This is an optimization exercise on Yosys and OpenROAD, whose aim is small area and a short achievable clock period, not a production implementation. RTL that was checked went through simulation tests only; none was proved equivalent to the original. Not every run is shown, and edits may drop behaviour that the tests do not exercise. No functional check of the RTL was part of runs 2 to 5 and 7.

$ cat design/flow/design.v
module clock_generator(f_clk,rst,f_adc_clock,f_dac_clock,f_sw,f_sw_rise);
input f_clk,rst;
output reg f_adc_clock,f_dac_clock,f_sw;
output f_sw_rise;                                   
parameter N_sw=499;                                 
parameter N_adc=3;                                  
reg [9:0]counter1,counter2;
wire f_sw_next;
assign f_sw_next=(counter1<=10)||(counter1==N_sw);
assign f_sw_rise=f_sw_next&~f_sw;
always@(posedge f_clk)
begin
if(rst)
begin
f_sw<=0;
counter1<=0;
end
else if(counter1<=10)
begin
f_sw<=1;
counter1<=counter1+1;
end
else if (counter1==N_sw)
begin
f_sw<=1;
counter1<=0;
end
else
begin
f_sw<=0;
counter1<=counter1+1;
end
end
always@(posedge f_clk)
begin
if(rst)
begin
f_adc_clock<=0;
f_dac_clock<=0;
counter2<=0;
end
else if(counter2<=0)
begin
f_adc_clock<=0;
f_dac_clock<=0;
counter2<=counter2+1;
end
else if(counter2==N_adc)
begin
f_adc_clock<=1;
f_dac_clock<=1;
counter2<=0;
end
else 
begin
f_adc_clock<=0;
f_dac_clock<=0;
counter2<=counter2+1;
end
end
endmodule
module digital_PID_controller(clk,rst,f_pwm,N_er,N_con,K_p,K_i,K_d);
input signed[9:0]N_er,K_p,K_i,K_d;
input clk,rst;
input f_pwm;                              
output signed [18:0]N_con;
wire signed [19:0]N_prop_temp,N_int_temp1;
reg signed [19:0]N_der_temp;
wire signed [18:0]N_prop,N_int_temp2,N_int_inst,N_der;  
reg signed [18:0]N_int,N_int_temp3,N_int_temp4;
reg signed [9:0]N_er_prev;
parameter u_int_max=19'sb0_111111111111111110;
assign N_prop_temp=K_p*N_er;
assign N_int_temp1=K_i*N_er;
always@(posedge clk)
begin
if(rst)
begin
N_der_temp<=0;
N_er_prev<=0;
end
else if(f_pwm)
begin
N_der_temp<=K_d*(N_er-N_er_prev);
N_er_prev<=N_er;
end
end
assign N_prop={N_prop_temp[18:0]};        
assign N_int_temp2={N_int_temp1[18:0]};
assign N_der={N_der_temp[18:0]};
always@(posedge clk)
begin
if(rst)
begin
N_int_temp4<=0;
N_int_temp3<=0;
end
else if(f_pwm)
begin
N_int_temp4<=N_int_temp2+N_int_temp3;
N_int_temp3<=N_int_temp2+N_int_temp3;
end
end
assign N_int_inst={N_int_temp4[18],N_int_temp4[18],N_int_temp4[18],{N_int_temp4[18:3]}};
always@(posedge clk)
begin
if(rst)
N_int<=0;
else if(f_pwm)
begin
if(N_int_inst>u_int_max)
N_int<=u_int_max;
else
N_int<=N_int_inst;
end
end
assign N_con=N_prop+N_int+N_der;
endmodule
module DPWM_dead_time_circuit(clk,rst,f_pwm,cont_out,Q_H,Q_L);
input clk,rst,f_pwm;
input signed [18:0]cont_out;     
output Q_H,Q_L;
reg q_pwm;
reg[7:0]shift;
reg pwm_delay;
wire signed [11:0]controller_output;
reg signed [11:0]counter;        
assign controller_output={cont_out[18:7]};
always@(posedge clk)
begin
if(rst)
begin
q_pwm<=0;
counter<=0;
end
else if(counter<=1)
begin
q_pwm<=1;
counter<=counter+1;
end
else if(counter<=controller_output)
begin
q_pwm<=1;
counter<=counter+1;
end
else if(counter==499)
begin
q_pwm<=0;
counter<=0;
end
else 
begin
q_pwm<=0;
counter<=counter+1;
end
end
always@(posedge clk)
begin
if(rst)
begin
shift<=0;
pwm_delay<=0;
end
else
begin
shift[0]<=q_pwm;
shift[1]<=shift[0];
shift[2]<=shift[1];
shift[3]<=shift[2];
shift[4]<=shift[3];
pwm_delay<=shift[4];
end
end
assign Q_H=q_pwm & pwm_delay;
assign Q_L=~(q_pwm | pwm_delay);
endmodule
  module PID_CONTROLLER(clk,rst,clk_adc,clk_dac,pwm_high,pwm_low,adc_data,dac_data,Q_load,Q_L_R_tran);
input clk,rst,Q_L_R_tran;                             
output clk_adc,clk_dac,pwm_high,pwm_low,Q_load;       
input signed [9:0]adc_data;                           
output [11:0]dac_data;                                
reg signed [9:0]N_out;
wire signed [9:0] N_e;
wire signed [18:0] N_con;
wire f_sw;                                            
wire f_pwm;                                           
parameter K_p=10'sb0001_010000;                       
parameter K_i=10'sb0_001100011;                       
parameter K_d=10'sb0111_111111;                       
parameter N_ref_nom=10'sb0_010001010;                 
parameter delta_N_ref=10'sb0_000001110;               
wire signed [9:0]N_ref;
reg signed [9:0]N_ref_temp;
always@(posedge clk)
begin                                                 
if(rst)
N_out<=0;
else if(f_pwm)
N_out<={adc_data[9:1],1'b0};                          
end
assign N_e=N_ref-N_out;
clock_generator u1(.f_clk(clk),.rst(rst),.f_adc_clock(clk_adc),.f_dac_clock(clk_dac),.f_sw(f_sw),.f_sw_rise(f_pwm));
digital_PID_controller u2(.clk(clk),.rst(rst),.f_pwm(f_pwm),.N_er(N_e),.N_con(N_con),.K_p(K_p),.K_i(K_i),.K_d(K_d));
DPWM_dead_time_circuit u6(.clk(clk),.rst(rst),.f_pwm(f_pwm),.cont_out(N_con),.Q_H(pwm_high),.Q_L(pwm_low));
parameter N_tran=100;
reg[9:0]counter1;
reg Q_tran;
wire Q_tran_type;
assign Q_tran_type=Q_L_R_tran;                       
always@(posedge clk)
begin
if(rst)
begin
Q_tran<=0;
N_ref_temp<=0;
counter1<=0;
end
else if(f_pwm)
begin
if(counter1<=N_tran/2)
begin
Q_tran<=0;
N_ref_temp<=N_ref_nom;
counter1<=counter1+1;
end
else if(counter1==N_tran)
begin
Q_tran<=0;
N_ref_temp<=N_ref_nom;
counter1<=0;
end
else 
begin
Q_tran<=1;
N_ref_temp<=N_ref_nom+delta_N_ref;
counter1<=counter1+1;
end
end
end
assign Q_load=Q_tran_type?0:Q_tran;
assign N_ref=Q_tran_type?N_ref_temp:N_ref_nom;
assign dac_data=12'b0;
endmodule
$ cat design/flow/run.sh
#!/bin/bash
# synth_recipe.tcl (not shown) runs the flow's synth.tcl, then flattens the netlist and writes it again
# the make line also repeats each setting of config.mk as NAME=value (left out here)
make -C /OpenROAD-flow-scripts/flow DESIGN_CONFIG=/design/flow/config.mk WORK_HOME=/design/flow/orfs CLKGATE_MAP_FILE= SYNTH_SCRIPT=/design/flow/synth_recipe.tcl finish
$ cat design/flow/config.mk
export PLATFORM = sky130hd
export DESIGN_NAME = PID_CONTROLLER
export DESIGN_NICKNAME = PID_CONTROLLER
export VERILOG_FILES = /design/flow/design.v
export SDC_FILE = /design/flow/constraint.sdc
export NUM_CORES = 4
export LEC_CHECK = 0
export CAP_MARGIN = 20
export CORE_MARGIN = 2
export CORE_UTILIZATION = 40
export SLEW_MARGIN = 20
$ cat design/flow/constraint.sdc
create_clock -name core_clock -period 10.0 [get_ports {clk}]
set_input_delay 2.0000 -clock core_clock [delete_from_list [all_inputs] [get_ports {clk}]]
set_output_delay 2.0000 -clock core_clock [all_outputs]
set_load 0.01 [all_outputs]
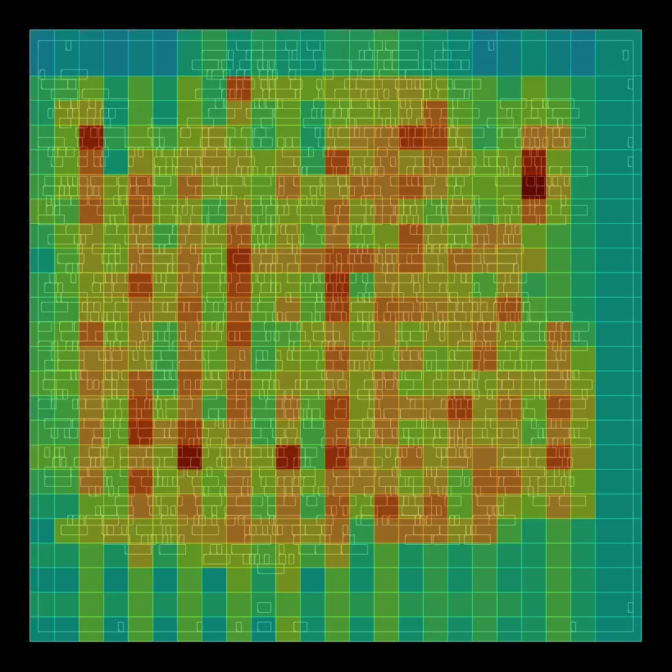
*Routing congestion, run 1*
drt wl/cell: 13.3 microns
met1 GRT Util: 0.232
GR Util met2: 0.287
GR peak layer: met2

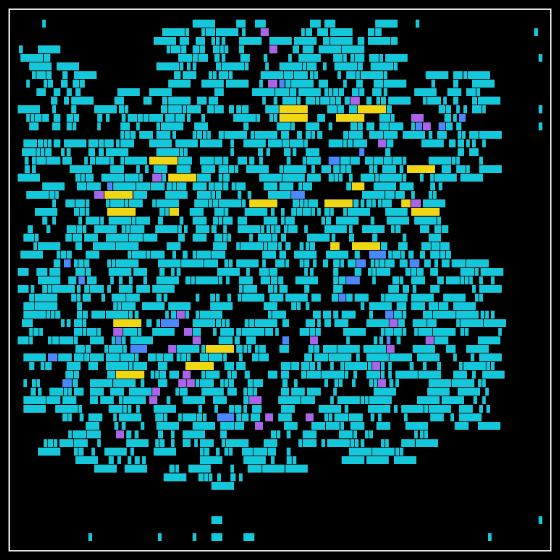
*Sizing map, run 1*
| color | size | cells | share |
|---|---|---|---|
| yellow | drive 6 and up | 21 | 1.6% |
| blue | drive 2 | 24 | 1.8% |
| purple | drive 3 to 4 | 31 | 2.3% |
| cyan | drive 1 or less | 1273 | 94% |
Repair and plain buffers: 37
post-layout worst setup margin: 553 ps

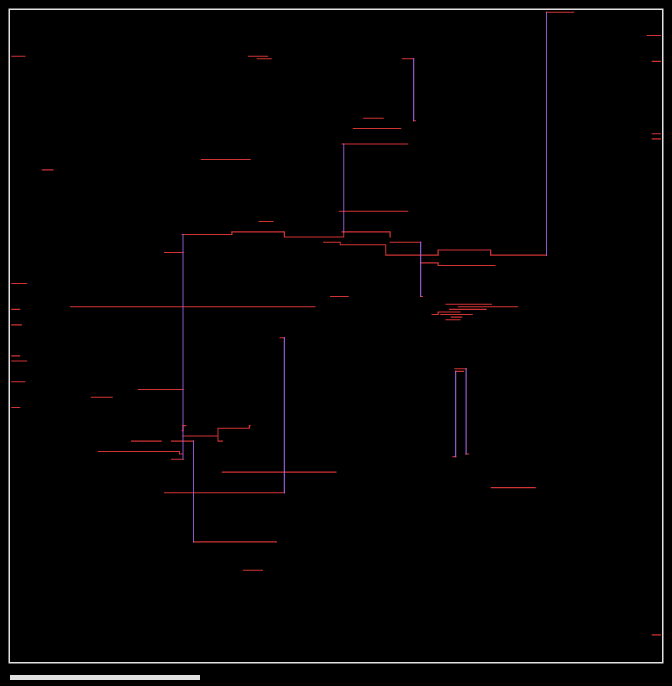
*Wiring by layer, run 1*
The bar under the picture is 50 microns long. Only two layers are drawn.
| color | layer | wire length |
|---|---|---|
| purple | met4 | 289 microns |
| red | met3 | 602 microns |
DRT Wirelength: 23.0 mm
GRT Resource Usage Total: 0.171

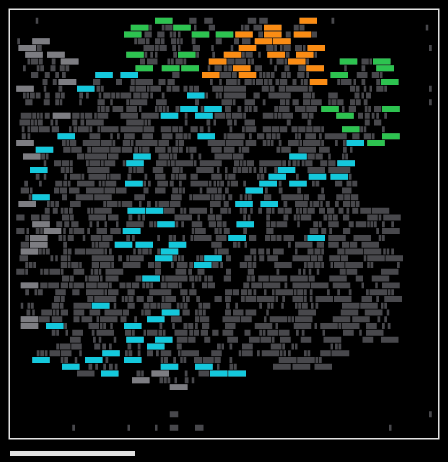
*Sequential cells colored by instance or generate block, run 1*
The bar under the picture is 50 microns long.
| color | scope | sequential cells |
|---|---|---|
| orange | u6 | 19 |
| cyan | u2 | 61 |
| green | u1 | 22 |
post-layout util: 0.447
DIE AREA: 0.0295 sq mm

==> results.txt, run 1 <==
* Status: finished clean
* R2r worst-path depth at 28
* Critical-path top delay cell: fa_1
* # clock sinks at ~120
* Worst slack at placement at -9.18 ps
* Crit path to: u2.N_der_temp[18]$_SDFFE_PP0P_
* Crit-path max FO at 6
* Sequential element share of the synthesized area at 0.221
* Final global-route overflow total at 0
* Postcts setup bufs at 0
* Synth Register Bits at between 100 and 150
* Worst Hold Endpoint: u6.shift[1]$_SDFF_PP0_
* Hold_buf cts at 0
* F_max at 106 MHz
* Final Hold Viols at 0
* Vias in the first global route at approximately 8.4k
* Clock Buffer Count at 17
* Rows at just over 60
* Post-cts sizing count at 0
* Setup_tns at 0 ps
* Syn Area/Cell at 8.57 sq um
* Flip-flop and latch area at approximately 0.0025 sq mm
* Worst Hold Depth at 1
* Clk latency of the worst-skew pair at roughly 420 ps
* Ys Warns at 4
* FILL cells at 2716
* Slew Limit Fails at 0
* Die H at 172 microns
* Critical path class: in2reg
* Post-synth EDFFs at 0
* Post-route DRC violation count at 0
* Initial Util at 0.406
* Minimum clock period at between 9000 and 10000 ps
* # Taps at around 380
* Clock root buffer: clkbuf_16
* Die W at approximately 170 microns
* ClkCell Share at 0.0438
* Largest net degree at the start of global routing at 74
* Worst Path Required at between 10000 and 15000 ps
* I/O Pins at 30
* Hold WS at about 440 ps
* Most used cell, CP: fa_1
* WP data arrival at about 9800 ps
* CP Depth at 28
* Routed vias at roughly 8.3k
* CTS tree: done
* Nets at 1603
* Floorplan core area at 0.0277 sq mm
* Hold Crit Start: u6.shift[0]$_SDFF_PP0_
* CTS buffer count at 17
* GPL Wtd Cong at 0.819
* Largest stage delay on the critical path at roughly 560 ps
* CP endpoint kind: register
* Synthesized area at approximately 0.011 sq mm
* Initial antenna violation count at 0
* Cells after Synth at about 1.3k
* Fraction of layout cells with a size suffix above 1 at 0.0563
* Vias per cell at slightly below 5
* RR Startpoint: N_ref_temp[3]$_SDFFE_PP0P_
* Post-synth cell types at 67
* Comb_multi_in at about 930
* Async SR Flop Fraction at 0
* Port buffer count at 16
* Longest Clk Path Bufs at 2
* Seq/total area at 0.200
* Relative slew slack at 0.443
* Seq_cells at around 120
* Max H-tree Level at 4
* Crit path from: Q_L_R_tran
* Skew final at between 10 and 15 ps
* Non-clk invs at ~220
* Most used DFF post-synth: dfxtp_1
* Clock transition at path regs at 60 ps
* Crit path max-delay family: adder cells
* Multi-input gate area at around 0.0077 sq mm
* Hold Crit Class: reg2reg
* Final Cycle Share at 0.945
* Worst Tran Pin Value at 836 ps
* Synth-to-Final Area Change at 10.2%
* RSZ-0062 raised after global routing: no
* Fraction of area in multi-input gates at 0.624
* NonClk Buf Share at 0.0254
* Final ANT Viol Nets at 0
* Max-Cap Viols at 0
* DP HPWL at 17.9 mm
* Reg2Reg Setup Slack at between 2000 and 2500 ps
* First-pass GRT wire length at roughly 40 mm
* Number of diodes at 0
* DR iter-0 viols at 340
* Setup crit start kind: primary input
* DR pass1 iterations at 5
* Top class by area: multi-input combinational cells
* RR Endpoint: u2.N_der_temp[18]$_SDFFE_PP0P_
* Final setup vio count at 0
* CP bufs+invs at 4
[run 1: cell usage in the layout, fill, tap and decap left out, types with 5 or more instances in the layout]
cell,instances
xor2_1,39
or2_2,6
nor4_1,6
nand2_1,151
nand3_1,26
buf_4,22
or3_1,9
xnor2_1,55
conb_1,12
nor2_1,82
nor3_1,18
clkbuf_16,17
nand4_1,15
and2_1,7
a31oi_1,7
inv_1,223
a21oi_1,100
o21ai_0,26
o21bai_1,8
a21o_1,12
clkinv_4,6
nor2b_1,16
o21a_1,5
a211oi_1,11
nand2b_1,8
ha_1,159
clkdlybuf4s50_1,15
dfxtp_1,124
fa_1,95
[run 1: Yosys cell counts (7+ instances only)]
master / count / area (sq um)
buf_4: 13 / 97.6
a211oi_1: 11 / 82.6
nor2b_1: 18 / 113
o21ai_0: 28 / 140
inv_1: 223 / 837
nor3_1: 18 / 90.1
xor2_1: 39 / 342
nand2_1: 151 / 567
nand2b_1: 8 / 50.1
xnor2_1: 55 / 482
nand3_1: 26 / 130
clkbuf_1: 22 / 82.6
nand4_1: 15 / 93.8
nor2_1: 82 / 308
or3_1: 9 / 56.3
a21o_1: 12 / 90.1
a31oi_1: 7 / 43.8
fa_1: 95 / 1900
and2_1: 7 / 43.8
dfxtp_1: 124 / 2480
a21oi_1: 100 / 500
o21bai_1: 8 / 60.1
ha_1: 159 / 1990
[run 1: logic make-up after synthesis]
family	count (synthesis)	synth area share
xor+xnor	95	0.0747
compound gates	208	0.114
flops	124	0.221
other cells	1	0.000334
simple gates	362	0.146
buf+inv	267	0.0964
mux	1	0.000891
fa+ha+maj	254	0.346
[run 1: through the flow]
step	instances	cell area (sq um)
after floorplan	1323	11300
after global placement	1695	11800
after detailed placement	1695	11800
after CTS	1727	12400
after global routing	1727	12400
final	1727	12400
[run 1: routing by layer]
layer,track usage,vias up,wire [microns]
met1,0.232,3941,11400
li1,-,4286,-
met2,0.287,90,10700
met3,0.0269,22,602
met4,0.0405,0,289
met5,0,-,0
[run 1: flip-flops by register name, indices dropped and copies added, names as in the netlist, 3 cells and up]
| name | cells |
|---|---|
| N_out | 9 |
| N_ref_temp | 3 |
| counter1 | 10 |
| u1.counter1 | 10 |
| u1.counter2 | 10 |
| u2.N_der_temp | 18 |
| u2.N_er_prev | 9 |
| u2.N_int | 16 |
| u2.N_int_temp3 | 18 |
| u6.counter | 12 |
| u6.shift | 5 |
==> inputs of run 2 (changes only) <==
==> design/flow/design.v (replaced) <==
module clock_generator(f_clk,rst,f_adc_clock,f_dac_clock,f_sw,f_sw_rise);
input f_clk,rst;
output f_adc_clock,f_dac_clock,f_sw;
output f_sw_rise;
reg [8:0] t;
wire en = (&t[8:4]) & t[1] & t[0];       
assign f_sw_rise = en;
assign f_sw = en & t[2];                 
assign f_adc_clock = ~t[1] & ~t[0];
assign f_dac_clock = f_adc_clock;
always @(posedge f_clk)
  if (rst) t <= 9'd503;
  else if (en) t <= {8'd0, t[2]};
  else t <= t + 9'd1;
endmodule
module digital_PID_controller(clk,rst,en,sel,a,r1,y0,y1);
input clk,rst,en,sel;
input signed [8:0] a;           
input [6:0] r1;                 
output signed [11:0] y0,y1;     
reg signed [8:0] fp;
reg signed [17:0] acc;
reg [13:0] kh;
wire signed [8:0] f0 = 9'sd69 - a;
wire signed [8:0] f1 = $signed({2'b00, r1}) - a;
wire signed [8:0] fe = sel ? f1 : f0;
wire signed [18:0] ai = {{3{acc[17]}}, acc[17:2]};
wire signed [9:0] d = fe - fp;
wire [18:0] k = ai + ({{9{d[9]}}, d} <<< 10) - ({{9{d[9]}}, d} <<< 1);
wire [13:0] s0 = kh + {{3{f0[8]}}, f0, 2'b00} + {{5{f0[8]}}, f0};
wire [13:0] s1 = kh + {{3{f1[8]}}, f1, 2'b00} + {{5{f1[8]}}, f1};
assign y0 = s0[13:2];
assign y1 = s1[13:2];
always @(posedge clk)
  if (en) kh <= k[18:5];
always @(posedge clk)
  if (rst) begin
    fp <= 9'sd0;
    acc <= 18'sd0;
  end else if (en) begin
    fp <= fe;
    acc <= acc + fe * 18'sd99;
  end
endmodule
module DPWM_dead_time_circuit(clk,rst,sel,y0,y1,Q_H,Q_L);
input clk,rst,sel;
input signed [11:0] y0,y1;
output Q_H,Q_L;
reg q_pwm;
reg [5:0] shift;
reg signed [11:0] counter;
wire low = counter <= 12'sd1;
wire cmp0 = counter <= y0;
wire cmp1 = counter <= y1;
wire on = low | (sel ? cmp1 : cmp0);
wire wrap = (counter == 12'sd499) & ~on;
always @(posedge clk)
  if (rst) begin
    q_pwm <= 1'b0;
    counter <= 12'sd0;
    shift <= 6'd0;
  end else begin
    q_pwm <= on;
    counter <= wrap ? 12'sd0 : counter + 12'sd1;
    shift <= {shift[4:0], q_pwm};
  end
assign Q_H = q_pwm & shift[5];
assign Q_L = ~(q_pwm | shift[5]);
endmodule
module PID_CONTROLLER(clk,rst,clk_adc,clk_dac,pwm_high,pwm_low,adc_data,dac_data,Q_load,Q_L_R_tran);
input clk,rst,Q_L_R_tran;
output clk_adc,clk_dac,pwm_high,pwm_low,Q_load;
input signed [9:0] adc_data;
output [11:0] dac_data;
wire en, init;
reg signed [8:0] a;             
reg [6:0] s;                    
wire q_tran = s[6];             
wire [6:0] r1 = init ? 7'd0 : (q_tran ? 7'd76 : 7'd69);
wire signed [11:0] y0, y1;
clock_generator u1(.f_clk(clk),.rst(rst),.f_adc_clock(clk_adc),.f_dac_clock(clk_dac),.f_sw(init),.f_sw_rise(en));
always @(posedge clk)
  if (rst) begin
    a <= 9'sd0;
    s <= 7'd12;
  end else if (en) begin
    a <= adc_data[9:1];
    s <= (s == 7'd112) ? 7'd12 : s + 7'd1;
  end
digital_PID_controller u2(.clk(clk),.rst(rst),.en(en),.sel(Q_L_R_tran),.a(a),.r1(r1),.y0(y0),.y1(y1));
DPWM_dead_time_circuit u6(.clk(clk),.rst(rst),.sel(Q_L_R_tran),.y0(y0),.y1(y1),.Q_H(pwm_high),.Q_L(pwm_low));
assign Q_load = ~Q_L_R_tran & q_tran;
assign dac_data = 12'b0;
endmodule
==> results.txt, run 2 <==
* Vias in the first global route at between 6k and 7k
* CP bufs+invs at 5
* Setup_tns at 0 ps
* Post-synth EDFFs at 14
* Initial Util at 0.408
* Top reg by flops: u2.acc
* Synth Register Bits at 85
* RSZ-0062 raised after global routing: no
* Die H at around 150 microns
* R2r worst-path depth at 31
* Post-route DRC violation count at 0
* Post-Synth XOR/XNOR Area at 0.103
* Synth Area in Compound Gates at 0.151
* Mux contribution to synthesized area at 0.00476
* First-pass GRT wire length at approximately 31 mm
* Die W at ~150 microns
* Largest net degree at the start of global routing at a little under 70
* Most frequent cells in the layout: ha_1 (152), inv_1 (113), nand2_1 (105)
* GR peak layer: met2
* Final Hold Viols at 0
* Cells after Synth at approximately 1.0k
* Synth Area in Simple Gates at 0.167
* Post-synth cell types at 72
* Skew final at approximately 8.2 ps
* Ys Warns at 4
* Minimum clock period at 7830 ps
* Clk latency of the worst-skew pair at between 300 and 400 ps
* DP HPWL at 14.6 mm
* CTS tree: done
* Syn Area/Cell at ~8.5 sq um
* DR iter-0 viols at 350
* Largest stage delay on the critical path at approximately 640 ps
* Longest Clk Path Bufs at 2
* Flip-flop and latch area at approximately 0.0018 sq mm
* Post-cts sizing count at 0
* I/O Pins at 30
* Sequential element share of the synthesized area at 0.206
* Worst Tran Pin Value at 778 ps
* Final setup vio count at 0
* Setup crit start kind: primary input
* WP data arrival at a little over 8000 ps
* Max H-tree Level at 3
* Most used DFF post-synth: dfxtp_1
* Clock root buffer: clkbuf_16
* Initial antenna violation count at 0
* Top cells by count, synth: ha_1 (152), inv_1 (113), nand2_1 (105)
* CTS buffer count at 9
* Status: finished clean
* Fraction of layout cells with a size suffix above 1 at 0.0405
* Number of diodes at 0
* Crit path max-delay family: adder cells
* FILL cells at between 2k and 2.5k
* Final ANT Viol Nets at 0
* Postcts setup bufs at 0
* DR pass1 iterations at 4
* DRT Wirelength at ~18 mm
* Critical-path top delay cell: or4b_2
* Routed vias at around 6.8k
* CP Depth at 23
* Max FFs per register at 18
* # clock sinks at 85
* Worst Hold Depth at 1
* Floorplan core area at roughly 0.022 sq mm
* Critical path class: in2reg
* Final Cycle Share at 0.783
* Final global-route overflow total at 0
* Hold Crit Class: reg2reg
* CP endpoint kind: register
* Max-Cap Viols at 0
* Clock transition at path regs at 70 ps
* Hold_buf cts at 0
* Nets at approximately 1.3k
* F_max at ~130 MHz
* Most common cell in the netlist: ha_1
* Leading post-synthesis cells by cell area: ha_1 (21%), dfxtp_1 (16%), fa_1 (8.1%)
* Reg2Reg Setup Slack at between 2000 and 3000 ps
* Slew Limit Fails at 0
* Synthesized area at about 0.0089 sq mm
* Port buffer count at 16
* Async SR Flop Fraction at 0
* Post-Synth Adder-Cell Area at 0.296
* Relative slew slack at 0.467
* Synth top area share at 0.213
* Yosys top cell by area: ha_1
* Rows at 54
* Commonest non-fill, non-tap cell in the layout: ha_1
* Worst path cell trace: clkdlybuf4s50_1, buf_4, inv_1, a21oi_1, ha_1, ha_1, fa_1, inv_1, fa_1, inv_1, ha_1, a21oi_1, nor2b_1, o21bai_1, nand2_1, xor2_1, ha_1, a21oi_1, or4b_2, a41oi_1, xnor2_1, nand2_1, a21oi_1
* Largest family of logic cells by synthesized area: adder cells
* Crit-path max FO at 17
* GPL Wtd Cong at between 0.8 and 0.9
* Vias per cell at between 5 and 6
* Worst Path Required at between 10000 and 15000 ps
* Multi-input gate area at about 0.0065 sq mm
* Biggest regs: u2.acc (18), u2.kh (14), u6.counter (12)
run 2: worst paths after layout:
check                                            start                       to
worst min-delay path            u6.shift[4]$_SDFF_PP0_   u6.shift[5]$_SDFF_PP0_
worst max-delay path                        Q_L_R_tran  u2.acc[16]$_SDFFE_PP0N_
worst max register to register      u1.t[0]$_SDFF_PP1_  u2.acc[16]$_SDFFE_PP0N_
worst min register to register  u6.shift[4]$_SDFF_PP0_   u6.shift[5]$_SDFF_PP0_
run 2: kinds of logic (layout without fill, tap and decap cells):
kind of cell | after synthesis | after routing
mux | 4 | 4
xor+xnor | 104 | 104
other cells | 1 | 12
compound gates | 206 | 206
buf+inv | 148 | 153
flops | 85 | 85
fa+ha+maj | 190 | 190
simple gates | 309 | 309
run 2: final cells by class:
cell class	count	area share
Clock buffer	10	0.0237
Tap cell	280	0.0363
Inverter	114	0.0444
Multi-Input combinational cell	825	0.674
Timing Repair Buffer	23	0.0215
Sequential cell	85	0.191
Clock inverter	6	0.00895
run 2: metrics by stage:
| stage | instances | hold WS [ps] | instance area (sq um) | worst slack, ps |
|---|---|---|---|---|
| after global routing | 1343 | 456 | 9650 | 1730 |
| after detailed placement | 1327 | 427 | 9330 | 1830 |
| after CTS | 1343 | 444 | 9650 | 2210 |
| after floorplan | 1058 | 414 | 8980 | 2820 |
| final | 1343 | 440 | 9650 | 2170 |
| after global placement | 1327 | 418 | 9330 | 1860 |
run 2: metal layers:
metal	up-vias	share of wire
met4	0	0.019
li1	3595	-
met1	3096	0.47
met3	19	0.020
met2	61	0.49
met5	-	0
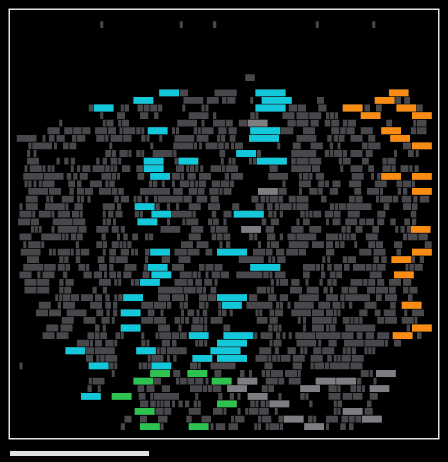
*Sequential cells colored by instance or generate block, run 2*
The bar under the picture is 50 microns long.
| color | scope | sequential cells |
|---|---|---|
| green | u1 | 9 |
| orange | u6 | 19 |
| cyan | u2 | 41 |
post-layout util: 0.441
Layout Cells excl Fill: 1343
DIE AREA: 0.0235 sq mm

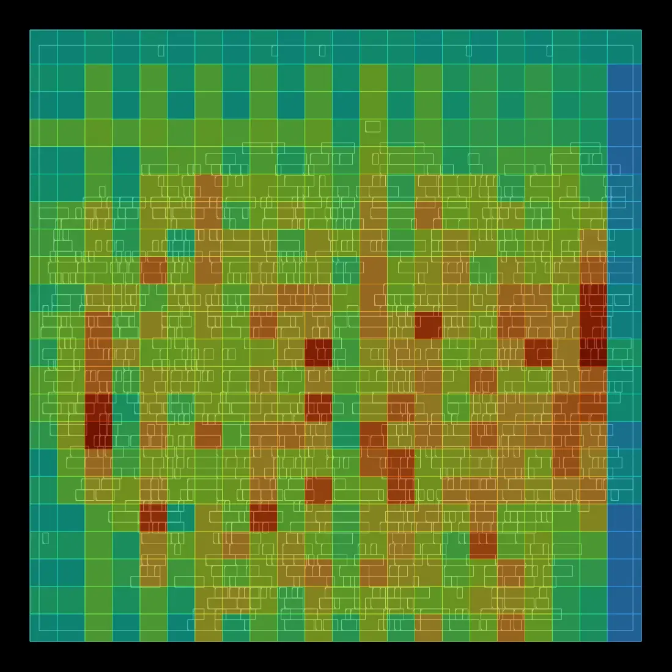
*Routing congestion, run 2*
drt wl/cell: 13.6 microns
GRT Resource Usage Total: 0.161
met1 GRT Util: 0.203
met3 GRT Util: 0.0250
GR Util met2: 0.283

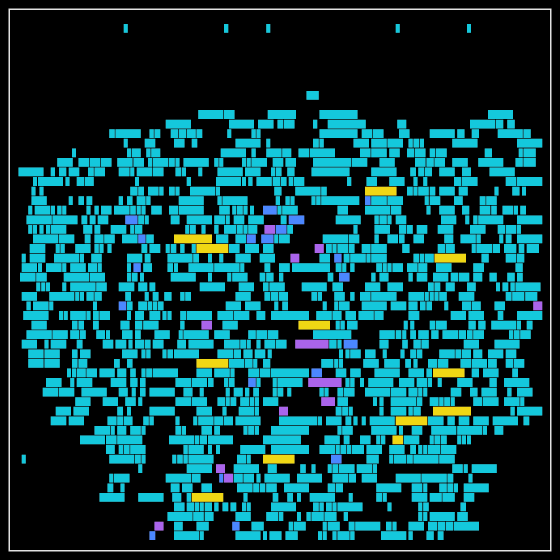
*Sizing map, run 2*
| color | size | cells | share |
|---|---|---|---|
| blue | drive 2 | 19 | 1.8% |
| yellow | drive 6 and up | 12 | 1.1% |
| cyan | drive 1 or less | 1020 | 96% |
| purple | drive 3 to 4 | 12 | 1.1% |
post-layout worst setup margin: 2170 ps
Repair and plain buffers: 23
Synth-to-Final Area Change: 7.95%
Final Cell Area: 0.00965 sq mm

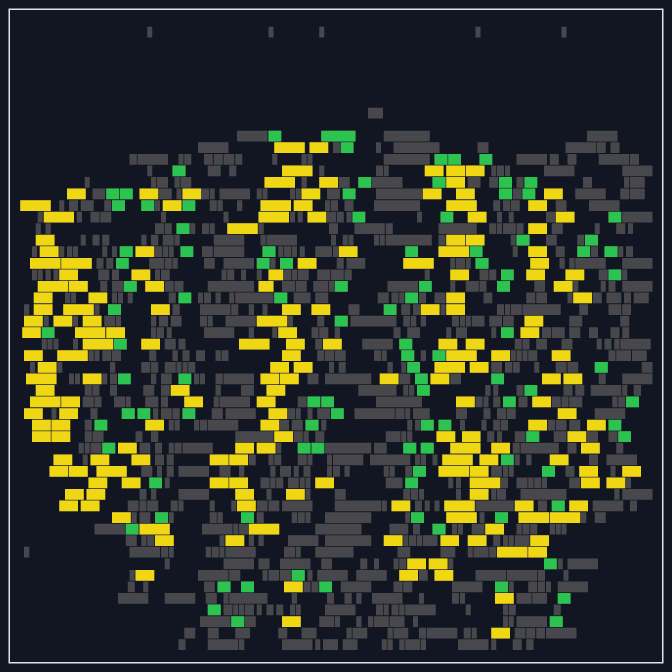
*Gate-type map, run 2*
| color | family | cells | most used |
|---|---|---|---|
| yellow | adder and majority cells | 190 | ha_1 |
| green | XOR/XNOR gates | 104 | xnor2_1 |

==> inputs of run 3 (changes only) <==
==> design/flow/design.v (replaced) <==
module clock_generator(f_clk,rst,f_adc_clock,f_dac_clock,f_sw,f_sw_rise,upd);
input f_clk,rst;
output f_adc_clock,f_dac_clock,f_sw;
output f_sw_rise;
output upd;
reg [8:0] t;
wire en = (&t[8:4]) & t[1] & t[0];       
assign f_sw_rise = en;
assign f_sw = en & t[2];                 
assign upd = (t == 9'd1);                
assign f_adc_clock = ~t[1] & ~t[0];
assign f_dac_clock = f_adc_clock;
always @(posedge f_clk)
  if (rst) t <= 9'd503;
  else if (en) t <= {8'd0, t[2]};
  else t <= t + 9'd1;
endmodule
module digital_PID_controller(clk,rst,en,upd,init,qt,sel,adc,y0,y1);
input clk,rst;
input en;                       
input upd;                      
input init;                     
input qt;                       
input sel;                      
input [8:0] adc;                
output [11:0] y0,y1;            
reg [8:0] f0;
reg [8:0] fp;
reg [17:0] acc;
reg [13:0] kh;
wire band = ~f0[8] & (&f0[7:3]) & (|f0[2:0]);    
wire [8:0] f76 = f0 + 9'd7;
wire hi = sel & qt;
wire zero = sel & init;
wire [8:0] fe = zero ? 9'd0 : hi ? f76 : f0;
wire [9:0] d = {f0[8], f0} - {fp[8], fp};
wire [18:0] k0 = {{3{acc[17]}}, acc[17:2]} + {d[8:0], 10'd0} - {{8{d[9]}}, d, 1'b0};
wire [13:0] k1 = k0[18:5] + (band ? 14'd255 : 14'd223) + (k0[4:0] >= 5'd14);
wire [13:0] s0 = kh + {{3{f0[8]}}, f0, 2'b00} + {{5{f0[8]}}, f0};
wire [13:0] s1 = s0 + (band ? 14'h3623 : 14'h0023);
assign y0 = s0[13:2];
assign y1 = s1[13:2];
always @(posedge clk)
  if (en) kh <= zero ? 14'd0 : hi ? k1 : k0[18:5];
always @(posedge clk)
  if (rst) begin
    f0 <= 9'd69;
    fp <= 9'd0;
    acc <= 18'd0;
  end else begin
    if (en) begin
      f0 <= 9'd69 - adc;
      fp <= fe;
    end
    if (upd) acc <= acc + {{9{fp[8]}}, fp} * 18'd99;
  end
endmodule
module DPWM_dead_time_circuit(clk,rst,sel,y0,y1,Q_H,Q_L);
input clk,rst,sel;
input signed [11:0] y0,y1;
output Q_H,Q_L;
reg q_pwm;
reg [5:0] shift;
reg signed [11:0] counter;
wire low = counter <= 12'sd1;
wire cmp0 = counter <= y0;
wire cmp1 = counter <= y1;
wire on = low | (sel ? cmp1 : cmp0);
wire wrap = (counter == 12'sd499) & ~on;
always @(posedge clk)
  if (rst) begin
    q_pwm <= 1'b0;
    counter <= 12'sd0;
    shift <= 6'd0;
  end else begin
    q_pwm <= on;
    counter <= wrap ? 12'sd0 : counter + 12'sd1;
    shift <= {shift[4:0], q_pwm};
  end
assign Q_H = q_pwm & shift[5];
assign Q_L = ~(q_pwm | shift[5]);
endmodule
module PID_CONTROLLER(clk,rst,clk_adc,clk_dac,pwm_high,pwm_low,adc_data,dac_data,Q_load,Q_L_R_tran);
input clk,rst,Q_L_R_tran;
output clk_adc,clk_dac,pwm_high,pwm_low,Q_load;
input signed [9:0] adc_data;
output [11:0] dac_data;
wire en, init, upd;
reg [6:0] s;                    
wire q_tran = s[6];             
wire [11:0] y0, y1;
clock_generator u1(.f_clk(clk),.rst(rst),.f_adc_clock(clk_adc),.f_dac_clock(clk_dac),.f_sw(init),.f_sw_rise(en),.upd(upd));
always @(posedge clk)
  if (rst) s <= 7'd12;
  else if (en) s <= (s == 7'd112) ? 7'd12 : s + 7'd1;
digital_PID_controller u2(.clk(clk),.rst(rst),.en(en),.upd(upd),.init(init),.qt(q_tran),.sel(Q_L_R_tran),
  .adc(adc_data[9:1]),.y0(y0),.y1(y1));
DPWM_dead_time_circuit u6(.clk(clk),.rst(rst),.sel(Q_L_R_tran & q_tran),.y0(y0),.y1(y1),.Q_H(pwm_high),.Q_L(pwm_low));
assign Q_load = ~Q_L_R_tran & q_tran;
assign dac_data = 12'b0;
endmodule
==> results.txt, run 3 <==
* Initial antenna violation count at 0
* DIE AREA at 0.0235 sq mm
* Post-synth EDFFs at 14
* Top cells by count, synth: ha_1 (148), inv_1 (109), nor2_1 (109)
* Post-layout worst setup margin at 4170 ps
* Initial Util at 0.408
* Final ANT Viol Nets at 0
* Status: finished clean
* Clock root buffer: clkbuf_16
* WP data arrival at 6040 ps
* Relative slew slack at 0.424
* CTS tree: done
* Floorplan core area at about 0.022 sq mm
* Worst Path Required at 10210 ps
* Biggest regs: u2.acc (18), u2.kh (14), u6.counter (12)
* Crit-path max FO at 9
* Synthesized area at 0.00890 sq mm
* GPL Wtd Cong at just over 0.8
* Nets at approximately 1.3k
* Vias in the first global route at approximately 6.8k
* Most frequent cells in the layout: ha_1 (148), nor2_1 (109), inv_1 (109)
* Hold Crit Class: reg2reg
* DP HPWL at between 15 and 20 mm
* Synth-to-Final Area Change at 8.22%
* Setup_tns at 0 ps
* Max FFs per register at 18
* Post-cts sizing count at 0
* GRT Resource Usage Total at 0.173
* Critical path class: reg2reg
* Die H at 153 microns
* Synth Register Bits at 85
* Leading post-synthesis cells by cell area: ha_1 (21%), dfxtp_1 (16%), fa_1 (7.2%)
* Longest Clk Path Bufs at 2
* Final Cell Area at 0.00964 sq mm
* Slew Limit Fails at 0
* Final setup vio count at 0
* Ys Warns at 4
* Worst slack at placement at around 4200 ps
* Rows at 54
* Hold WS at between 400 and 500 ps
* Routed vias at 7007
* Vias per cell at slightly above 5
* Synth top area share at 0.208
* DR iter-0 viols at 336
* DRT Wirelength at between 15 and 20 mm
* Max H-tree Level at 3
* Clk latency of the worst-skew pair at 360 ps
* Async SR Flop Fraction at 0
* Dpl cell area at 0.00934 sq mm
* Port buffer count at 16
* Syn Area/Cell at 8.47 sq um
* Final Hold Viols at 0
* Most used DFF post-synth: dfxtp_1
* Top reg by flops: u2.acc
* Die W at ~150 microns
* Placed Cells at 1336
* Hold_buf cts at 0
* Post-synth cell types at slightly below 70
* CP endpoint kind: register
* Max-Cap Viols at 0
-- run 3: changes by cell type after synthesis, sizes merged, moves of 5 or more --
cell	before	now
nor2	68	109
nand3	23	14
o21a	8	18
a211oi	11	21
o31ai	3	8
nand2b	13	6
a21o	26	17
inv	114	109
o21ai	36	53
nand2	105	67
-- run 3: final cells by class --
type	count	area, sq um
timing repair buffer	22	200
inverter	110	413
clock inverter	6	43.8
multi-input combinational	839	6540
fill	2170	12200
clock buffer	10	250
sequential	85	1840
tap	280	350
-- run 3: cell families after synthesis --
| group | Yosys count | synth area share |
|---|---|---|
| simple gates | 292 | 0.155 |
| compound gates | 244 | 0.183 |
| fa+ha+maj | 180 | 0.280 |
| buf+inv | 138 | 0.0636 |
| xor+xnor | 106 | 0.106 |
| flops | 85 | 0.207 |
| mux | 5 | 0.00562 |
| other cells | 1 | 0.000421 |
-- run 3: layer usage --
metal	global-route usage	wire length, microns
met1	0.241	9880
met2	0.283	8660
met3	0.0196	347
met4	0.0459	254
met5	0	0
-- run 3: path summary, 6_finish.rpt --
path	slack, ps	startpoint	endpoint	depth (start not counted)
hold reg to reg	440	u6.shift[1]$_SDFF_PP0_	u6.shift[2]$_SDFF_PP0_	1
setup reg to reg	4170	u2.f0[2]$_SDFFE_PP1P_	u6.counter[2]$_SDFF_PP0_	22
setup / recovery	4170	u2.f0[2]$_SDFFE_PP1P_	u6.counter[2]$_SDFF_PP0_	22
hold / removal	440	u6.shift[1]$_SDFF_PP0_	u6.shift[2]$_SDFF_PP0_	1
-- run 3: critical path: stages (launching register included) --
cell	delay, ps
dfxtp_1	490
fa_1	520
ha_1	320
a21o_1	180
a21oi_1	200
nor2b_1	90
o31a_1	300
o311a_1	300
o21a_1	180
o21a_1	180
nor2_1	220
ha_1	300
a21o_1	180
a41o_1	220
xnor2_1	220
ha_1	290
nand4_1	140
nor3_1	70
a311oi_1	240
o311a_1	190
o21ai_0	90
a21oi_1	580
a211oi_1	170
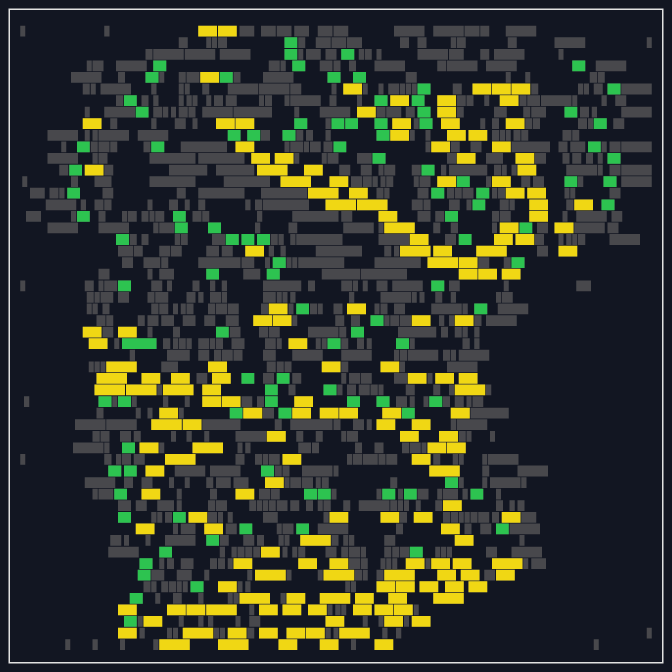
*Gate-type map, run 3*
| color | family | cells | most used |
|---|---|---|---|
| yellow | adder and majority cells | 180 | ha_1 |
| green | XOR/XNOR gates | 106 | xnor2_1 |
Layout Cells excl Fill: 1352
fraction of area in multi-input gates: 0.678
commonest non-fill, non-tap cell in the layout: ha_1

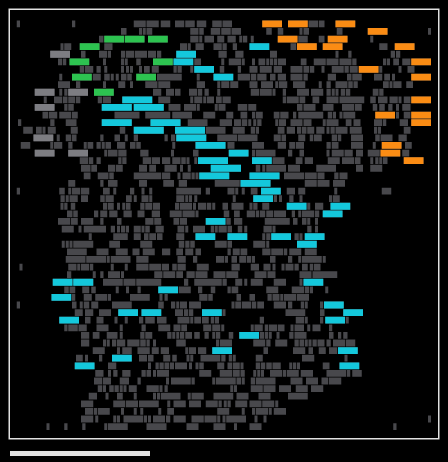
*Sequential cells colored by instance or generate block, run 3*
The bar under the picture is 50 microns long.
| color | scope | sequential cells |
|---|---|---|
| orange | u6 | 19 |
| green | u1 | 9 |
| cyan | u2 | 50 |

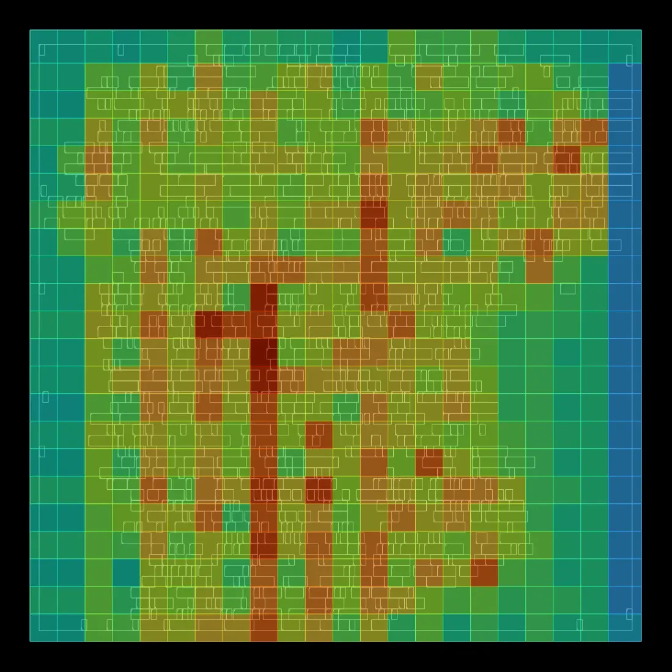
*Routing congestion, run 3*
post-layout util: 0.442
met3 GRT Util: 0.0196
drt wl/cell: 14.2 microns
GR Util met2: 0.283
met1 GRT Util: 0.241

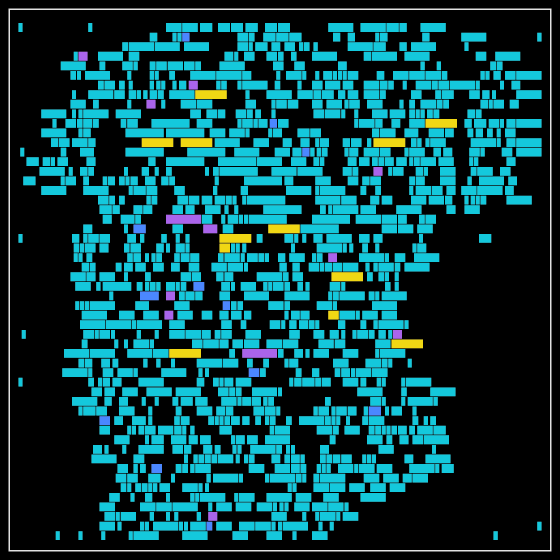
*Sizing map, run 3*
| color | size | cells | share |
|---|---|---|---|
| cyan | drive 1 or less | 1036 | 97% |
| yellow | drive 6 and up | 12 | 1.1% |
| blue | drive 2 | 12 | 1.1% |
| purple | drive 3 to 4 | 12 | 1.1% |

==> inputs of run 4 (changes only) <==
--- a/design/flow/config.mk
+++ b/design/flow/config.mk
@@ -10,2 +10,3 @@
 export CORE_UTILIZATION = 40
+export SETUP_SLACK_MARGIN = 5
 export SLEW_MARGIN = 20
==> results.txt, run 4 <==
* F_max at just under 200 MHz
* Die W at 153 microns
* RSZ-0062 raised after global routing: yes
* CP endpoint kind: register
* DR pass1 iterations at 4
* WP data arrival at around 5400 ps
* Floorplan core area at between 0.02 and 0.025 sq mm
* I/O Pins at 30
* Longest Clk Path Bufs at 2
* DP HPWL at 15.5 mm
* Most frequent cells in the layout: ha_1 (139), inv_1 (107), nor2_1 (104)
* Hold WS at roughly 440 ps
* Top cells by count, synth: ha_1 (148), inv_1 (109), nor2_1 (109)
* Hold_buf cts at 0
* Critical path class: reg2reg
* Crit-path max FO at 8
* Final ANT Viol Nets at 0
* Hold Crit Class: reg2reg
* Setup_tns at 0 ps
* Minimum clock period at ~5200 ps
* Top reg by flops: u2.acc
* Routed vias at roughly 7.1k
* Vias per cell at just over 5
* First-pass GRT wire length at about 34 mm
* Leading post-synthesis cells by cell area: ha_1 (21%), dfxtp_1 (16%), fa_1 (7.2%)
* Skew final at between 10 and 15 ps
* GPL Wtd Cong at around 0.86
* Initial antenna violation count at 0
* Rows at 54
* Worst Tran Pin Value at 788 ps
* Biggest regs: u2.acc (18), u2.kh (14), u6.counter (12)
* Hold Crit Start: u6.shift[2]$_SDFF_PP0_
* Slew Limit Fails at 0
* Clock root buffer: clkbuf_16
* Syn Area/Cell at around 8.5 sq um
* Clk latency of the worst-skew pair at around 360 ps
* Setup crit start kind: register
* Final Hold Viols at 0
* Most used DFF post-synth: dfxtp_1
* Final setup vio count at 0
* # clock sinks at 85
* Commonest non-fill, non-tap cell in the layout: ha_1
* Max FFs per register at 18
* Status: finished clean
* Final global-route overflow total at 0
* Max-Cap Viols at 0
* Final Cycle Share at 0.517
* Async SR Flop Fraction at 0
* CTS tree: done
* Nets at between 1k and 1.5k
* Crit path from: u2.kh[2]$_SDFFCE_PP0P_
* Relative slew slack at 0.473
* Sequential element share of the synthesized area at 0.207
* CTS buffer count at 9
* Clock transition at path regs at about 70 ps
* Largest net degree at the start of global routing at 50
* Synth-to-Final Area Change at 15.6%
* Critical-path top delay cell: fa_1
* Post-synth cell types at 69
* DRT Wirelength at roughly 20 mm
* Max H-tree Level at 3
* Vias in the first global route at roughly 7.0k
* Ys Warns at 4
* Worst Path Required at roughly 10000 ps
* Fraction of layout cells with a size suffix above 1 at 0.129
* Post-layout worst setup margin at 4830 ps
* Synthesized area at ~0.0089 sq mm
* DR iter-0 viols at ~250
* Initial Util at 0.408
* Die H at roughly 150 microns
* Number of diodes at 0
* Most common cell in the netlist: ha_1
* Post-route DRC violation count at 0
* Port buffer count at 16
* Yosys top cell by area: ha_1
* Cells after Synth at roughly 1.1k
* Reg2Reg Setup Slack at between 4000 and 5000 ps
* Synth Register Bits at 85
* RR Startpoint: u2.kh[2]$_SDFFCE_PP0P_
* Worst slack at placement at between 4000 and 5000 ps
* Post-synth EDFFs at 14
* Synth top area share at 0.208
* Most used cell, CP: ha_1
* Largest stage delay on the critical path at approximately 500 ps
run 4: what timing repair did:
item / in CTS / in global routing
setup buffers: 15 / 10
pin swaps: 23 / 31
endpoints found under the hold margin: 0 / 0
resized for setup: 45 / 65
setup endpoints to repair: 20 / 19
run 4: layout make-up:
cell class	instances	area, sq um
multi-input combinational	839	7000
fill	2097	11500
tap	280	350
inverter	110	417
sequential	85	1860
clock inverter	7	55.1
clock buffer	9	225
timing repair buffer	45	388
run 4: stage by stage:
step                instance area [sq um]  cells  utilization
detailed placement                   9340   1334        0.428
floorplan                            8960   1062            -
CTS                                  9920   1365        0.454
finish                              10300   1375        0.472
global route                        10300   1375        0.472
global placement                     9340   1334        0.428
run 4: cells by family (layout without fill, tap and decap cells):
logic type               count (synthesis)  in the layout  synth area share
AND/OR/NAND/NOR                        292            292             0.155
AO/OA/AOI/OAI                          244            244             0.183
adder cells (fa/ha/maj)                180            180             0.280
buffers and inverters                  138            171            0.0636
XOR/XNOR                               106            106             0.106
flip-flops                              85             85             0.207
multiplexers                             5              5           0.00562
other                                    1             12          0.000421
run 4: final timing paths:
kind	endpoint	depth (start not counted)
worst max register to register	u6.counter[0]$_SDFF_PP0_	25
worst min register to register	u6.shift[3]$_SDFF_PP0_	1
worst min-delay path	u6.shift[3]$_SDFF_PP0_	1
worst max-delay path	u6.counter[0]$_SDFF_PP0_	25
run 4: routing by layer:
layer | vias to the layer above | GRT usage | share of wire
met3 | 13 | 0.0204 | 0.013
li1 | 3726 | - | -
met2 | 44 | 0.293 | 0.47
met1 | 3298 | 0.245 | 0.51
met4 | 0 | 0.0437 | 0.012
met5 | - | 0 | 0
run 4: worst max-delay path, delay by kind of cell (launching register included):
kind	cells	cell delay [ps]
buffers and inverters	3	450
adder cells (fa/ha/maj)	4	1460
XOR/XNOR	1	160
flip-flops	1	420
AND/OR/NAND/NOR	6	720
AO/OA/AOI/OAI	11	1900
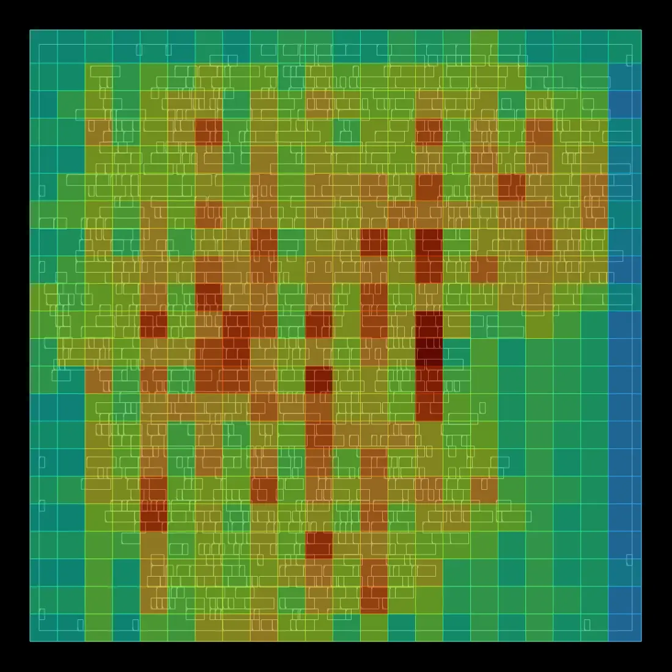
*Routing congestion, run 4*
met3 GRT Util: 0.0204
drt wl/cell: 14.6 microns
GR Util met2: 0.293
GRT Resource Usage Total: 0.176
met1 GRT Util: 0.245

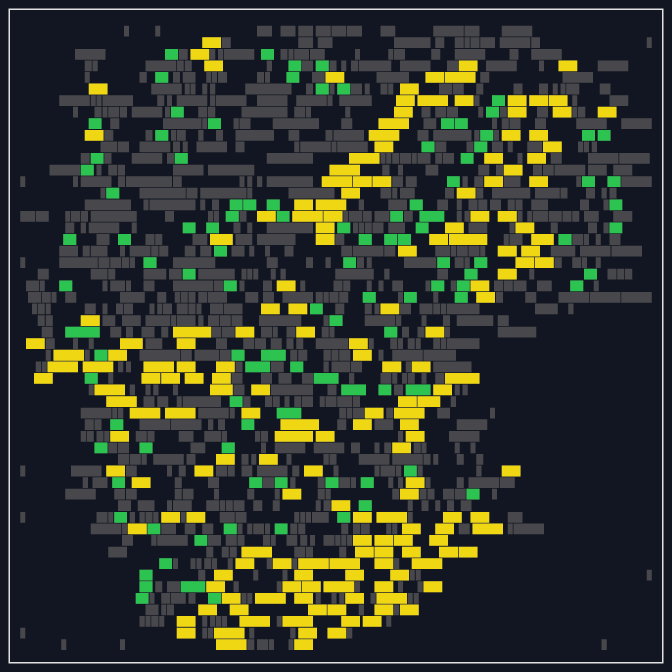
*Gate-type map, run 4*
| color | family | cells | most used |
|---|---|---|---|
| yellow | adder and majority cells | 180 | ha_1 |
| green | XOR/XNOR gates | 106 | xnor2_1 |

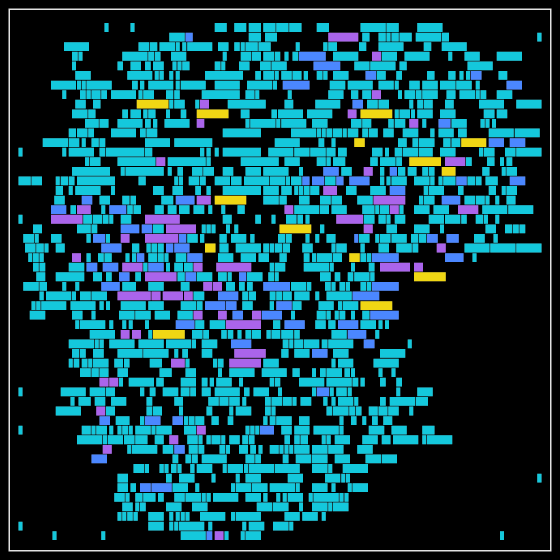
*Sizing map, run 4*
| color | size | cells | share |
|---|---|---|---|
| purple | drive 3 to 4 | 54 | 4.9% |
| yellow | drive 6 and up | 14 | 1.3% |
| cyan | drive 1 or less | 954 | 87% |
| blue | drive 2 | 73 | 6.7% |

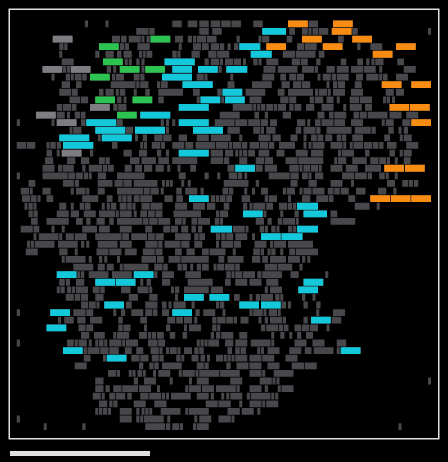
*Sequential cells colored by instance or generate block, run 4*
The bar under the picture is 50 microns long.
| color | scope | sequential cells |
|---|---|---|
| green | u1 | 9 |
| orange | u6 | 19 |
| cyan | u2 | 50 |
not colored: 7
Layout Cells excl Fill: 1375
DIE AREA: 0.0235 sq mm
post-layout util: 0.472

==> inputs of run 5 (changes only) <==
--- a/design/flow/design.v
+++ b/design/flow/design.v
@@ -35,9 +35,24 @@
 wire [8:0] fe = zero ? 9'd0 : hi ? f76 : f0;
-wire [9:0] d = {f0[8], f0} - {fp[8], fp};
-wire [18:0] k0 = {{3{acc[17]}}, acc[17:2]} + {d[8:0], 10'd0} - {{8{d[9]}}, d, 1'b0};
-wire [13:0] k1 = k0[18:5] + (band ? 14'd255 : 14'd223) + (k0[4:0] >= 5'd14);
-wire [13:0] s0 = kh + {{3{f0[8]}}, f0, 2'b00} + {{5{f0[8]}}, f0};
-wire [13:0] s1 = s0 + (band ? 14'h3623 : 14'h0023);
+wire [9:0] d;
+rca #(10) ad(.a({f0[8], f0}), .b(~{fp[8], fp}), .ci(1'b1), .s(d), .co());
+wire [18:0] ka = {{3{acc[17]}}, acc[17:2]};
+wire [18:0] kb = {d[8:0], 10'd0};
+wire [18:0] kc = ~{{8{d[9]}}, d, 1'b0};
+wire [18:0] ks, kk;
+csa #(19) kcs(.a(ka), .b(kb), .c(kc), .s(ks), .k(kk));
+wire [18:0] k0;
+rca #(19) ka0(.a(ks), .b(kk), .ci(1'b1), .s(k0), .co());
+wire [13:0] k1;
+rca #(14) ka1(.a(k0[18:5]), .b(band ? 14'd255 : 14'd223), .ci(k0[4:0] >= 5'd14), .s(k1), .co());
+wire [13:0] ss, sk, s0, s1;
+csa #(14) scs(.a(kh), .b({{3{f0[8]}}, f0, 2'b00}), .c({{5{f0[8]}}, f0}), .s(ss), .k(sk));
+rca #(14) sa0(.a(ss), .b(sk), .ci(1'b0), .s(s0), .co());
+rca #(14) sa1(.a(s0), .b(band ? 14'h3623 : 14'h0023), .ci(1'b0), .s(s1), .co());
 assign y0 = s0[13:2];
 assign y1 = s1[13:2];
+wire [10:0] f3;
+rca #(11) af3(.a({{2{fp[8]}}, fp}), .b({fp[8], fp, 1'b0}), .ci(1'b0), .s(f3), .co());
+wire [17:0] as, ak, accn;
+csa #(18) acs(.a(acc), .b({{7{f3[10]}}, f3}), .c({{2{f3[10]}}, f3, 5'd0}), .s(as), .k(ak));
+rca #(18) aa(.a(as), .b(ak), .ci(1'b0), .s(accn), .co());
 always @(posedge clk)
@@ -54,4 +69,18 @@
     end
-    if (upd) acc <= acc + {{9{fp[8]}}, fp} * 18'd99;
+    if (upd) acc <= accn;
   end
+endmodule
+module rca #(parameter N = 8) (input [N-1:0] a, input [N-1:0] b, input ci, output [N-1:0] s, output co);
+wire [N:0] c;
+assign c[0] = ci;
+genvar i;
+generate for (i = 0; i < N; i = i + 1) begin : g
+  assign s[i] = a[i] ^ b[i] ^ c[i];
+  assign c[i+1] = (a[i] & b[i]) | (c[i] & (a[i] ^ b[i]));
+end endgenerate
+assign co = c[N];
+endmodule
+module csa #(parameter N = 8) (input [N-1:0] a, input [N-1:0] b, input [N-1:0] c, output [N-1:0] s, output [N-1:0] k);
+assign s = a ^ b ^ c;
+assign k = {(a[N-2:0] & b[N-2:0]) | (c[N-2:0] & (a[N-2:0] ^ b[N-2:0])), 1'b0};
 endmodule
==> results.txt, run 5 <==
* Post-layout worst setup margin at 1780 ps
* Fraction of layout cells with a size suffix above 1 at 0.185
* WP data arrival at 8300 ps
* Floorplan core area at roughly 0.018 sq mm
* Cells after Synth at ~740
* Post-synth cell types at 53
* Final setup vio count at 0
* Leading post-synthesis cells by cell area: fa_1 (24%), dfxtp_1 (19%), ha_1 (14%)
* GRT Resource Usage Total at 0.165
* Clk latency of the worst-skew pair at between 300 and 400 ps
* Initial antenna violation count at 0
* Setup_tns at 0 ps
* R2r worst-path depth at 27
* Reg2Reg Setup Slack at 1780 ps
* Synthesized area at between 0.007 and 0.008 sq mm
* Initial Util at 0.408
* Longest Clk Path Bufs at 2
* Max-Cap Viols at 0
* Final Hold Viols at 0
* RR Endpoint: u2.kh[13]$_SDFFCE_PP0P_
* Synth-to-Final Area Change at 15.1%
* DR iter-0 viols at around 140
* Hold Crit Start: u6.shift[0]$_SDFF_PP0_
* DR pass1 iterations at 4
* Final Cycle Share at 0.822
* Minimum clock period at approximately 8000 ps
* Slew Limit Fails at 0
* Crit-path max FO at 2
* Largest net degree at the start of global routing at 60
* Die W at between 100 and 150 microns
* RR Startpoint: u2.f0[0]$_SDFFE_PP1P_
* Crit path from: u2.f0[0]$_SDFFE_PP1P_
* Clock transition at path regs at around 70 ps
* Most used DFF post-synth: dfxtp_1
* RSZ-0062 raised after global routing: yes
* Most common cell in the netlist: inv_1
* Max H-tree Level at 3
* Worst Tran Pin Value at slightly above 1000 ps
* Die H at between 100 and 150 microns
* Vias in the first global route at 5174
* Yosys top cell by area: fa_1
* CTS tree: done
* Worst slack at placement at 1700 ps
* CP endpoint kind: register
* Hold WS at about 440 ps
* Vias per cell at 5.00
* Nets at 948
* Post-synth EDFFs at 14
* I/O Pins at 30
* Synth Register Bits at between 80 and 90
* Critical path class: reg2reg
* Max FFs per register at 18
* Final ANT Viol Nets at 0
* Relative slew slack at 0.315
* Sequential element share of the synthesized area at 0.251
* Ys Warns at 4
* Worst Hold Endpoint: u6.shift[1]$_SDFF_PP0_
* Async SR Flop Fraction at 0
* Top cells by count, synth: inv_1 (139), fa_1 (87), ha_1 (81)
* Skew final at 9.24 ps
* Biggest regs: u2.acc (18), u2.kh (14), u6.counter (12)
* F_max at about 120 MHz
* Status: finished clean
* Synth top area share at 0.238
* Syn Area/Cell at 9.87 sq um
* Setup crit start kind: register
* Number of diodes at 0
* CTS buffer count at 9
* GPL Wtd Cong at approximately 0.85
* Rows at 49
* Top reg by flops: u2.acc
* Worst Hold Depth at 1
* Commonest non-fill, non-tap cell in the layout: inv_1
* Placed Cells at 970
* Most frequent cells in the layout: inv_1 (123), ha_1 (72), dfxtp_1 (65)
* Post-route DRC violation count at 0
* Final global-route overflow total at 0
* Clock root buffer: clkbuf_16
* Worst Path Required at just over 10000 ps
* First-pass GRT wire length at 25.5 mm
* Hold Crit Class: reg2reg
* DP HPWL at roughly 12 mm
* # clock sinks at 85
* Port buffer count at 16
run 5: kinds of logic (layout without fill, tap and decap cells):
kind of cell               after synthesis  in the layout  synth area share
other                                    1             12          0.000511
muxes                                   15             15            0.0205
and+or+nand+nor                        177            177             0.122
buffers and inverters                  171            189            0.0942
DFF                                     85             85             0.251
xor gates and xnor gates                45             45            0.0538
adders and majority gates              168            168             0.376
AOI/OAI and AO/OA                       81             81            0.0826
run 5: routing by layer:
layer,vias up,wire length (microns),GRT usage
li1,2435,-,-
met1,2482,7100,0.212
met2,62,7640,0.285
met3,23,393,0.0323
met4,0,259,0.0420
met5,-,0,0
run 5: how the worst max path moves through the flow:
stage,slack [ps],end
after floorplan,2060,u2.kh[13]$_SDFFCE_PP0P_
after global placement,1750,u2.kh[13]$_SDFFCE_PP0P_
after detailed placement,1700,u2.kh[13]$_SDFFCE_PP0P_
after CTS,1820,u2.kh[13]$_SDFFCE_PP0P_
after global routing,1570,u2.kh[13]$_SDFFCE_PP0P_
final,1780,u2.kh[13]$_SDFFCE_PP0P_
run 5: area by class of cell:
class	count	area [sq um]
timing repair buffer	34	299
sequential	85	1850
clock inverter	6	58.8
inverter	139	524
fill	1649	9530
tap	229	287
multi-input combinational	498	5160
clock buffer	10	250
run 5: critical path: stages, from the launching register on:
cell     delay, ps
dfxtp_4        360
inv_4           60
ha_4           120
inv_2           30
fa_2           390
fa_2           400
fa_2           360
fa_2           380
fa_2           590
inv_2           50
ha_4           210
fa_2           380
fa_2           360
fa_2           360
fa_2           350
fa_2           350
fa_2           350
fa_2           350
fa_2           340
fa_2           350
fa_2           350
fa_2           340
fa_1           510
ha_1           150
nand2_1         80
xnor2_2        140
xnor2_1        170
nor2_1          60
run 5: timing repair:
| action | CTS | global route |
|---|---|---|
| pin swaps | 7 | 34 |
| gates cloned | 0 | 0 |
| buffers inserted | 8 | 7 |
| resized for setup | 12 | 20 |
| hold buffers | 0 | 0 |
| setup endpoints to repair | 30 | 30 |
run 5: stage by stage:
stage,instance area (sq um)
detailed placement,7900
global placement,7900
CTS,8320
global route,8440
floorplan,7610
finish,8440
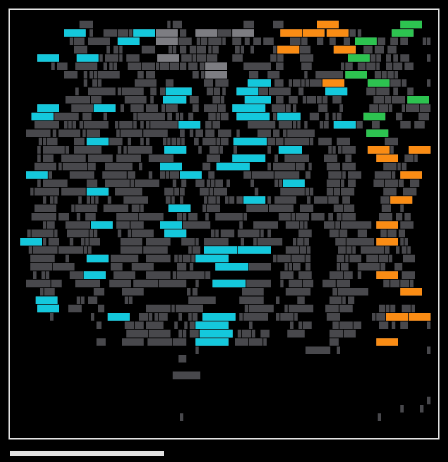
*Sequential cells colored by instance or generate block, run 5*
The bar under the picture is 50 microns long.
| color | scope | sequential cells |
|---|---|---|
| green | u1 | 9 |
| orange | u6 | 19 |
| cyan | u2 | 50 |
not colored: 7
Layout Cells excl Fill: 1001
DIE AREA: 0.0194 sq mm
post-layout util: 0.470

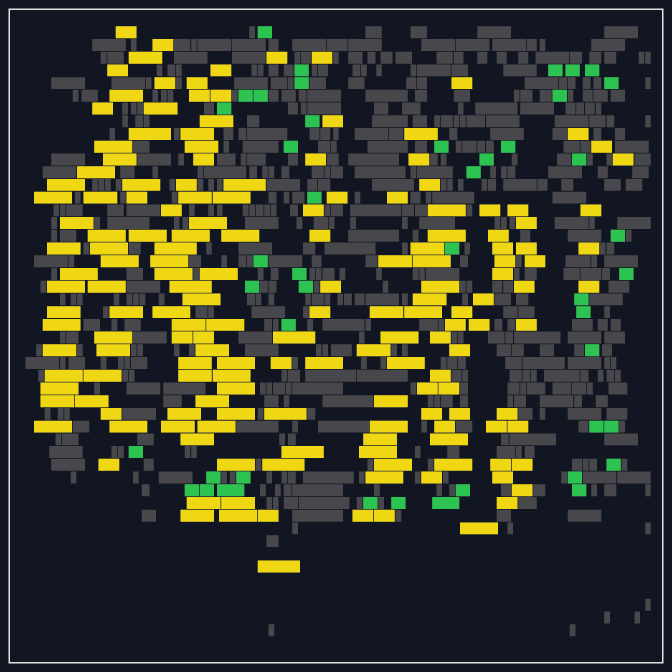
*Gate-type map, run 5*
| color | family | cells | most used |
|---|---|---|---|
| yellow | adder and majority cells | 168 | ha_1 |
| green | XOR/XNOR gates | 45 | xnor2_1 |

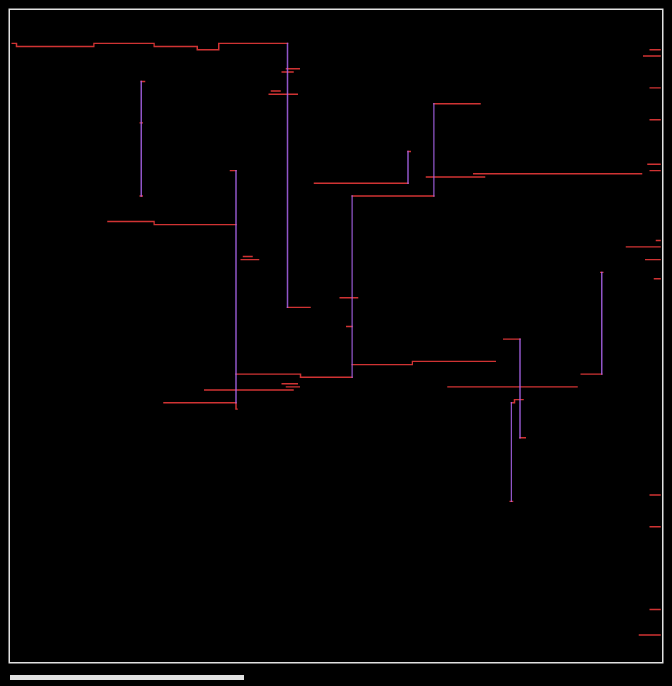
*Wiring by layer, run 5*
The bar under the picture is 50 microns long. Only two layers are drawn.
| color | layer | wire length |
|---|---|---|
| purple | met4 | 260 microns |
| red | met3 | 394 microns |
drt wl/cell: 15.4 microns
routed vias: 5002
DRT Wirelength: 15.4 mm

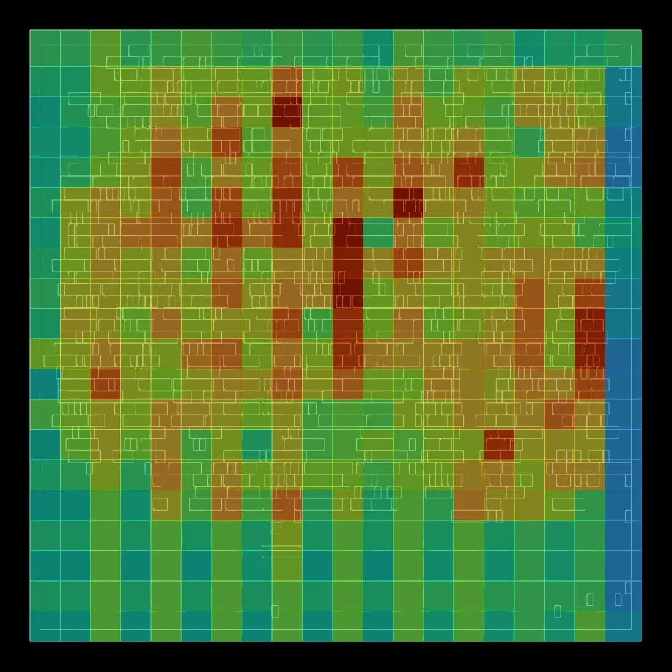
*Routing congestion, run 5*
GR Util met2: 0.285
met3 GRT Util: 0.0323

## Run 6: files that changed since run 5, shown whole
==> design/flow/design.v <==
module clock_generator(f_clk,rst,f_adc_clock,f_dac_clock,f_sw,f_sw_rise,t);
input f_clk,rst;
output f_adc_clock,f_dac_clock,f_sw;
output f_sw_rise;
output reg [8:0] t;
wire en = (&t[8:4]) & t[1] & t[0];       
assign f_sw_rise = en;
assign f_sw = en & t[2];                 
assign f_adc_clock = ~t[1] & ~t[0];
assign f_dac_clock = f_adc_clock;
always @(posedge f_clk)
  if (rst) t <= 9'd503;
  else if (en) t <= {8'd0, t[2]};
  else t <= t + 9'd1;
endmodule
module digital_PID_controller(clk,rst,en,init,qt,sel,adc,t,y0,y1);
input clk,rst;
input en;                       
input init;                     
input qt;                       
input sel;                      
input [8:0] adc;                
input [8:0] t;                  
output [11:0] y0,y1;            
reg [8:0] f0;
reg [8:0] fp;                   
reg fs;                         
reg [17:0] acc;                 
reg [13:0] k0;                  
reg kap;                        
reg [13:0] kh;
reg c1, c2, ca, cb, cx, cy, ck1, ck2;
wire band = ~f0[8] & (&f0[7:3]) & (|f0[2:0]);    
wire hi = sel & qt;
wire pass = (t[8:5] == 4'd1);
wire [4:0] s = t[4:0];
wire tp0 = (s <= 5'd8) ? fp[0] : fs;                                  
wire tp8 = (s == 5'd0) ? 1'b0 : (s <= 5'd9) ? fp[8] : fs;             
wire tp4 = (s < 5'd5) ? 1'b0 : (s <= 5'd13) ? fp[4] : fs;             
wire tp3 = (s < 5'd6) ? 1'b0 : (s <= 5'd14) ? fp[3] : fs;             
wire tpx = (s <= 5'd11) ? fp[6] : fs;                                 
wire tpy = (s < 5'd12) ? 1'b0 : fp[6];                                
reg f0m;                                                              
always @(*)
  case (s)
    5'd3,  5'd12: f0m = f0[0];
    5'd4,  5'd13: f0m = f0[1];
    5'd5,  5'd14: f0m = f0[2];
    5'd6,  5'd15: f0m = f0[3];
    5'd7,  5'd16: f0m = f0[4];
    5'd8,  5'd17: f0m = f0[5];
    5'd9,  5'd18: f0m = f0[6];
    5'd10, 5'd19: f0m = f0[7];
    default:      f0m = f0[8];
  endcase
wire f0x = (s <= 5'd11) ? f0m : f0[8];
wire f0y = (s < 5'd12) ? 1'b0 : f0m;
wire h1 = tp0 ^ tp8 ^ c1;
wire h1c = (tp0 & tp8) | (c1 & (tp0 ^ tp8));
wire h2 = tp4 ^ tp3 ^ c2;
wire h2c = (tp4 & tp3) | (c2 & (tp4 ^ tp3));
wire sa = acc[0] ^ h1 ^ ca;
wire sac = (acc[0] & h1) | (ca & (acc[0] ^ h1));
wire ab = sa ^ h2 ^ cb;                                               
wire abc = (sa & h2) | (cb & (sa ^ h2));
wire x = f0x ^ ~tpx ^ cx;
wire xc = (f0x & ~tpx) | (cx & (f0x ^ ~tpx));
wire y = f0y ^ ~tpy ^ cy;
wire yc = (f0y & ~tpy) | (cy & (f0y ^ ~tpy));
wire dy = (s < 5'd12) ? 1'b0 : y;                                     
wire nx = (s < 5'd3) ? 1'b1 : ~x;                                     
wire ak = (s <= 5'd17) ? ab : acc[17];
wire sk = ak ^ dy ^ ck1;
wire skc = (ak & dy) | (ck1 & (ak ^ dy));
wire kb = sk ^ nx ^ ck2;
wire kbc = (sk & nx) | (ck2 & (sk ^ nx));
always @(posedge clk) begin
  c1 <= pass & h1c;
  c2 <= pass & h2c;
  ca <= pass & sac;
  cb <= pass & abc;
  cx <= ~(pass & (s >= 5'd3)) | xc;
  cy <= ~(pass & (s >= 5'd12)) | yc;
  ck1 <= pass & (s >= 5'd2) & skc;
  ck2 <= ~(pass & (s >= 5'd2)) | kbc;
  if (pass & (s >= 5'd7) & (s <= 5'd20)) k0 <= {kb, k0[13:1]};
  if (pass & (s == 5'd3)) kap <= kb;
  if (pass & ((s == 5'd4) | (s == 5'd5))) kap <= kap & kb;
  if (pass & (s == 5'd6)) kap <= kap | kb;
end
wire [13:0] k1 = k0 + (band ? 14'd255 : 14'd223) + kap;
wire [8:0] fe = init ? (sel ? 9'd0 : 9'd69) : hi ? f0 + 9'd7 : f0;
always @(posedge clk) begin
  if (en) begin
    kh <= init ? (sel ? 14'd0 : 14'd2203) : hi ? k1 : k0;
    f0 <= 9'd69 - adc;
  end
  if (en) begin
    fp <= fe;
    fs <= fe[8];
  end else if (pass & (s <= 5'd20))
    fp <= {fp[0], fp[8:1]};
end
always @(posedge clk)
  if (rst) acc <= 18'd0;
  else if (pass & (s <= 5'd17)) acc <= {ab, acc[17:1]};
wire [13:0] s0 = kh + {{3{f0[8]}}, f0, 2'b00} + {{5{f0[8]}}, f0};
wire [13:0] s1 = kh + {{3{f0[8]}}, f0, 2'b00} + {{5{f0[8]}}, f0} + (band ? 14'h3623 : 14'h0023);
assign y0 = s0[13:2];
assign y1 = s1[13:2];
endmodule
module DPWM_dead_time_circuit(clk,rst,sel,y0,y1,Q_H,Q_L);
input clk,rst,sel;
input signed [11:0] y0,y1;
output Q_H,Q_L;
reg q_pwm;
reg [5:0] shift;
reg signed [11:0] counter;
wire low = counter <= 12'sd1;
wire cmp0 = counter <= y0;
wire cmp1 = counter <= y1;
wire on = low | (sel ? cmp1 : cmp0);
wire wrap = (counter == 12'sd499) & ~on;
always @(posedge clk)
  if (rst) begin
    q_pwm <= 1'b0;
    counter <= 12'sd0;
    shift <= 6'd0;
  end else begin
    q_pwm <= on;
    counter <= wrap ? 12'sd0 : counter + 12'sd1;
    shift <= {shift[4:0], q_pwm};
  end
assign Q_H = q_pwm & shift[5];
assign Q_L = ~(q_pwm | shift[5]);
endmodule
module PID_CONTROLLER(clk,rst,clk_adc,clk_dac,pwm_high,pwm_low,adc_data,dac_data,Q_load,Q_L_R_tran);
input clk,rst,Q_L_R_tran;
output clk_adc,clk_dac,pwm_high,pwm_low,Q_load;
input signed [9:0] adc_data;
output [11:0] dac_data;
wire en, init;
wire [8:0] t;
reg [6:0] s;                    
wire q_tran = s[6];             
wire [11:0] y0, y1;
clock_generator u1(.f_clk(clk),.rst(rst),.f_adc_clock(clk_adc),.f_dac_clock(clk_dac),.f_sw(init),.f_sw_rise(en),.t(t));
always @(posedge clk)
  if (rst) s <= 7'd12;
  else if (en) s <= (s == 7'd112) ? 7'd12 : s + 7'd1;
digital_PID_controller u2(.clk(clk),.rst(rst),.en(en),.init(init),.qt(q_tran),.sel(Q_L_R_tran),
  .adc(adc_data[9:1]),.t(t),.y0(y0),.y1(y1));
DPWM_dead_time_circuit u6(.clk(clk),.rst(rst),.sel(Q_L_R_tran & q_tran),.y0(y0),.y1(y1),.Q_H(pwm_high),.Q_L(pwm_low));
assign Q_load = ~Q_L_R_tran & q_tran;
assign dac_data = 12'b0;
endmodule
==> results.txt, run 6 <==
* Status: finished clean
* Layout Cells excl Fill at 1008
* CP bufs+invs at 2
* Floorplan core area at between 0.015 and 0.02 sq mm
* Worst Path Required at between 10000 and 15000 ps
* Synth Register Bits at 109
* Hold Crit Class: reg2reg
* Final Hold Viols at 0
* Relative slew slack at 0.420
* CTS tree: done
* Commonest non-fill, non-tap cell in the layout: nand2_1
* FILL cells at 1595
* Sequential element share of the synthesized area at 0.378
* Post-synth EDFFs at 48
* Drt wl/cell at 15.2 microns
* Clock transition at path regs at approximately 70 ps
* Max FFs per register at 18
* Met2 WL at about 7.6 mm
* Largest stage delay on the critical path at between 500 and 600 ps
* Final Cycle Share at 0.491
* Syn Area/Cell at 9.45 sq um
* DR WL met3 at about 580 microns
* GPL Wtd Cong at between 0.8 and 0.9
* Leading post-synthesis cells by cell area: edfxtp_1 (20%), dfxtp_1 (17%), ha_1 (10%)
* Crit-path max FO at 8
* Number of diodes at 0
* Yosys top cell by area: edfxtp_1
* Minimum clock period at slightly below 5000 ps
* CP endpoint kind: register
* Most used DFF post-synth: dfxtp_1
* Final ANT Viol Nets at 0
* Reg2Reg Setup Slack at between 5000 and 6000 ps
* Uppermost routed layer: met4
* RR Startpoint: u2.f0[2]$_DFFE_PP_
* Initial antenna violation count at 0
* Critical path class: reg2reg
* Cells after Synth at 745
* Dpl cell area at approximately 0.0074 sq mm
* Routed vias at about 5.4k
* RR Endpoint: u6.counter[2]$_SDFF_PP0_
* Setup_tns at 0 ps
* Max H-tree Level at 3
* Top reg by flops: u2.acc
* R2r worst-path depth at 24
* Die H at 137 microns
* Flip-flop and latch area at approximately 0.0027 sq mm
* Worst path cell trace: buf_6, fa_1, ha_4, nand2_4, o31ai_4, a21oi_2, nor2b_2, o21a_1, nor2_4, xnor2_2, ha_1, a21oi_2, o31ai_4, a31oi_2, xnor2_1, ha_1, nand4_1, nor2_1, nand2_1, o21bai_4, a31o_4, a31oi_4, buf_12, nor3_2
* Async SR Flop Fraction at 0
* I/O Pins at 30
* Post-synth cell types at 73
* Worst Tran Pin Value at around 860 ps
* Critical-path top delay cell: fa_1
* Final global-route overflow total at 0
* Setup crit start kind: register
* CTS buffer count at 9
* Post-route DRC violation count at 0
* Port buffer count at 16
* Hold_buf cts at 0
* F_max at roughly 200 MHz
* Clk latency of the worst-skew pair at 360 ps
* DP HPWL at roughly 11 mm
* Die W at 137 microns
* Max-Cap Viols at 0
* Fraction of layout cells with a size suffix above 1 at 0.124
* Final Cell Area at slightly above 0.008 sq mm
* Met1 wire length at 6.98 mm
* Synthesized area at around 0.0070 sq mm
* Longest Clk Path Bufs at 2
* Vias in the first global route at ~5.0k
* DRT Wirelength at ~15 mm
* DIE AREA at roughly 0.019 sq mm
* Placed Cells at ~970
* Vias per cell at ~5.3
* Nets at ~870
* DR iter-0 viols at 300
* GRT Resource Usage Total at 0.168
* Biggest regs: u2.acc (18), u2.k0 (14), u2.kh (14)
* Crit path from: u2.f0[2]$_DFFE_PP_
* Clock root buffer: clkbuf_16
* Initial Util at 0.409
* Synth top area share at 0.205
* Skew final at between 10 and 15 ps
* Rows at 48
* CP Depth at 24
* Ys Warns at 4
* Multi-input gate area at between 0.004 and 0.005 sq mm
* DR pass1 iterations at 5
* Most common cell in the netlist: nand2_1
* Most frequent cells in the layout: nand2_1 (85), dfxtp_1 (56), ha_1 (54)
* Largest net degree at the start of global routing at 42
* Crit path to: u6.counter[2]$_SDFF_PP0_
* Top cells by count, synth: nand2_1 (85), dfxtp_1 (61), ha_1 (59)
* RSZ-0062 raised after global routing: yes
* # clock sinks at 109
## run 6: per-layer routing
metal / track usage / up-vias
met5: 0 / -
met4: 0.0550 / 0
met3: 0.0341 / 26
met2: 0.285 / 111
met1: 0.213 / 2576
li1: - / 2655
## run 6: cell families (layout without fill, tap and decap cells)
logic type | after synthesis | count (layout) | synth area share
adders and majority gates | 76 | 76 | 0.153
AOI/OAI and AO/OA | 165 | 165 | 0.159
other | 1 | 12 | 0.000532
muxes | 8 | 8 | 0.0121
and+or+nand+nor | 242 | 242 | 0.163
xor gates and xnor gates | 65 | 65 | 0.0849
DFF | 109 | 109 | 0.378
buffers and inverters | 79 | 106 | 0.0496
## run 6: worst min-delay path by stage
stage | cells past startpoint | from | to
CTS | 2 | u2.acc[9]$_SDFFE_PP0P_ | u2.acc[8]$_SDFFE_PP0P_
global route | 1 | u6.shift[1]$_SDFF_PP0_ | u6.shift[2]$_SDFF_PP0_
detailed placement | 1 | u6.shift[3]$_SDFF_PP0_ | u6.shift[4]$_SDFF_PP0_
global placement | 1 | u6.shift[1]$_SDFF_PP0_ | u6.shift[2]$_SDFF_PP0_
floorplan | 1 | u6.shift[0]$_SDFF_PP0_ | u6.shift[1]$_SDFF_PP0_
finish | 1 | u6.shift[3]$_SDFF_PP0_ | u6.shift[4]$_SDFF_PP0_
## run 6: what timing repair did
item	in CTS	in global routing
endpoints found under the setup margin	12	11
pin swaps	11	26
buffers inserted	10	16
gates resized for setup	24	20
endpoints found under the hold margin	0	0
## run 6: through the flow
step           worst slack, ps  utilization  hold WS (ps)
4_1_cts                   5010        0.453           453
3_3_place_gp              4590        0.428           421
2_1_floorplan             5070            -           414
6_report                  5090        0.467           447
5_1_grt                   4870        0.467           461
3_5_place_dp              4390        0.428           431
## run 6: layout make-up
| class | instances | area share |
|---|---|---|
| multi-input combinational | 568 | 0.528 |
| clock inverter | 7 | 0.00606 |
| clock buffer | 9 | 0.0280 |
| sequential | 109 | 0.332 |
| timing repair buffer | 46 | 0.0496 |
| tap | 225 | 0.0350 |
| inverter | 44 | 0.0208 |
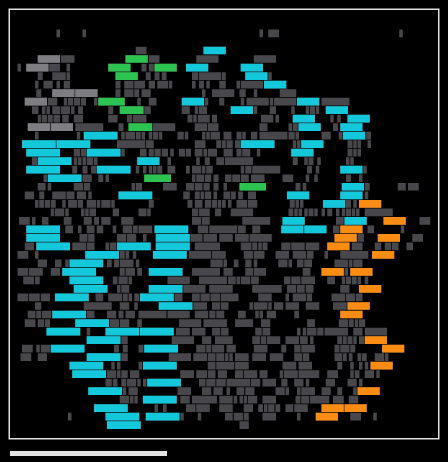
*Sequential cells colored by instance or generate block, run 6*
The bar under the picture is 50 microns long.
| color | scope | sequential cells |
|---|---|---|
| orange | u6 | 19 |
| green | u1 | 9 |
| cyan | u2 | 74 |
not colored: 7

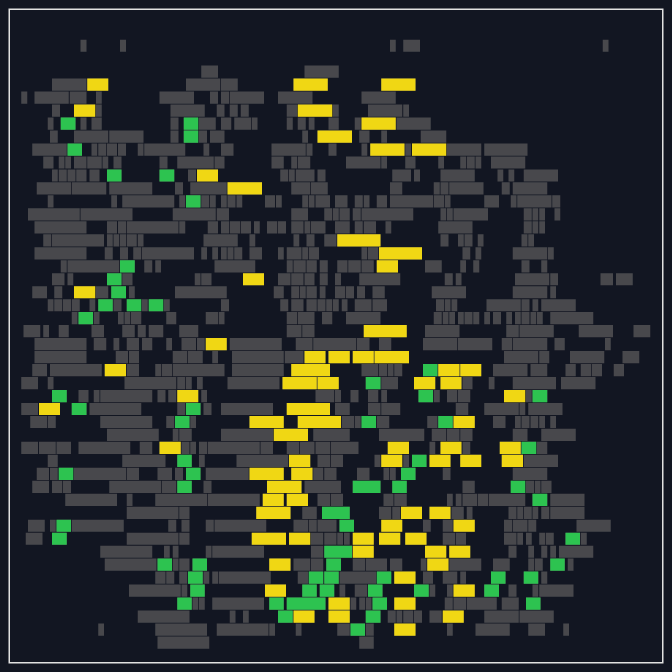
*Gate-type map, run 6*
| color | family | cells | most used |
|---|---|---|---|
| green | XOR/XNOR gates | 65 | xnor2_1 |
| yellow | adder and majority cells | 76 | ha_1 |

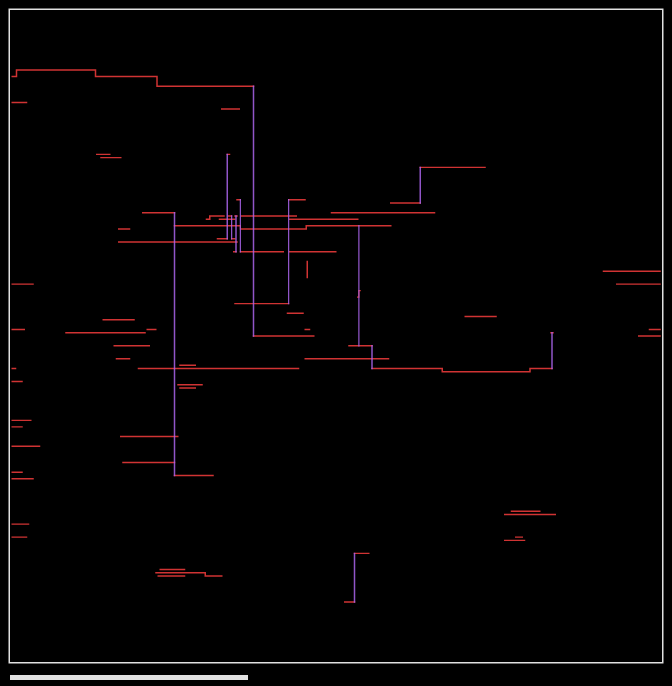
*Wiring by layer, run 6*
The bar under the picture is 50 microns long. Only two layers are drawn.
| color | layer | wire length |
|---|---|---|
| red | met3 | 577 microns |
| purple | met4 | 225 microns |

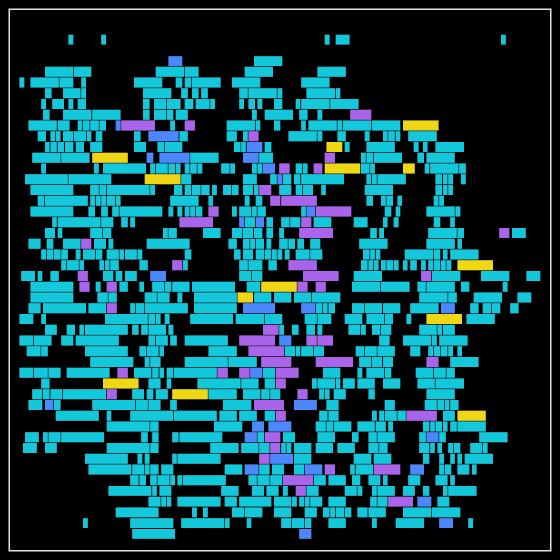
*Sizing map, run 6*
| color | size | cells | share |
|---|---|---|---|
| cyan | drive 1 or less | 686 | 88% |
| yellow | drive 6 and up | 13 | 1.7% |
| purple | drive 3 to 4 | 53 | 6.8% |
| blue | drive 2 | 31 | 4.0% |
post-layout worst setup margin: 5090 ps
Synth-to-Final Area Change: 14.3%

## Run 7: files that changed since run 6, shown whole
==> design/flow/design.v <==
module clock_generator(f_clk,rst,f_adc_clock,f_dac_clock,f_sw,f_sw_rise,t);
input f_clk,rst;
output f_adc_clock,f_dac_clock,f_sw;
output f_sw_rise;
output reg [8:0] t;
wire en = (&t[8:4]) & t[1] & t[0];       
assign f_sw_rise = en;
assign f_sw = en & t[2];                 
assign f_adc_clock = ~t[1] & ~t[0];
assign f_dac_clock = f_adc_clock;
always @(posedge f_clk)
  if (rst) t <= 9'd503;
  else if (en) t <= {8'd0, t[2]};
  else t <= t + 9'd1;
endmodule
module digital_PID_controller(clk,rst,en,init,qt,sel,adc,t,y0,y1);
input clk,rst;
input en;                       
input init;                     
input qt;                       
input sel;                      
input [8:0] adc;                
input [8:0] t;                  
output [11:0] y0,y1;            
reg [8:0] f0;
reg [8:0] fp;                   
reg fs;                         
reg [19:0] acc;                 
reg [13:0] k0;                  
reg kap;                        
reg [11:0] y0r;                 
reg y0e;                        
reg c1, c2, ca, cb, cx, cy, ck1, ck2;
wire band = ~f0[8] & (&f0[7:3]) & (|f0[2:0]);    
wire hi = sel & qt;
wire pass = (t[8:5] == 4'd1);
wire [4:0] s = t[4:0];
wire tp0 = (s <= 5'd8) ? fp[4] : fs;                                  
wire tp8 = (s == 5'd0) ? 1'b0 : (s <= 5'd9) ? fp[3] : fs;             
wire tp4 = (s < 5'd5) ? 1'b0 : (s <= 5'd13) ? fp[8] : fs;             
wire tp3 = (s < 5'd6) ? 1'b0 : (s <= 5'd14) ? fp[7] : fs;             
wire tpx = (s <= 5'd11) ? fp[1] : fs;                                 
wire tpy = (s < 5'd12) ? 1'b0 : fp[1];                                
reg f0m;                                                              
always @(*)
  case (s)
    5'd3,  5'd12: f0m = f0[0];
    5'd4,  5'd13: f0m = f0[1];
    5'd5,  5'd14: f0m = f0[2];
    5'd6,  5'd15: f0m = f0[3];
    5'd7,  5'd16: f0m = f0[4];
    5'd8,  5'd17: f0m = f0[5];
    5'd9,  5'd18: f0m = f0[6];
    5'd10, 5'd19: f0m = f0[7];
    default:      f0m = f0[8];
  endcase
wire f0x = (s <= 5'd11) ? f0m : f0[8];
wire f0y = (s < 5'd12) ? 1'b0 : f0m;
wire h1 = tp0 ^ tp8 ^ c1;
wire h1c = (tp0 & tp8) | (c1 & (tp0 ^ tp8));
wire h2 = tp4 ^ tp3 ^ c2;
wire h2c = (tp4 & tp3) | (c2 & (tp4 ^ tp3));
wire sa = acc[0] ^ h1 ^ ca;
wire sac = (acc[0] & h1) | (ca & (acc[0] ^ h1));
wire ab = sa ^ h2 ^ cb;                                               
wire abc = (sa & h2) | (cb & (sa ^ h2));
wire x = f0x ^ ~tpx ^ cx;
wire xc = (f0x & ~tpx) | (cx & (f0x ^ ~tpx));
wire y = f0y ^ ~tpy ^ cy;
wire yc = (f0y & ~tpy) | (cy & (f0y ^ ~tpy));
wire dy = (s < 5'd12) ? 1'b0 : y;                                     
wire nx = (s < 5'd3) ? 1'b1 : ~x;                                     
wire ak = (s <= 5'd17) ? ab : acc[19];
wire sk = ak ^ dy ^ ck1;
wire skc = (ak & dy) | (ck1 & (ak ^ dy));
wire kb = sk ^ nx ^ ck2;
wire kbc = (sk & nx) | (ck2 & (sk ^ nx));
always @(posedge clk) begin
  c1 <= pass & h1c;
  c2 <= pass & h2c;
  ca <= pass & sac;
  cb <= pass & abc;
  cx <= ~(pass & (s >= 5'd3)) | xc;
  cy <= ~(pass & (s >= 5'd12)) | yc;
  ck1 <= pass & (s >= 5'd2) & skc;
  ck2 <= ~(pass & (s >= 5'd2)) | kbc;
  k0 <= {(pass & (s >= 5'd7) & (s <= 5'd20)) ? kb : k0[0], k0[13:1]};
  if (pass & (s == 5'd3)) kap <= kb;
  if (pass & ((s == 5'd4) | (s == 5'd5))) kap <= kap & kb;
  if (pass & (s == 5'd6)) kap <= kap | kb;
end
wire [8:0] na = ~adc;
wire w = ~na[8] & (na[7:0] >= 8'd186);
wire hn = hi & ~init;
wire [13:0] kbase = init ? (sel ? 14'd0 : 14'd2203) : {k0[1:0], k0[13:2]};
wire [8:0] ko = hn ? (band ? 9'd255 : 9'd223) + {8'd0, kap} : 9'd0;
wire [13:0] kc = (w ? 14'd350 - 14'd2560 : 14'd350) + {5'd0, ko};
wire [13:0] o2 = {{3{na[8]}}, na, 2'b00};
wire [13:0] o3 = {{5{na[8]}}, na};
wire [13:0] p1 = kbase ^ o2 ^ o3;
wire [13:0] g1 = {(kbase[12:0] & o2[12:0]) | (kbase[12:0] & o3[12:0]) | (o2[12:0] & o3[12:0]), 1'b0};
wire [13:0] p2 = p1 ^ g1 ^ kc;
wire [13:0] g2 = {(p1[12:0] & g1[12:0]) | (p1[12:0] & kc[12:0]) | (g1[12:0] & kc[12:0]), 1'b0};
wire [13:0] y0n = p2 + g2;
wire [8:0] fe = init ? (sel ? 9'd0 : 9'b100100010) : hi ? f0 + 9'd7 : f0;
always @(posedge clk) begin
  if (en) begin
    y0r <= y0n[13:2];
    y0e <= y0n[1] | y0n[0];
    f0 <= 9'd69 - adc;
  end
  fp <= en ? fe : {fp[0], fp[8:1]};
  if (en) fs <= ~init & fe[8];
end
always @(posedge clk)
  if (rst) acc <= 20'd0;
  else acc <= {(pass & (s <= 5'd17)) ? ab : (pass & (s <= 5'd19) & s[4]) ? acc[19] : acc[0], acc[19:1]};
wire [11:0] d0 = y0r;
wire [11:0] ad = {band, band, 1'b0, band, band, 3'b000, 1'b1, 2'b00, y0e};
wire [12:0] rc;
assign rc[0] = 1'b0;
genvar i;
generate for (i = 0; i < 12; i = i + 1) begin : r1
  assign rc[i+1] = (d0[i] & ad[i]) | (rc[i] & (d0[i] ^ ad[i]));
end endgenerate
assign y0 = d0;
assign y1 = d0 ^ ad ^ rc[11:0];
endmodule
module DPWM_dead_time_circuit(clk,rst,sel,y0,y1,Q_H,Q_L);
input clk,rst,sel;
input [11:0] y0,y1;
output Q_H,Q_L;
reg q_pwm;
reg [5:0] shift;
reg [11:0] counter;
function le12;
  input [11:0] a, b;
  reg [11:0] g, p;
  reg [2:0] gg, pp;
  integer k;
  begin
    g = b & ~a;                          
    p = ~(a ^ b);
    g[11] = a[11] & ~b[11];              
    for (k = 0; k < 3; k = k + 1) begin
      gg[k] = g[4*k+3] | (p[4*k+3] & g[4*k+2]) | (p[4*k+3] & p[4*k+2] & g[4*k+1]) |
              (p[4*k+3] & p[4*k+2] & p[4*k+1] & g[4*k]);
      pp[k] = &p[4*k +: 4];
    end
    le12 = gg[2] | (pp[2] & (gg[1] | (pp[1] & (gg[0] | pp[0]))));
  end
endfunction
wire low = counter[11] | (counter[10:1] == 10'd0);    
wire on = low | le12(counter, sel ? y1 : y0);
wire wrap = (counter == 12'd499) & ~on;
always @(posedge clk)
  if (rst) begin
    q_pwm <= 1'b0;
    counter <= 12'd0;
    shift <= 6'd0;
  end else begin
    q_pwm <= on;
    counter <= wrap ? 12'd0 : counter + 12'd1;
    shift <= {shift[4:0], q_pwm};
  end
assign Q_H = q_pwm & shift[5];
assign Q_L = ~(q_pwm | shift[5]);
endmodule
module PID_CONTROLLER(clk,rst,clk_adc,clk_dac,pwm_high,pwm_low,adc_data,dac_data,Q_load,Q_L_R_tran);
input clk,rst,Q_L_R_tran;
output clk_adc,clk_dac,pwm_high,pwm_low,Q_load;
input signed [9:0] adc_data;
output [11:0] dac_data;
wire en, init;
wire [8:0] t;
reg [6:0] s;                    
wire q_tran = s[6];             
wire [11:0] y0, y1;
clock_generator u1(.f_clk(clk),.rst(rst),.f_adc_clock(clk_adc),.f_dac_clock(clk_dac),.f_sw(init),.f_sw_rise(en),.t(t));
always @(posedge clk)
  if (rst) s <= 7'd12;
  else if (en) s <= (s == 7'd112) ? 7'd12 : s + 7'd1;
digital_PID_controller u2(.clk(clk),.rst(rst),.en(en),.init(init),.qt(q_tran),.sel(Q_L_R_tran),
  .adc(adc_data[9:1]),.t(t),.y0(y0),.y1(y1));
DPWM_dead_time_circuit u6(.clk(clk),.rst(rst),.sel(Q_L_R_tran & q_tran),.y0(y0),.y1(y1),.Q_H(pwm_high),.Q_L(pwm_low));
assign Q_load = ~Q_L_R_tran & q_tran;
assign dac_data = 12'b0;
endmodule
==> results.txt, run 7 <==
* Sequential element share of the synthesized area at 0.350
* Critical path class: in2reg
* Crit-path max FO at 6
* Postcts setup bufs at 3
* Fraction of layout cells with a size suffix above 1 at 0.115
* Final Hold Viols at 0
* Post-route DRC violation count at 0
* Post-Synth Adder-Cell Area at 0.183
* Worst path cell trace: dlygate4sd2_1, a2111o_1, a211oi_4, ha_4, fa_1, ha_4, a21o_1, a31o_2, a21oi_1, o31ai_1, xor2_1
* Synthesized area at approximately 0.007 sq mm
* Commonest non-fill, non-tap cell in the layout: dfxtp_1
* Setup crit start kind: primary input
* FILL cells at around 1.7k
* Nets at 878
* Yosys top cell by area: dfxtp_1
* Synth top area share at 0.247
* First-pass GRT wire length at ~24 mm
* Minimum clock period at a little under 5000 ps
* Worst Tran Pin Value at around 700 ps
* Skew final at ~14 ps
* DIE AREA at between 0.015 and 0.02 sq mm
* Floorplan core area at between 0.015 and 0.02 sq mm
* Clock transition at path regs at roughly 70 ps
* Initial antenna violation count at 0
* CTS buffer count at 9
* Post-Synth XOR/XNOR Area at 0.0636
* Most used cell, CP: ha_4
* R2r worst-path depth at 23
* Post-synth cell types at 64
* Ys Warns at 4
* CP bufs+invs at 1
* Reg2Reg Setup Slack at 5200 ps
* I/O Pins at 30
* Port buffer count at 16
* Synth Area in Compound Gates at 0.123
* Drt wl/cell at about 14 microns
* Setup_tns at 0 ps
* GPL Wtd Cong at just over 0.8
* F_max at approximately 210 MHz
* CP Depth at 11
* Worst Path Required at about 10000 ps
* Initial Util at 0.406
* Most used DFF post-synth: dfxtp_1
* CTS tree: done
* Post-cts sizing count at 24
* Number of diodes at 0
* Relative slew slack at 0.522
* Most common cell in the netlist: dfxtp_1
* Largest family of logic cells by synthesized area: simple AND/OR/NAND/NOR gates
* Die W at 136 microns
* Biggest regs: u2.acc (20), u2.k0 (14)
* Clk latency of the worst-skew pair at between 300 and 400 ps
* Async SR Flop Fraction at 0
* DR pass1 iterations at 5
* Synth Register Bits at 110
* Top cells by count, synth: dfxtp_1 (86), inv_1 (83), nand2_1 (77)
* Slew Limit Fails at 0
* # clock sinks at 110
* CP endpoint kind: register
* Final global-route overflow total at 0
* Final setup vio count at 0
* RR Startpoint: u2.y0r[0]$_DFFE_PN_
* RSZ-0062 raised after global routing: no
* Top reg by flops: u2.acc
* DRT Wirelength at 14.5 mm
* Crit path max-delay family: compound AO/OA/AOI/OAI gates
* Most frequent cells in the layout: dfxtp_1 (84), inv_1 (81), nand2_1 (76)
* Longest Clk Path Bufs at 2
* Hold Crit Class: reg2reg
* Rows at 48
* Max FFs per register at 20
* Flip-flop and latch area at 0.00245 sq mm
* Largest net degree at the start of global routing at 43
* Multi-input gate area at around 0.0042 sq mm
* Crit path to: u2.y0r[11]$_DFFE_PN_
* Critical-path top delay cell: fa_1
* Final Cycle Share at 0.487
* Largest stage delay on the critical path at between 500 and 600 ps
* DP HPWL at approximately 10 mm
* Status: finished clean
* Die H at between 100 and 150 microns
* Mux contribution to synthesized area at 0.0135
* Final ANT Viol Nets at 0
* Vias in the first global route at 4757
* Max H-tree Level at 3
-- run 7: cell count changes in the layout (fill, tap and decap cells not counted), sizes merged, moves of 11 or more --
cell and delta:
a211oi +12, a21oi -29, buf -11, dfxtp +25, edfxtp -24, fa +11, inv +41, nor2b +17
xor2 -16
-- run 7: metal layers --
layer / GRT usage / share of wire / vias up
met5: 0 / 0 / -
met4: 0.0527 / 0.012 / 0
met3: 0.0321 / 0.030 / 10
met2: 0.261 / 0.45 / 70
met1: 0.232 / 0.50 / 2416
li1: - / - / 2595
-- run 7: cell type report --
class,count,area share
multi-input combinational,539,0.535
sequential,110,0.313
inverter,86,0.0422
tap,225,0.0359
timing repair buffer,34,0.0343
clock buffer,9,0.0288
clock inverter,7,0.0115
-- run 7: how the worst min path moves through the flow --
stage                           start                 to  depth (start not counted)
finish              u2.k0[11]$_DFF_P_  u2.k0[10]$_DFF_P_                          0
global route         u2.k0[2]$_DFF_P_   u2.k0[1]$_DFF_P_                          0
CTS                  u2.k0[2]$_DFF_P_   u2.k0[1]$_DFF_P_                          0
detailed placement   u2.k0[4]$_DFF_P_   u2.k0[3]$_DFF_P_                          0
global placement     u2.k0[7]$_DFF_P_   u2.k0[6]$_DFF_P_                          0
floorplan           u2.k0[11]$_DFF_P_  u2.k0[10]$_DFF_P_                          0
-- run 7: cells by family after synthesis --
kind of cell / count (synthesis)
flip-flops: 110
AND/OR/NAND/NOR: 252
adder cells (fa/ha/maj): 85
XOR/XNOR: 49
multiplexers: 9
other: 1
buffers and inverters: 128
AO/OA/AOI/OAI: 131
-- run 7: through the flow --
step | std cells | setup slack (ps) | hold WS, ps | instance area [sq um] | util
2_1_floorplan | 776 | 5010 | 323 | 7010 | -
3_3_place_gp | 981 | 4030 | 327 | 7270 | 0.423
3_5_place_dp | 981 | 4060 | 329 | 7270 | 0.423
4_1_cts | 1000 | 5010 | 354 | 7670 | 0.446
5_1_grt | 1010 | 5000 | 357 | 7830 | 0.456
6_report | 1010 | 5130 | 353 | 7830 | 0.456
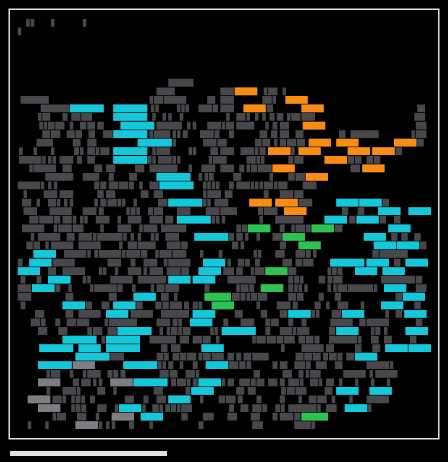
*Sequential cells colored by instance or generate block, run 7*
The bar under the picture is 50 microns long.
| color | scope | sequential cells |
|---|---|---|
| cyan | u2 | 75 |
| green | u1 | 9 |
| orange | u6 | 19 |
post-layout util: 0.456
Layout Cells excl Fill: 1010

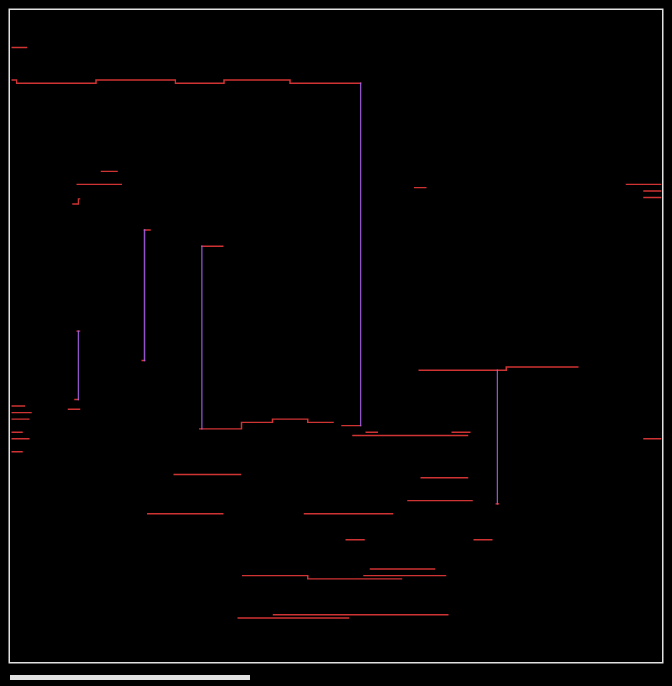
*Wiring by layer, run 7*
The bar under the picture is 50 microns long. Only two layers are drawn.
| color | layer | wire length |
|---|---|---|
| purple | met4 | 179 microns |
| red | met3 | 440 microns |

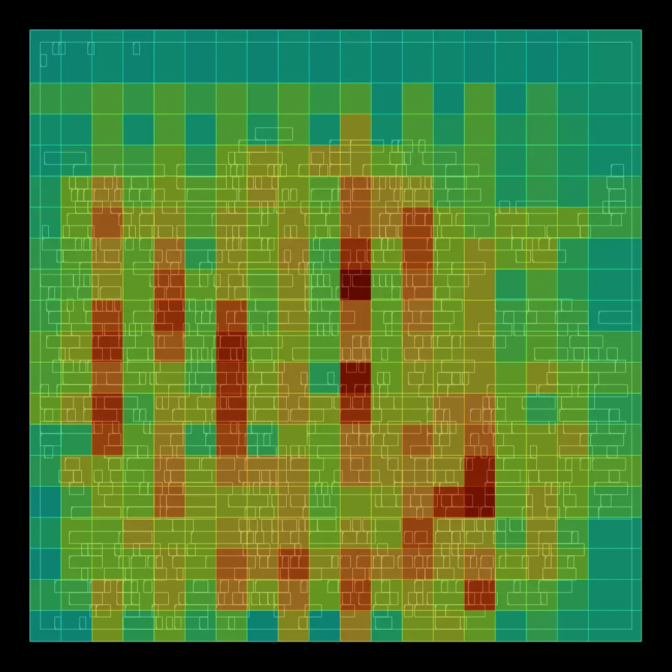
*Routing congestion, run 7*
GR Util met2: 0.261
GRT Resource Usage Total: 0.166
met3 GRT Util: 0.0321

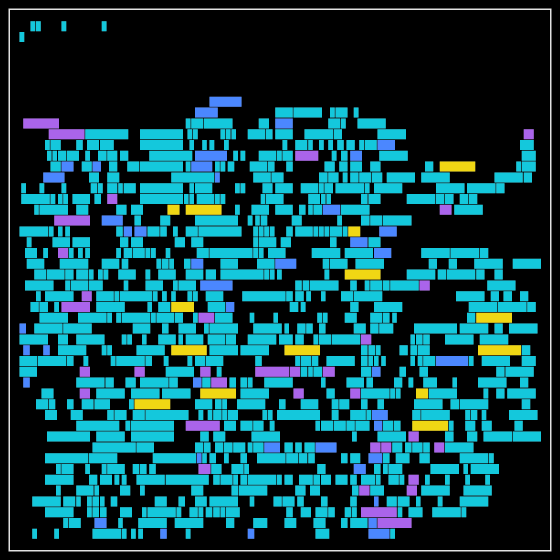
*Sizing map, run 7*
| color | size | cells | share |
|---|---|---|---|
| yellow | drive 6 and up | 14 | 1.8% |
| purple | drive 3 to 4 | 34 | 4.3% |
| blue | drive 2 | 42 | 5.4% |
| cyan | drive 1 or less | 695 | 89% |
post-layout worst setup margin: 5130 ps
Synth-to-Final Area Change: 12.4%
Repair and plain buffers: 34
Final Cell Area: 0.00783 sq mm

==> inputs of run 8 (changes only) <==
--- a/design/flow/design.v
+++ b/design/flow/design.v
@@ -95,4 +95,16 @@
 wire [13:0] kbase = init ? (sel ? 14'd0 : 14'd2203) : {k0[1:0], k0[13:2]};
-wire [8:0] ko = hn ? (band ? 9'd255 : 9'd223) + {8'd0, kap} : 9'd0;
-wire [13:0] kc = (w ? 14'd350 - 14'd2560 : 14'd350) + {5'd0, ko};
+wire [13:0] kc0 = w ? 14'd350 - 14'd2560 : 14'd350;
+reg [13:0] kc1;
+always @(*)
+  case ({band, kap, w})
+    3'b000: kc1 = 14'd350 + 14'd223;
+    3'b001: kc1 = 14'd350 + 14'd223 - 14'd2560;
+    3'b010: kc1 = 14'd350 + 14'd224;
+    3'b011: kc1 = 14'd350 + 14'd224 - 14'd2560;
+    3'b100: kc1 = 14'd350 + 14'd255;
+    3'b101: kc1 = 14'd350 + 14'd255 - 14'd2560;
+    3'b110: kc1 = 14'd350 + 14'd256;
+    default: kc1 = 14'd350 + 14'd256 - 14'd2560;
+  endcase
+wire [13:0] kc = hn ? kc1 : kc0;
 wire [13:0] o2 = {{3{na[8]}}, na, 2'b00};
@@ -137,15 +149,9 @@
   input [11:0] a, b;
-  reg [11:0] g, p;
-  reg [2:0] gg, pp;
+  reg c;
   integer k;
   begin
-    g = b & ~a;                          
-    p = ~(a ^ b);
-    g[11] = a[11] & ~b[11];              
-    for (k = 0; k < 3; k = k + 1) begin
-      gg[k] = g[4*k+3] | (p[4*k+3] & g[4*k+2]) | (p[4*k+3] & p[4*k+2] & g[4*k+1]) |
-              (p[4*k+3] & p[4*k+2] & p[4*k+1] & g[4*k]);
-      pp[k] = &p[4*k +: 4];
-    end
-    le12 = gg[2] | (pp[2] & (gg[1] | (pp[1] & (gg[0] | pp[0]))));
+    c = 1'b1;
+    for (k = 0; k < 11; k = k + 1)
+      c = (b[k] & ~a[k]) | (b[k] & c) | (~a[k] & c);
+    le12 = (~b[11] & a[11]) | (~b[11] & c) | (a[11] & c);
   end
@@ -153,3 +159,3 @@
 wire low = counter[11] | (counter[10:1] == 10'd0);    
-wire on = low | le12(counter, sel ? y1 : y0);
+wire on = low | (sel ? le12(counter, y1) : le12(counter, y0));
 wire wrap = (counter == 12'd499) & ~on;
==> results.txt, run 8 <==
* Final setup vio count at 0
* Minimum clock period at 4860 ps
* Max FFs per register at 20
* Floorplan core area at between 0.015 and 0.02 sq mm
* Vias per cell at 5.07
* Port buffer count at 16
* FILL cells at between 1.5k and 2k
* Biggest regs: u2.acc (20), u2.k0 (14)
* Setup_tns at 0 ps
* F_max at between 200 and 250 MHz
* Async SR Flop Fraction at 0
* WP data arrival at 4960 ps
* Yosys top cell by area: dfxtp_1
* Rows at 46
* Post-synth EDFFs at 24
* Hold Crit Class: reg2reg
* Skew final at ~6.6 ps
* GRT Resource Usage Total at 0.156
* Leading post-synthesis cells by cell area: dfxtp_1 (26%), edfxtp_1 (11%), fa_1 (8.6%)
* Syn Area/Cell at approximately 9.4 sq um
* Number of diodes at 0
* Top reg by flops: u2.acc
* Sequential element share of the synthesized area at 0.375
* Dpl cell area at about 0.007 sq mm
* Synth Register Bits at 110
* Ys Warns at 4
* Post-synth cell types at 66
* Worst Path Required at between 10000 and 15000 ps
* DIE AREA at 0.0173 sq mm
* Most common cell in the netlist: dfxtp_1
* Post-cts sizing count at 26
* CTS buffer count at 9
* DR pass1 iterations at 5
* CTS tree: done
* Nets at 799
* DR iter-0 viols at about 270
* Post-route DRC violation count at 0
* Clock root buffer: clkbuf_16
* First-pass GRT wire length at ~22 mm
* Fraction of layout cells with a size suffix above 1 at 0.118
* DP HPWL at ~9.7 mm
* DRT Wirelength at about 13 mm
* Worst Tran Pin Value at 910 ps
* Routed vias at 4760
* Status: finished clean
* Largest net degree at the start of global routing at 36
* # clock sinks at 110
* Top cells by count, synth: dfxtp_1 (86), inv_1 (75), nand2_1 (53)
* Die W at about 130 microns
* Longest Clk Path Bufs at 2
* Max H-tree Level at 3
* Most used DFF post-synth: dfxtp_1
* Final global-route overflow total at 0
* Critical path class: in2reg
* Hold_buf cts at 0
* Worst slack at placement at about 3800 ps
* Final Hold Viols at 0
* Most frequent cells in the layout: dfxtp_1 (83), inv_1 (70), nand2_1 (52)
* Placed Cells at 910
* Clock transition at path regs at about 70 ps
* Final ANT Viol Nets at 0
* Initial antenna violation count at 0
* Postcts setup bufs at 1
* Clk latency of the worst-skew pair at around 350 ps
* Layout Cells excl Fill at approximately 940
* Max-Cap Viols at 0
* Hold WS at ~350 ps
* Initial Util at 0.410
* Setup crit start kind: primary input
* Crit-path max FO at 5
* CP endpoint kind: register
* RSZ-0062 raised after global routing: no
* GPL Wtd Cong at 0.884
* Die H at 132 microns
* Cells after Synth at slightly below 700
* Synth top area share at 0.264
* Relative slew slack at 0.388
* Final Cycle Share at 0.486
* I/O Pins at 30
* Vias in the first global route at approximately 4.6k
* Slew Limit Fails at 0
* Synthesized area at approximately 0.0065 sq mm
## run 8: cell count changes after synthesis, moves of 5 or more
cell      change
nand2_1      -24
ha_1         -16
o21ai_0      -12
a211oi_1      -9
clkbuf_1      -8
inv_1         -8
nand4_1       -7
a21oi_1       +6
o22ai_1       +6
a21o_1        -5
nor2_1        +5
xor2_1        +5
## run 8: worst max-delay path, stage by stage
cell	delay, ps
clkdlybuf4s50_1	470
inv_2	80
fa_1	500
inv_1	50
fa_1	410
inv_1	70
ha_1	250
or2_2	330
a21oi_1	270
a21oi_2	80
a21o_1	210
a21oi_2	150
xnor2_1	80
## run 8: layer usage
metal	global-route usage	wire length [microns]	vias to the layer above
met2	0.253	6120	98
li1	-	-	2363
met5	0	0	-
met1	0.211	6190	2280
met4	0.0525	242	0
met3	0.0285	574	19
## run 8: worst paths after layout
| kind | end | startpoint | cells past startpoint | slack (ps) |
|---|---|---|---|---|
| max | u2.y0r[9]$_DFFE_PP_ | adc_data[7] | 13 | 5140 |
| min | u2.k0[3]$_DFF_P_ | u2.k0[4]$_DFF_P_ | 0 | 350 |
| max reg2reg | u2.y0r[8]$_DFFE_PP_ | u1.t[2]$_SDFF_PP1_ | 17 | 5230 |
| min reg2reg | u2.k0[3]$_DFF_P_ | u2.k0[4]$_DFF_P_ | 0 | 350 |
## run 8: cells by family (layout without fill, tap and decap cells)
logic type / count (synthesis) / after routing / share of synthesized area
adders and majority gates: 73 / 73 / 0.172
buffers and inverters: 108 / 123 / 0.0714
muxes: 7 / 7 / 0.0111
xor gates and xnor gates: 49 / 49 / 0.0659
and+or+nand+nor: 220 / 220 / 0.173
other: 1 / 12 / 0.000575
DFF: 110 / 110 / 0.375
AOI/OAI and AO/OA: 128 / 128 / 0.132
## run 8: final cells by class
class                           count  area [sq um]  area share
Multi-Input combinational cell    489          3790       0.515
Sequential cell                   110          2450       0.334
Inverter                           75           282      0.0383
Timing Repair Buffer               32           270      0.0367
Tap cell                          216           270      0.0367
Clock buffer                       10           239      0.0325
Clock inverter                      6          51.3     0.00698
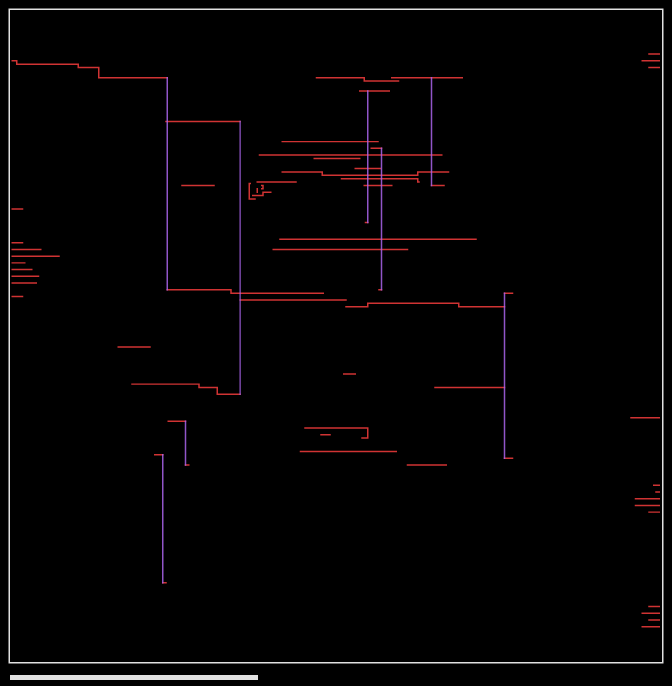
*Wiring by layer, run 8*
The bar under the picture is 50 microns long. Only two layers are drawn.
| color | layer | wire length |
|---|---|---|
| red | met3 | 575 microns |
| purple | met4 | 243 microns |

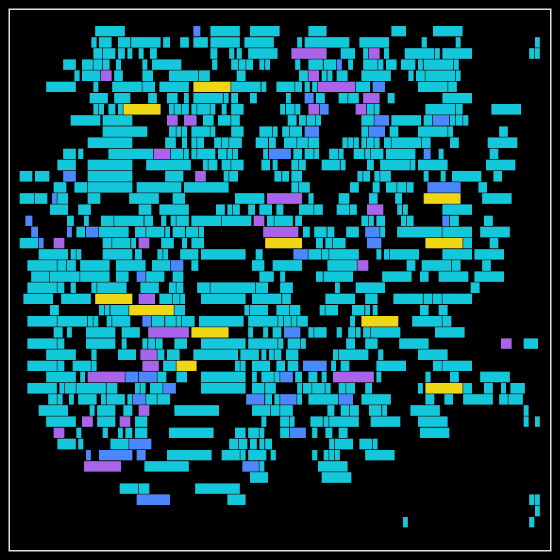
*Sizing map, run 8*
| color | size | cells | share |
|---|---|---|---|
| yellow | drive 6 and up | 11 | 1.5% |
| cyan | drive 1 or less | 637 | 88% |
| purple | drive 3 to 4 | 31 | 4.3% |
| blue | drive 2 | 43 | 6.0% |
Repair and plain buffers: 32
post-layout worst setup margin: 5140 ps
Synth-to-Final Area Change: 12.9%
Final Cell Area: 0.00735 sq mm

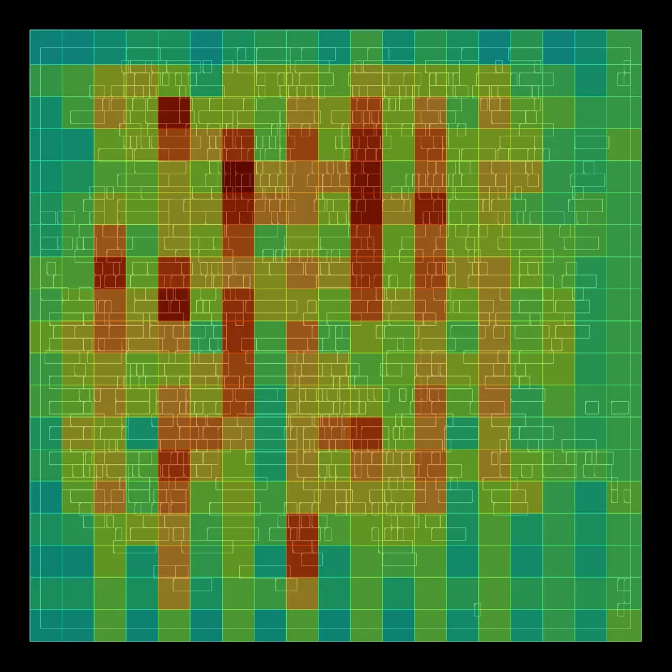
*Routing congestion, run 8*
GR Util met2: 0.253
drt wl/cell: 14.0 microns
met1 GRT Util: 0.211
post-layout util: 0.463
met3 GRT Util: 0.0285

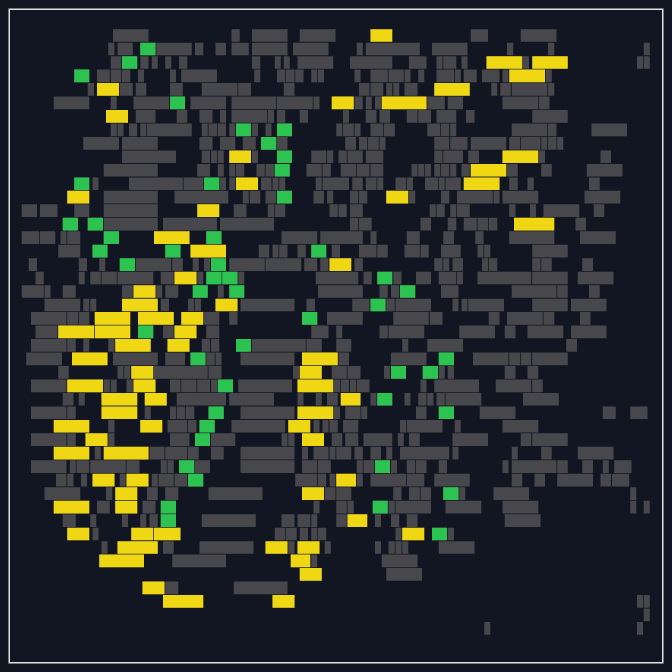
*Gate-type map, run 8*
| color | family | cells | most used |
|---|---|---|---|
| yellow | adder and majority cells | 73 | ha_1 |
| green | XOR/XNOR gates | 49 | xnor2_1 |
commonest non-fill, non-tap cell in the layout: dfxtp_1
fraction of area in multi-input gates: 0.515

separate check: timing with driven ports:
No port has a modelled driver above. Below, the same layouts with a new extraction and two added sets of constraints.
Step 1: set_driving_cell puts a clkbuf_16 on clk and a buf_2 on each other input, an assumption about the parent block.
Step 2 adds t to the input delays and takes it off the output delays; t is the mean of the earliest and latest rising clock arrival at the registers after step 1. Input paths then give back, and output paths get back, about the clock's delay inside the block.
a / b / c = no drivers / after step 1 / after step 2; a / b = the first two.
run | t, ns | slack for setup (ns) | hold WS [ns] | latest minus earliest clock arrival (ns) | cell pins on the clock port's net
run 1 | 0.466 | 0.553 / 0.577 / 0.112 | 0.438 / 0.438 / 0.438 | 0.011 / 0.011 | 1
run 2 | 0.394 | 2.174 / 2.192 / 1.798 | 0.440 / 0.440 / 0.440 | 0.010 / 0.009 | 1
run 3 | 0.397 | 4.167 / 4.167 / 4.167 | 0.441 / 0.441 / 0.441 | 0.010 / 0.010 | 1
run 4 | 0.395 | 4.828 / 4.828 / 4.828 | 0.442 / 0.442 / 0.442 | 0.011 / 0.011 | 1
run 5 | 0.397 | 1.784 / 1.784 / 1.784 | 0.440 / 0.440 / 0.440 | 0.010 / 0.010 | 1
run 6 | 0.397 | 5.090 / 5.090 / 5.090 | 0.447 / 0.447 / 0.447 | 0.013 / 0.013 | 1
run 7 | 0.398 | 5.127 / 5.151 / 4.754 | 0.353 / 0.353 / 0.353 | 0.014 / 0.015 | 1
run 8 | 0.388 | 5.138 / 5.152 / 4.764 | 0.349 / 0.349 / 0.349 | 0.007 / 0.007 | 1
After both steps every run listed still meets setup and hold. For run 1, which loses most, drivers alone change the setup slack by +0.024 ns; drivers and shift together by -0.441 ns.
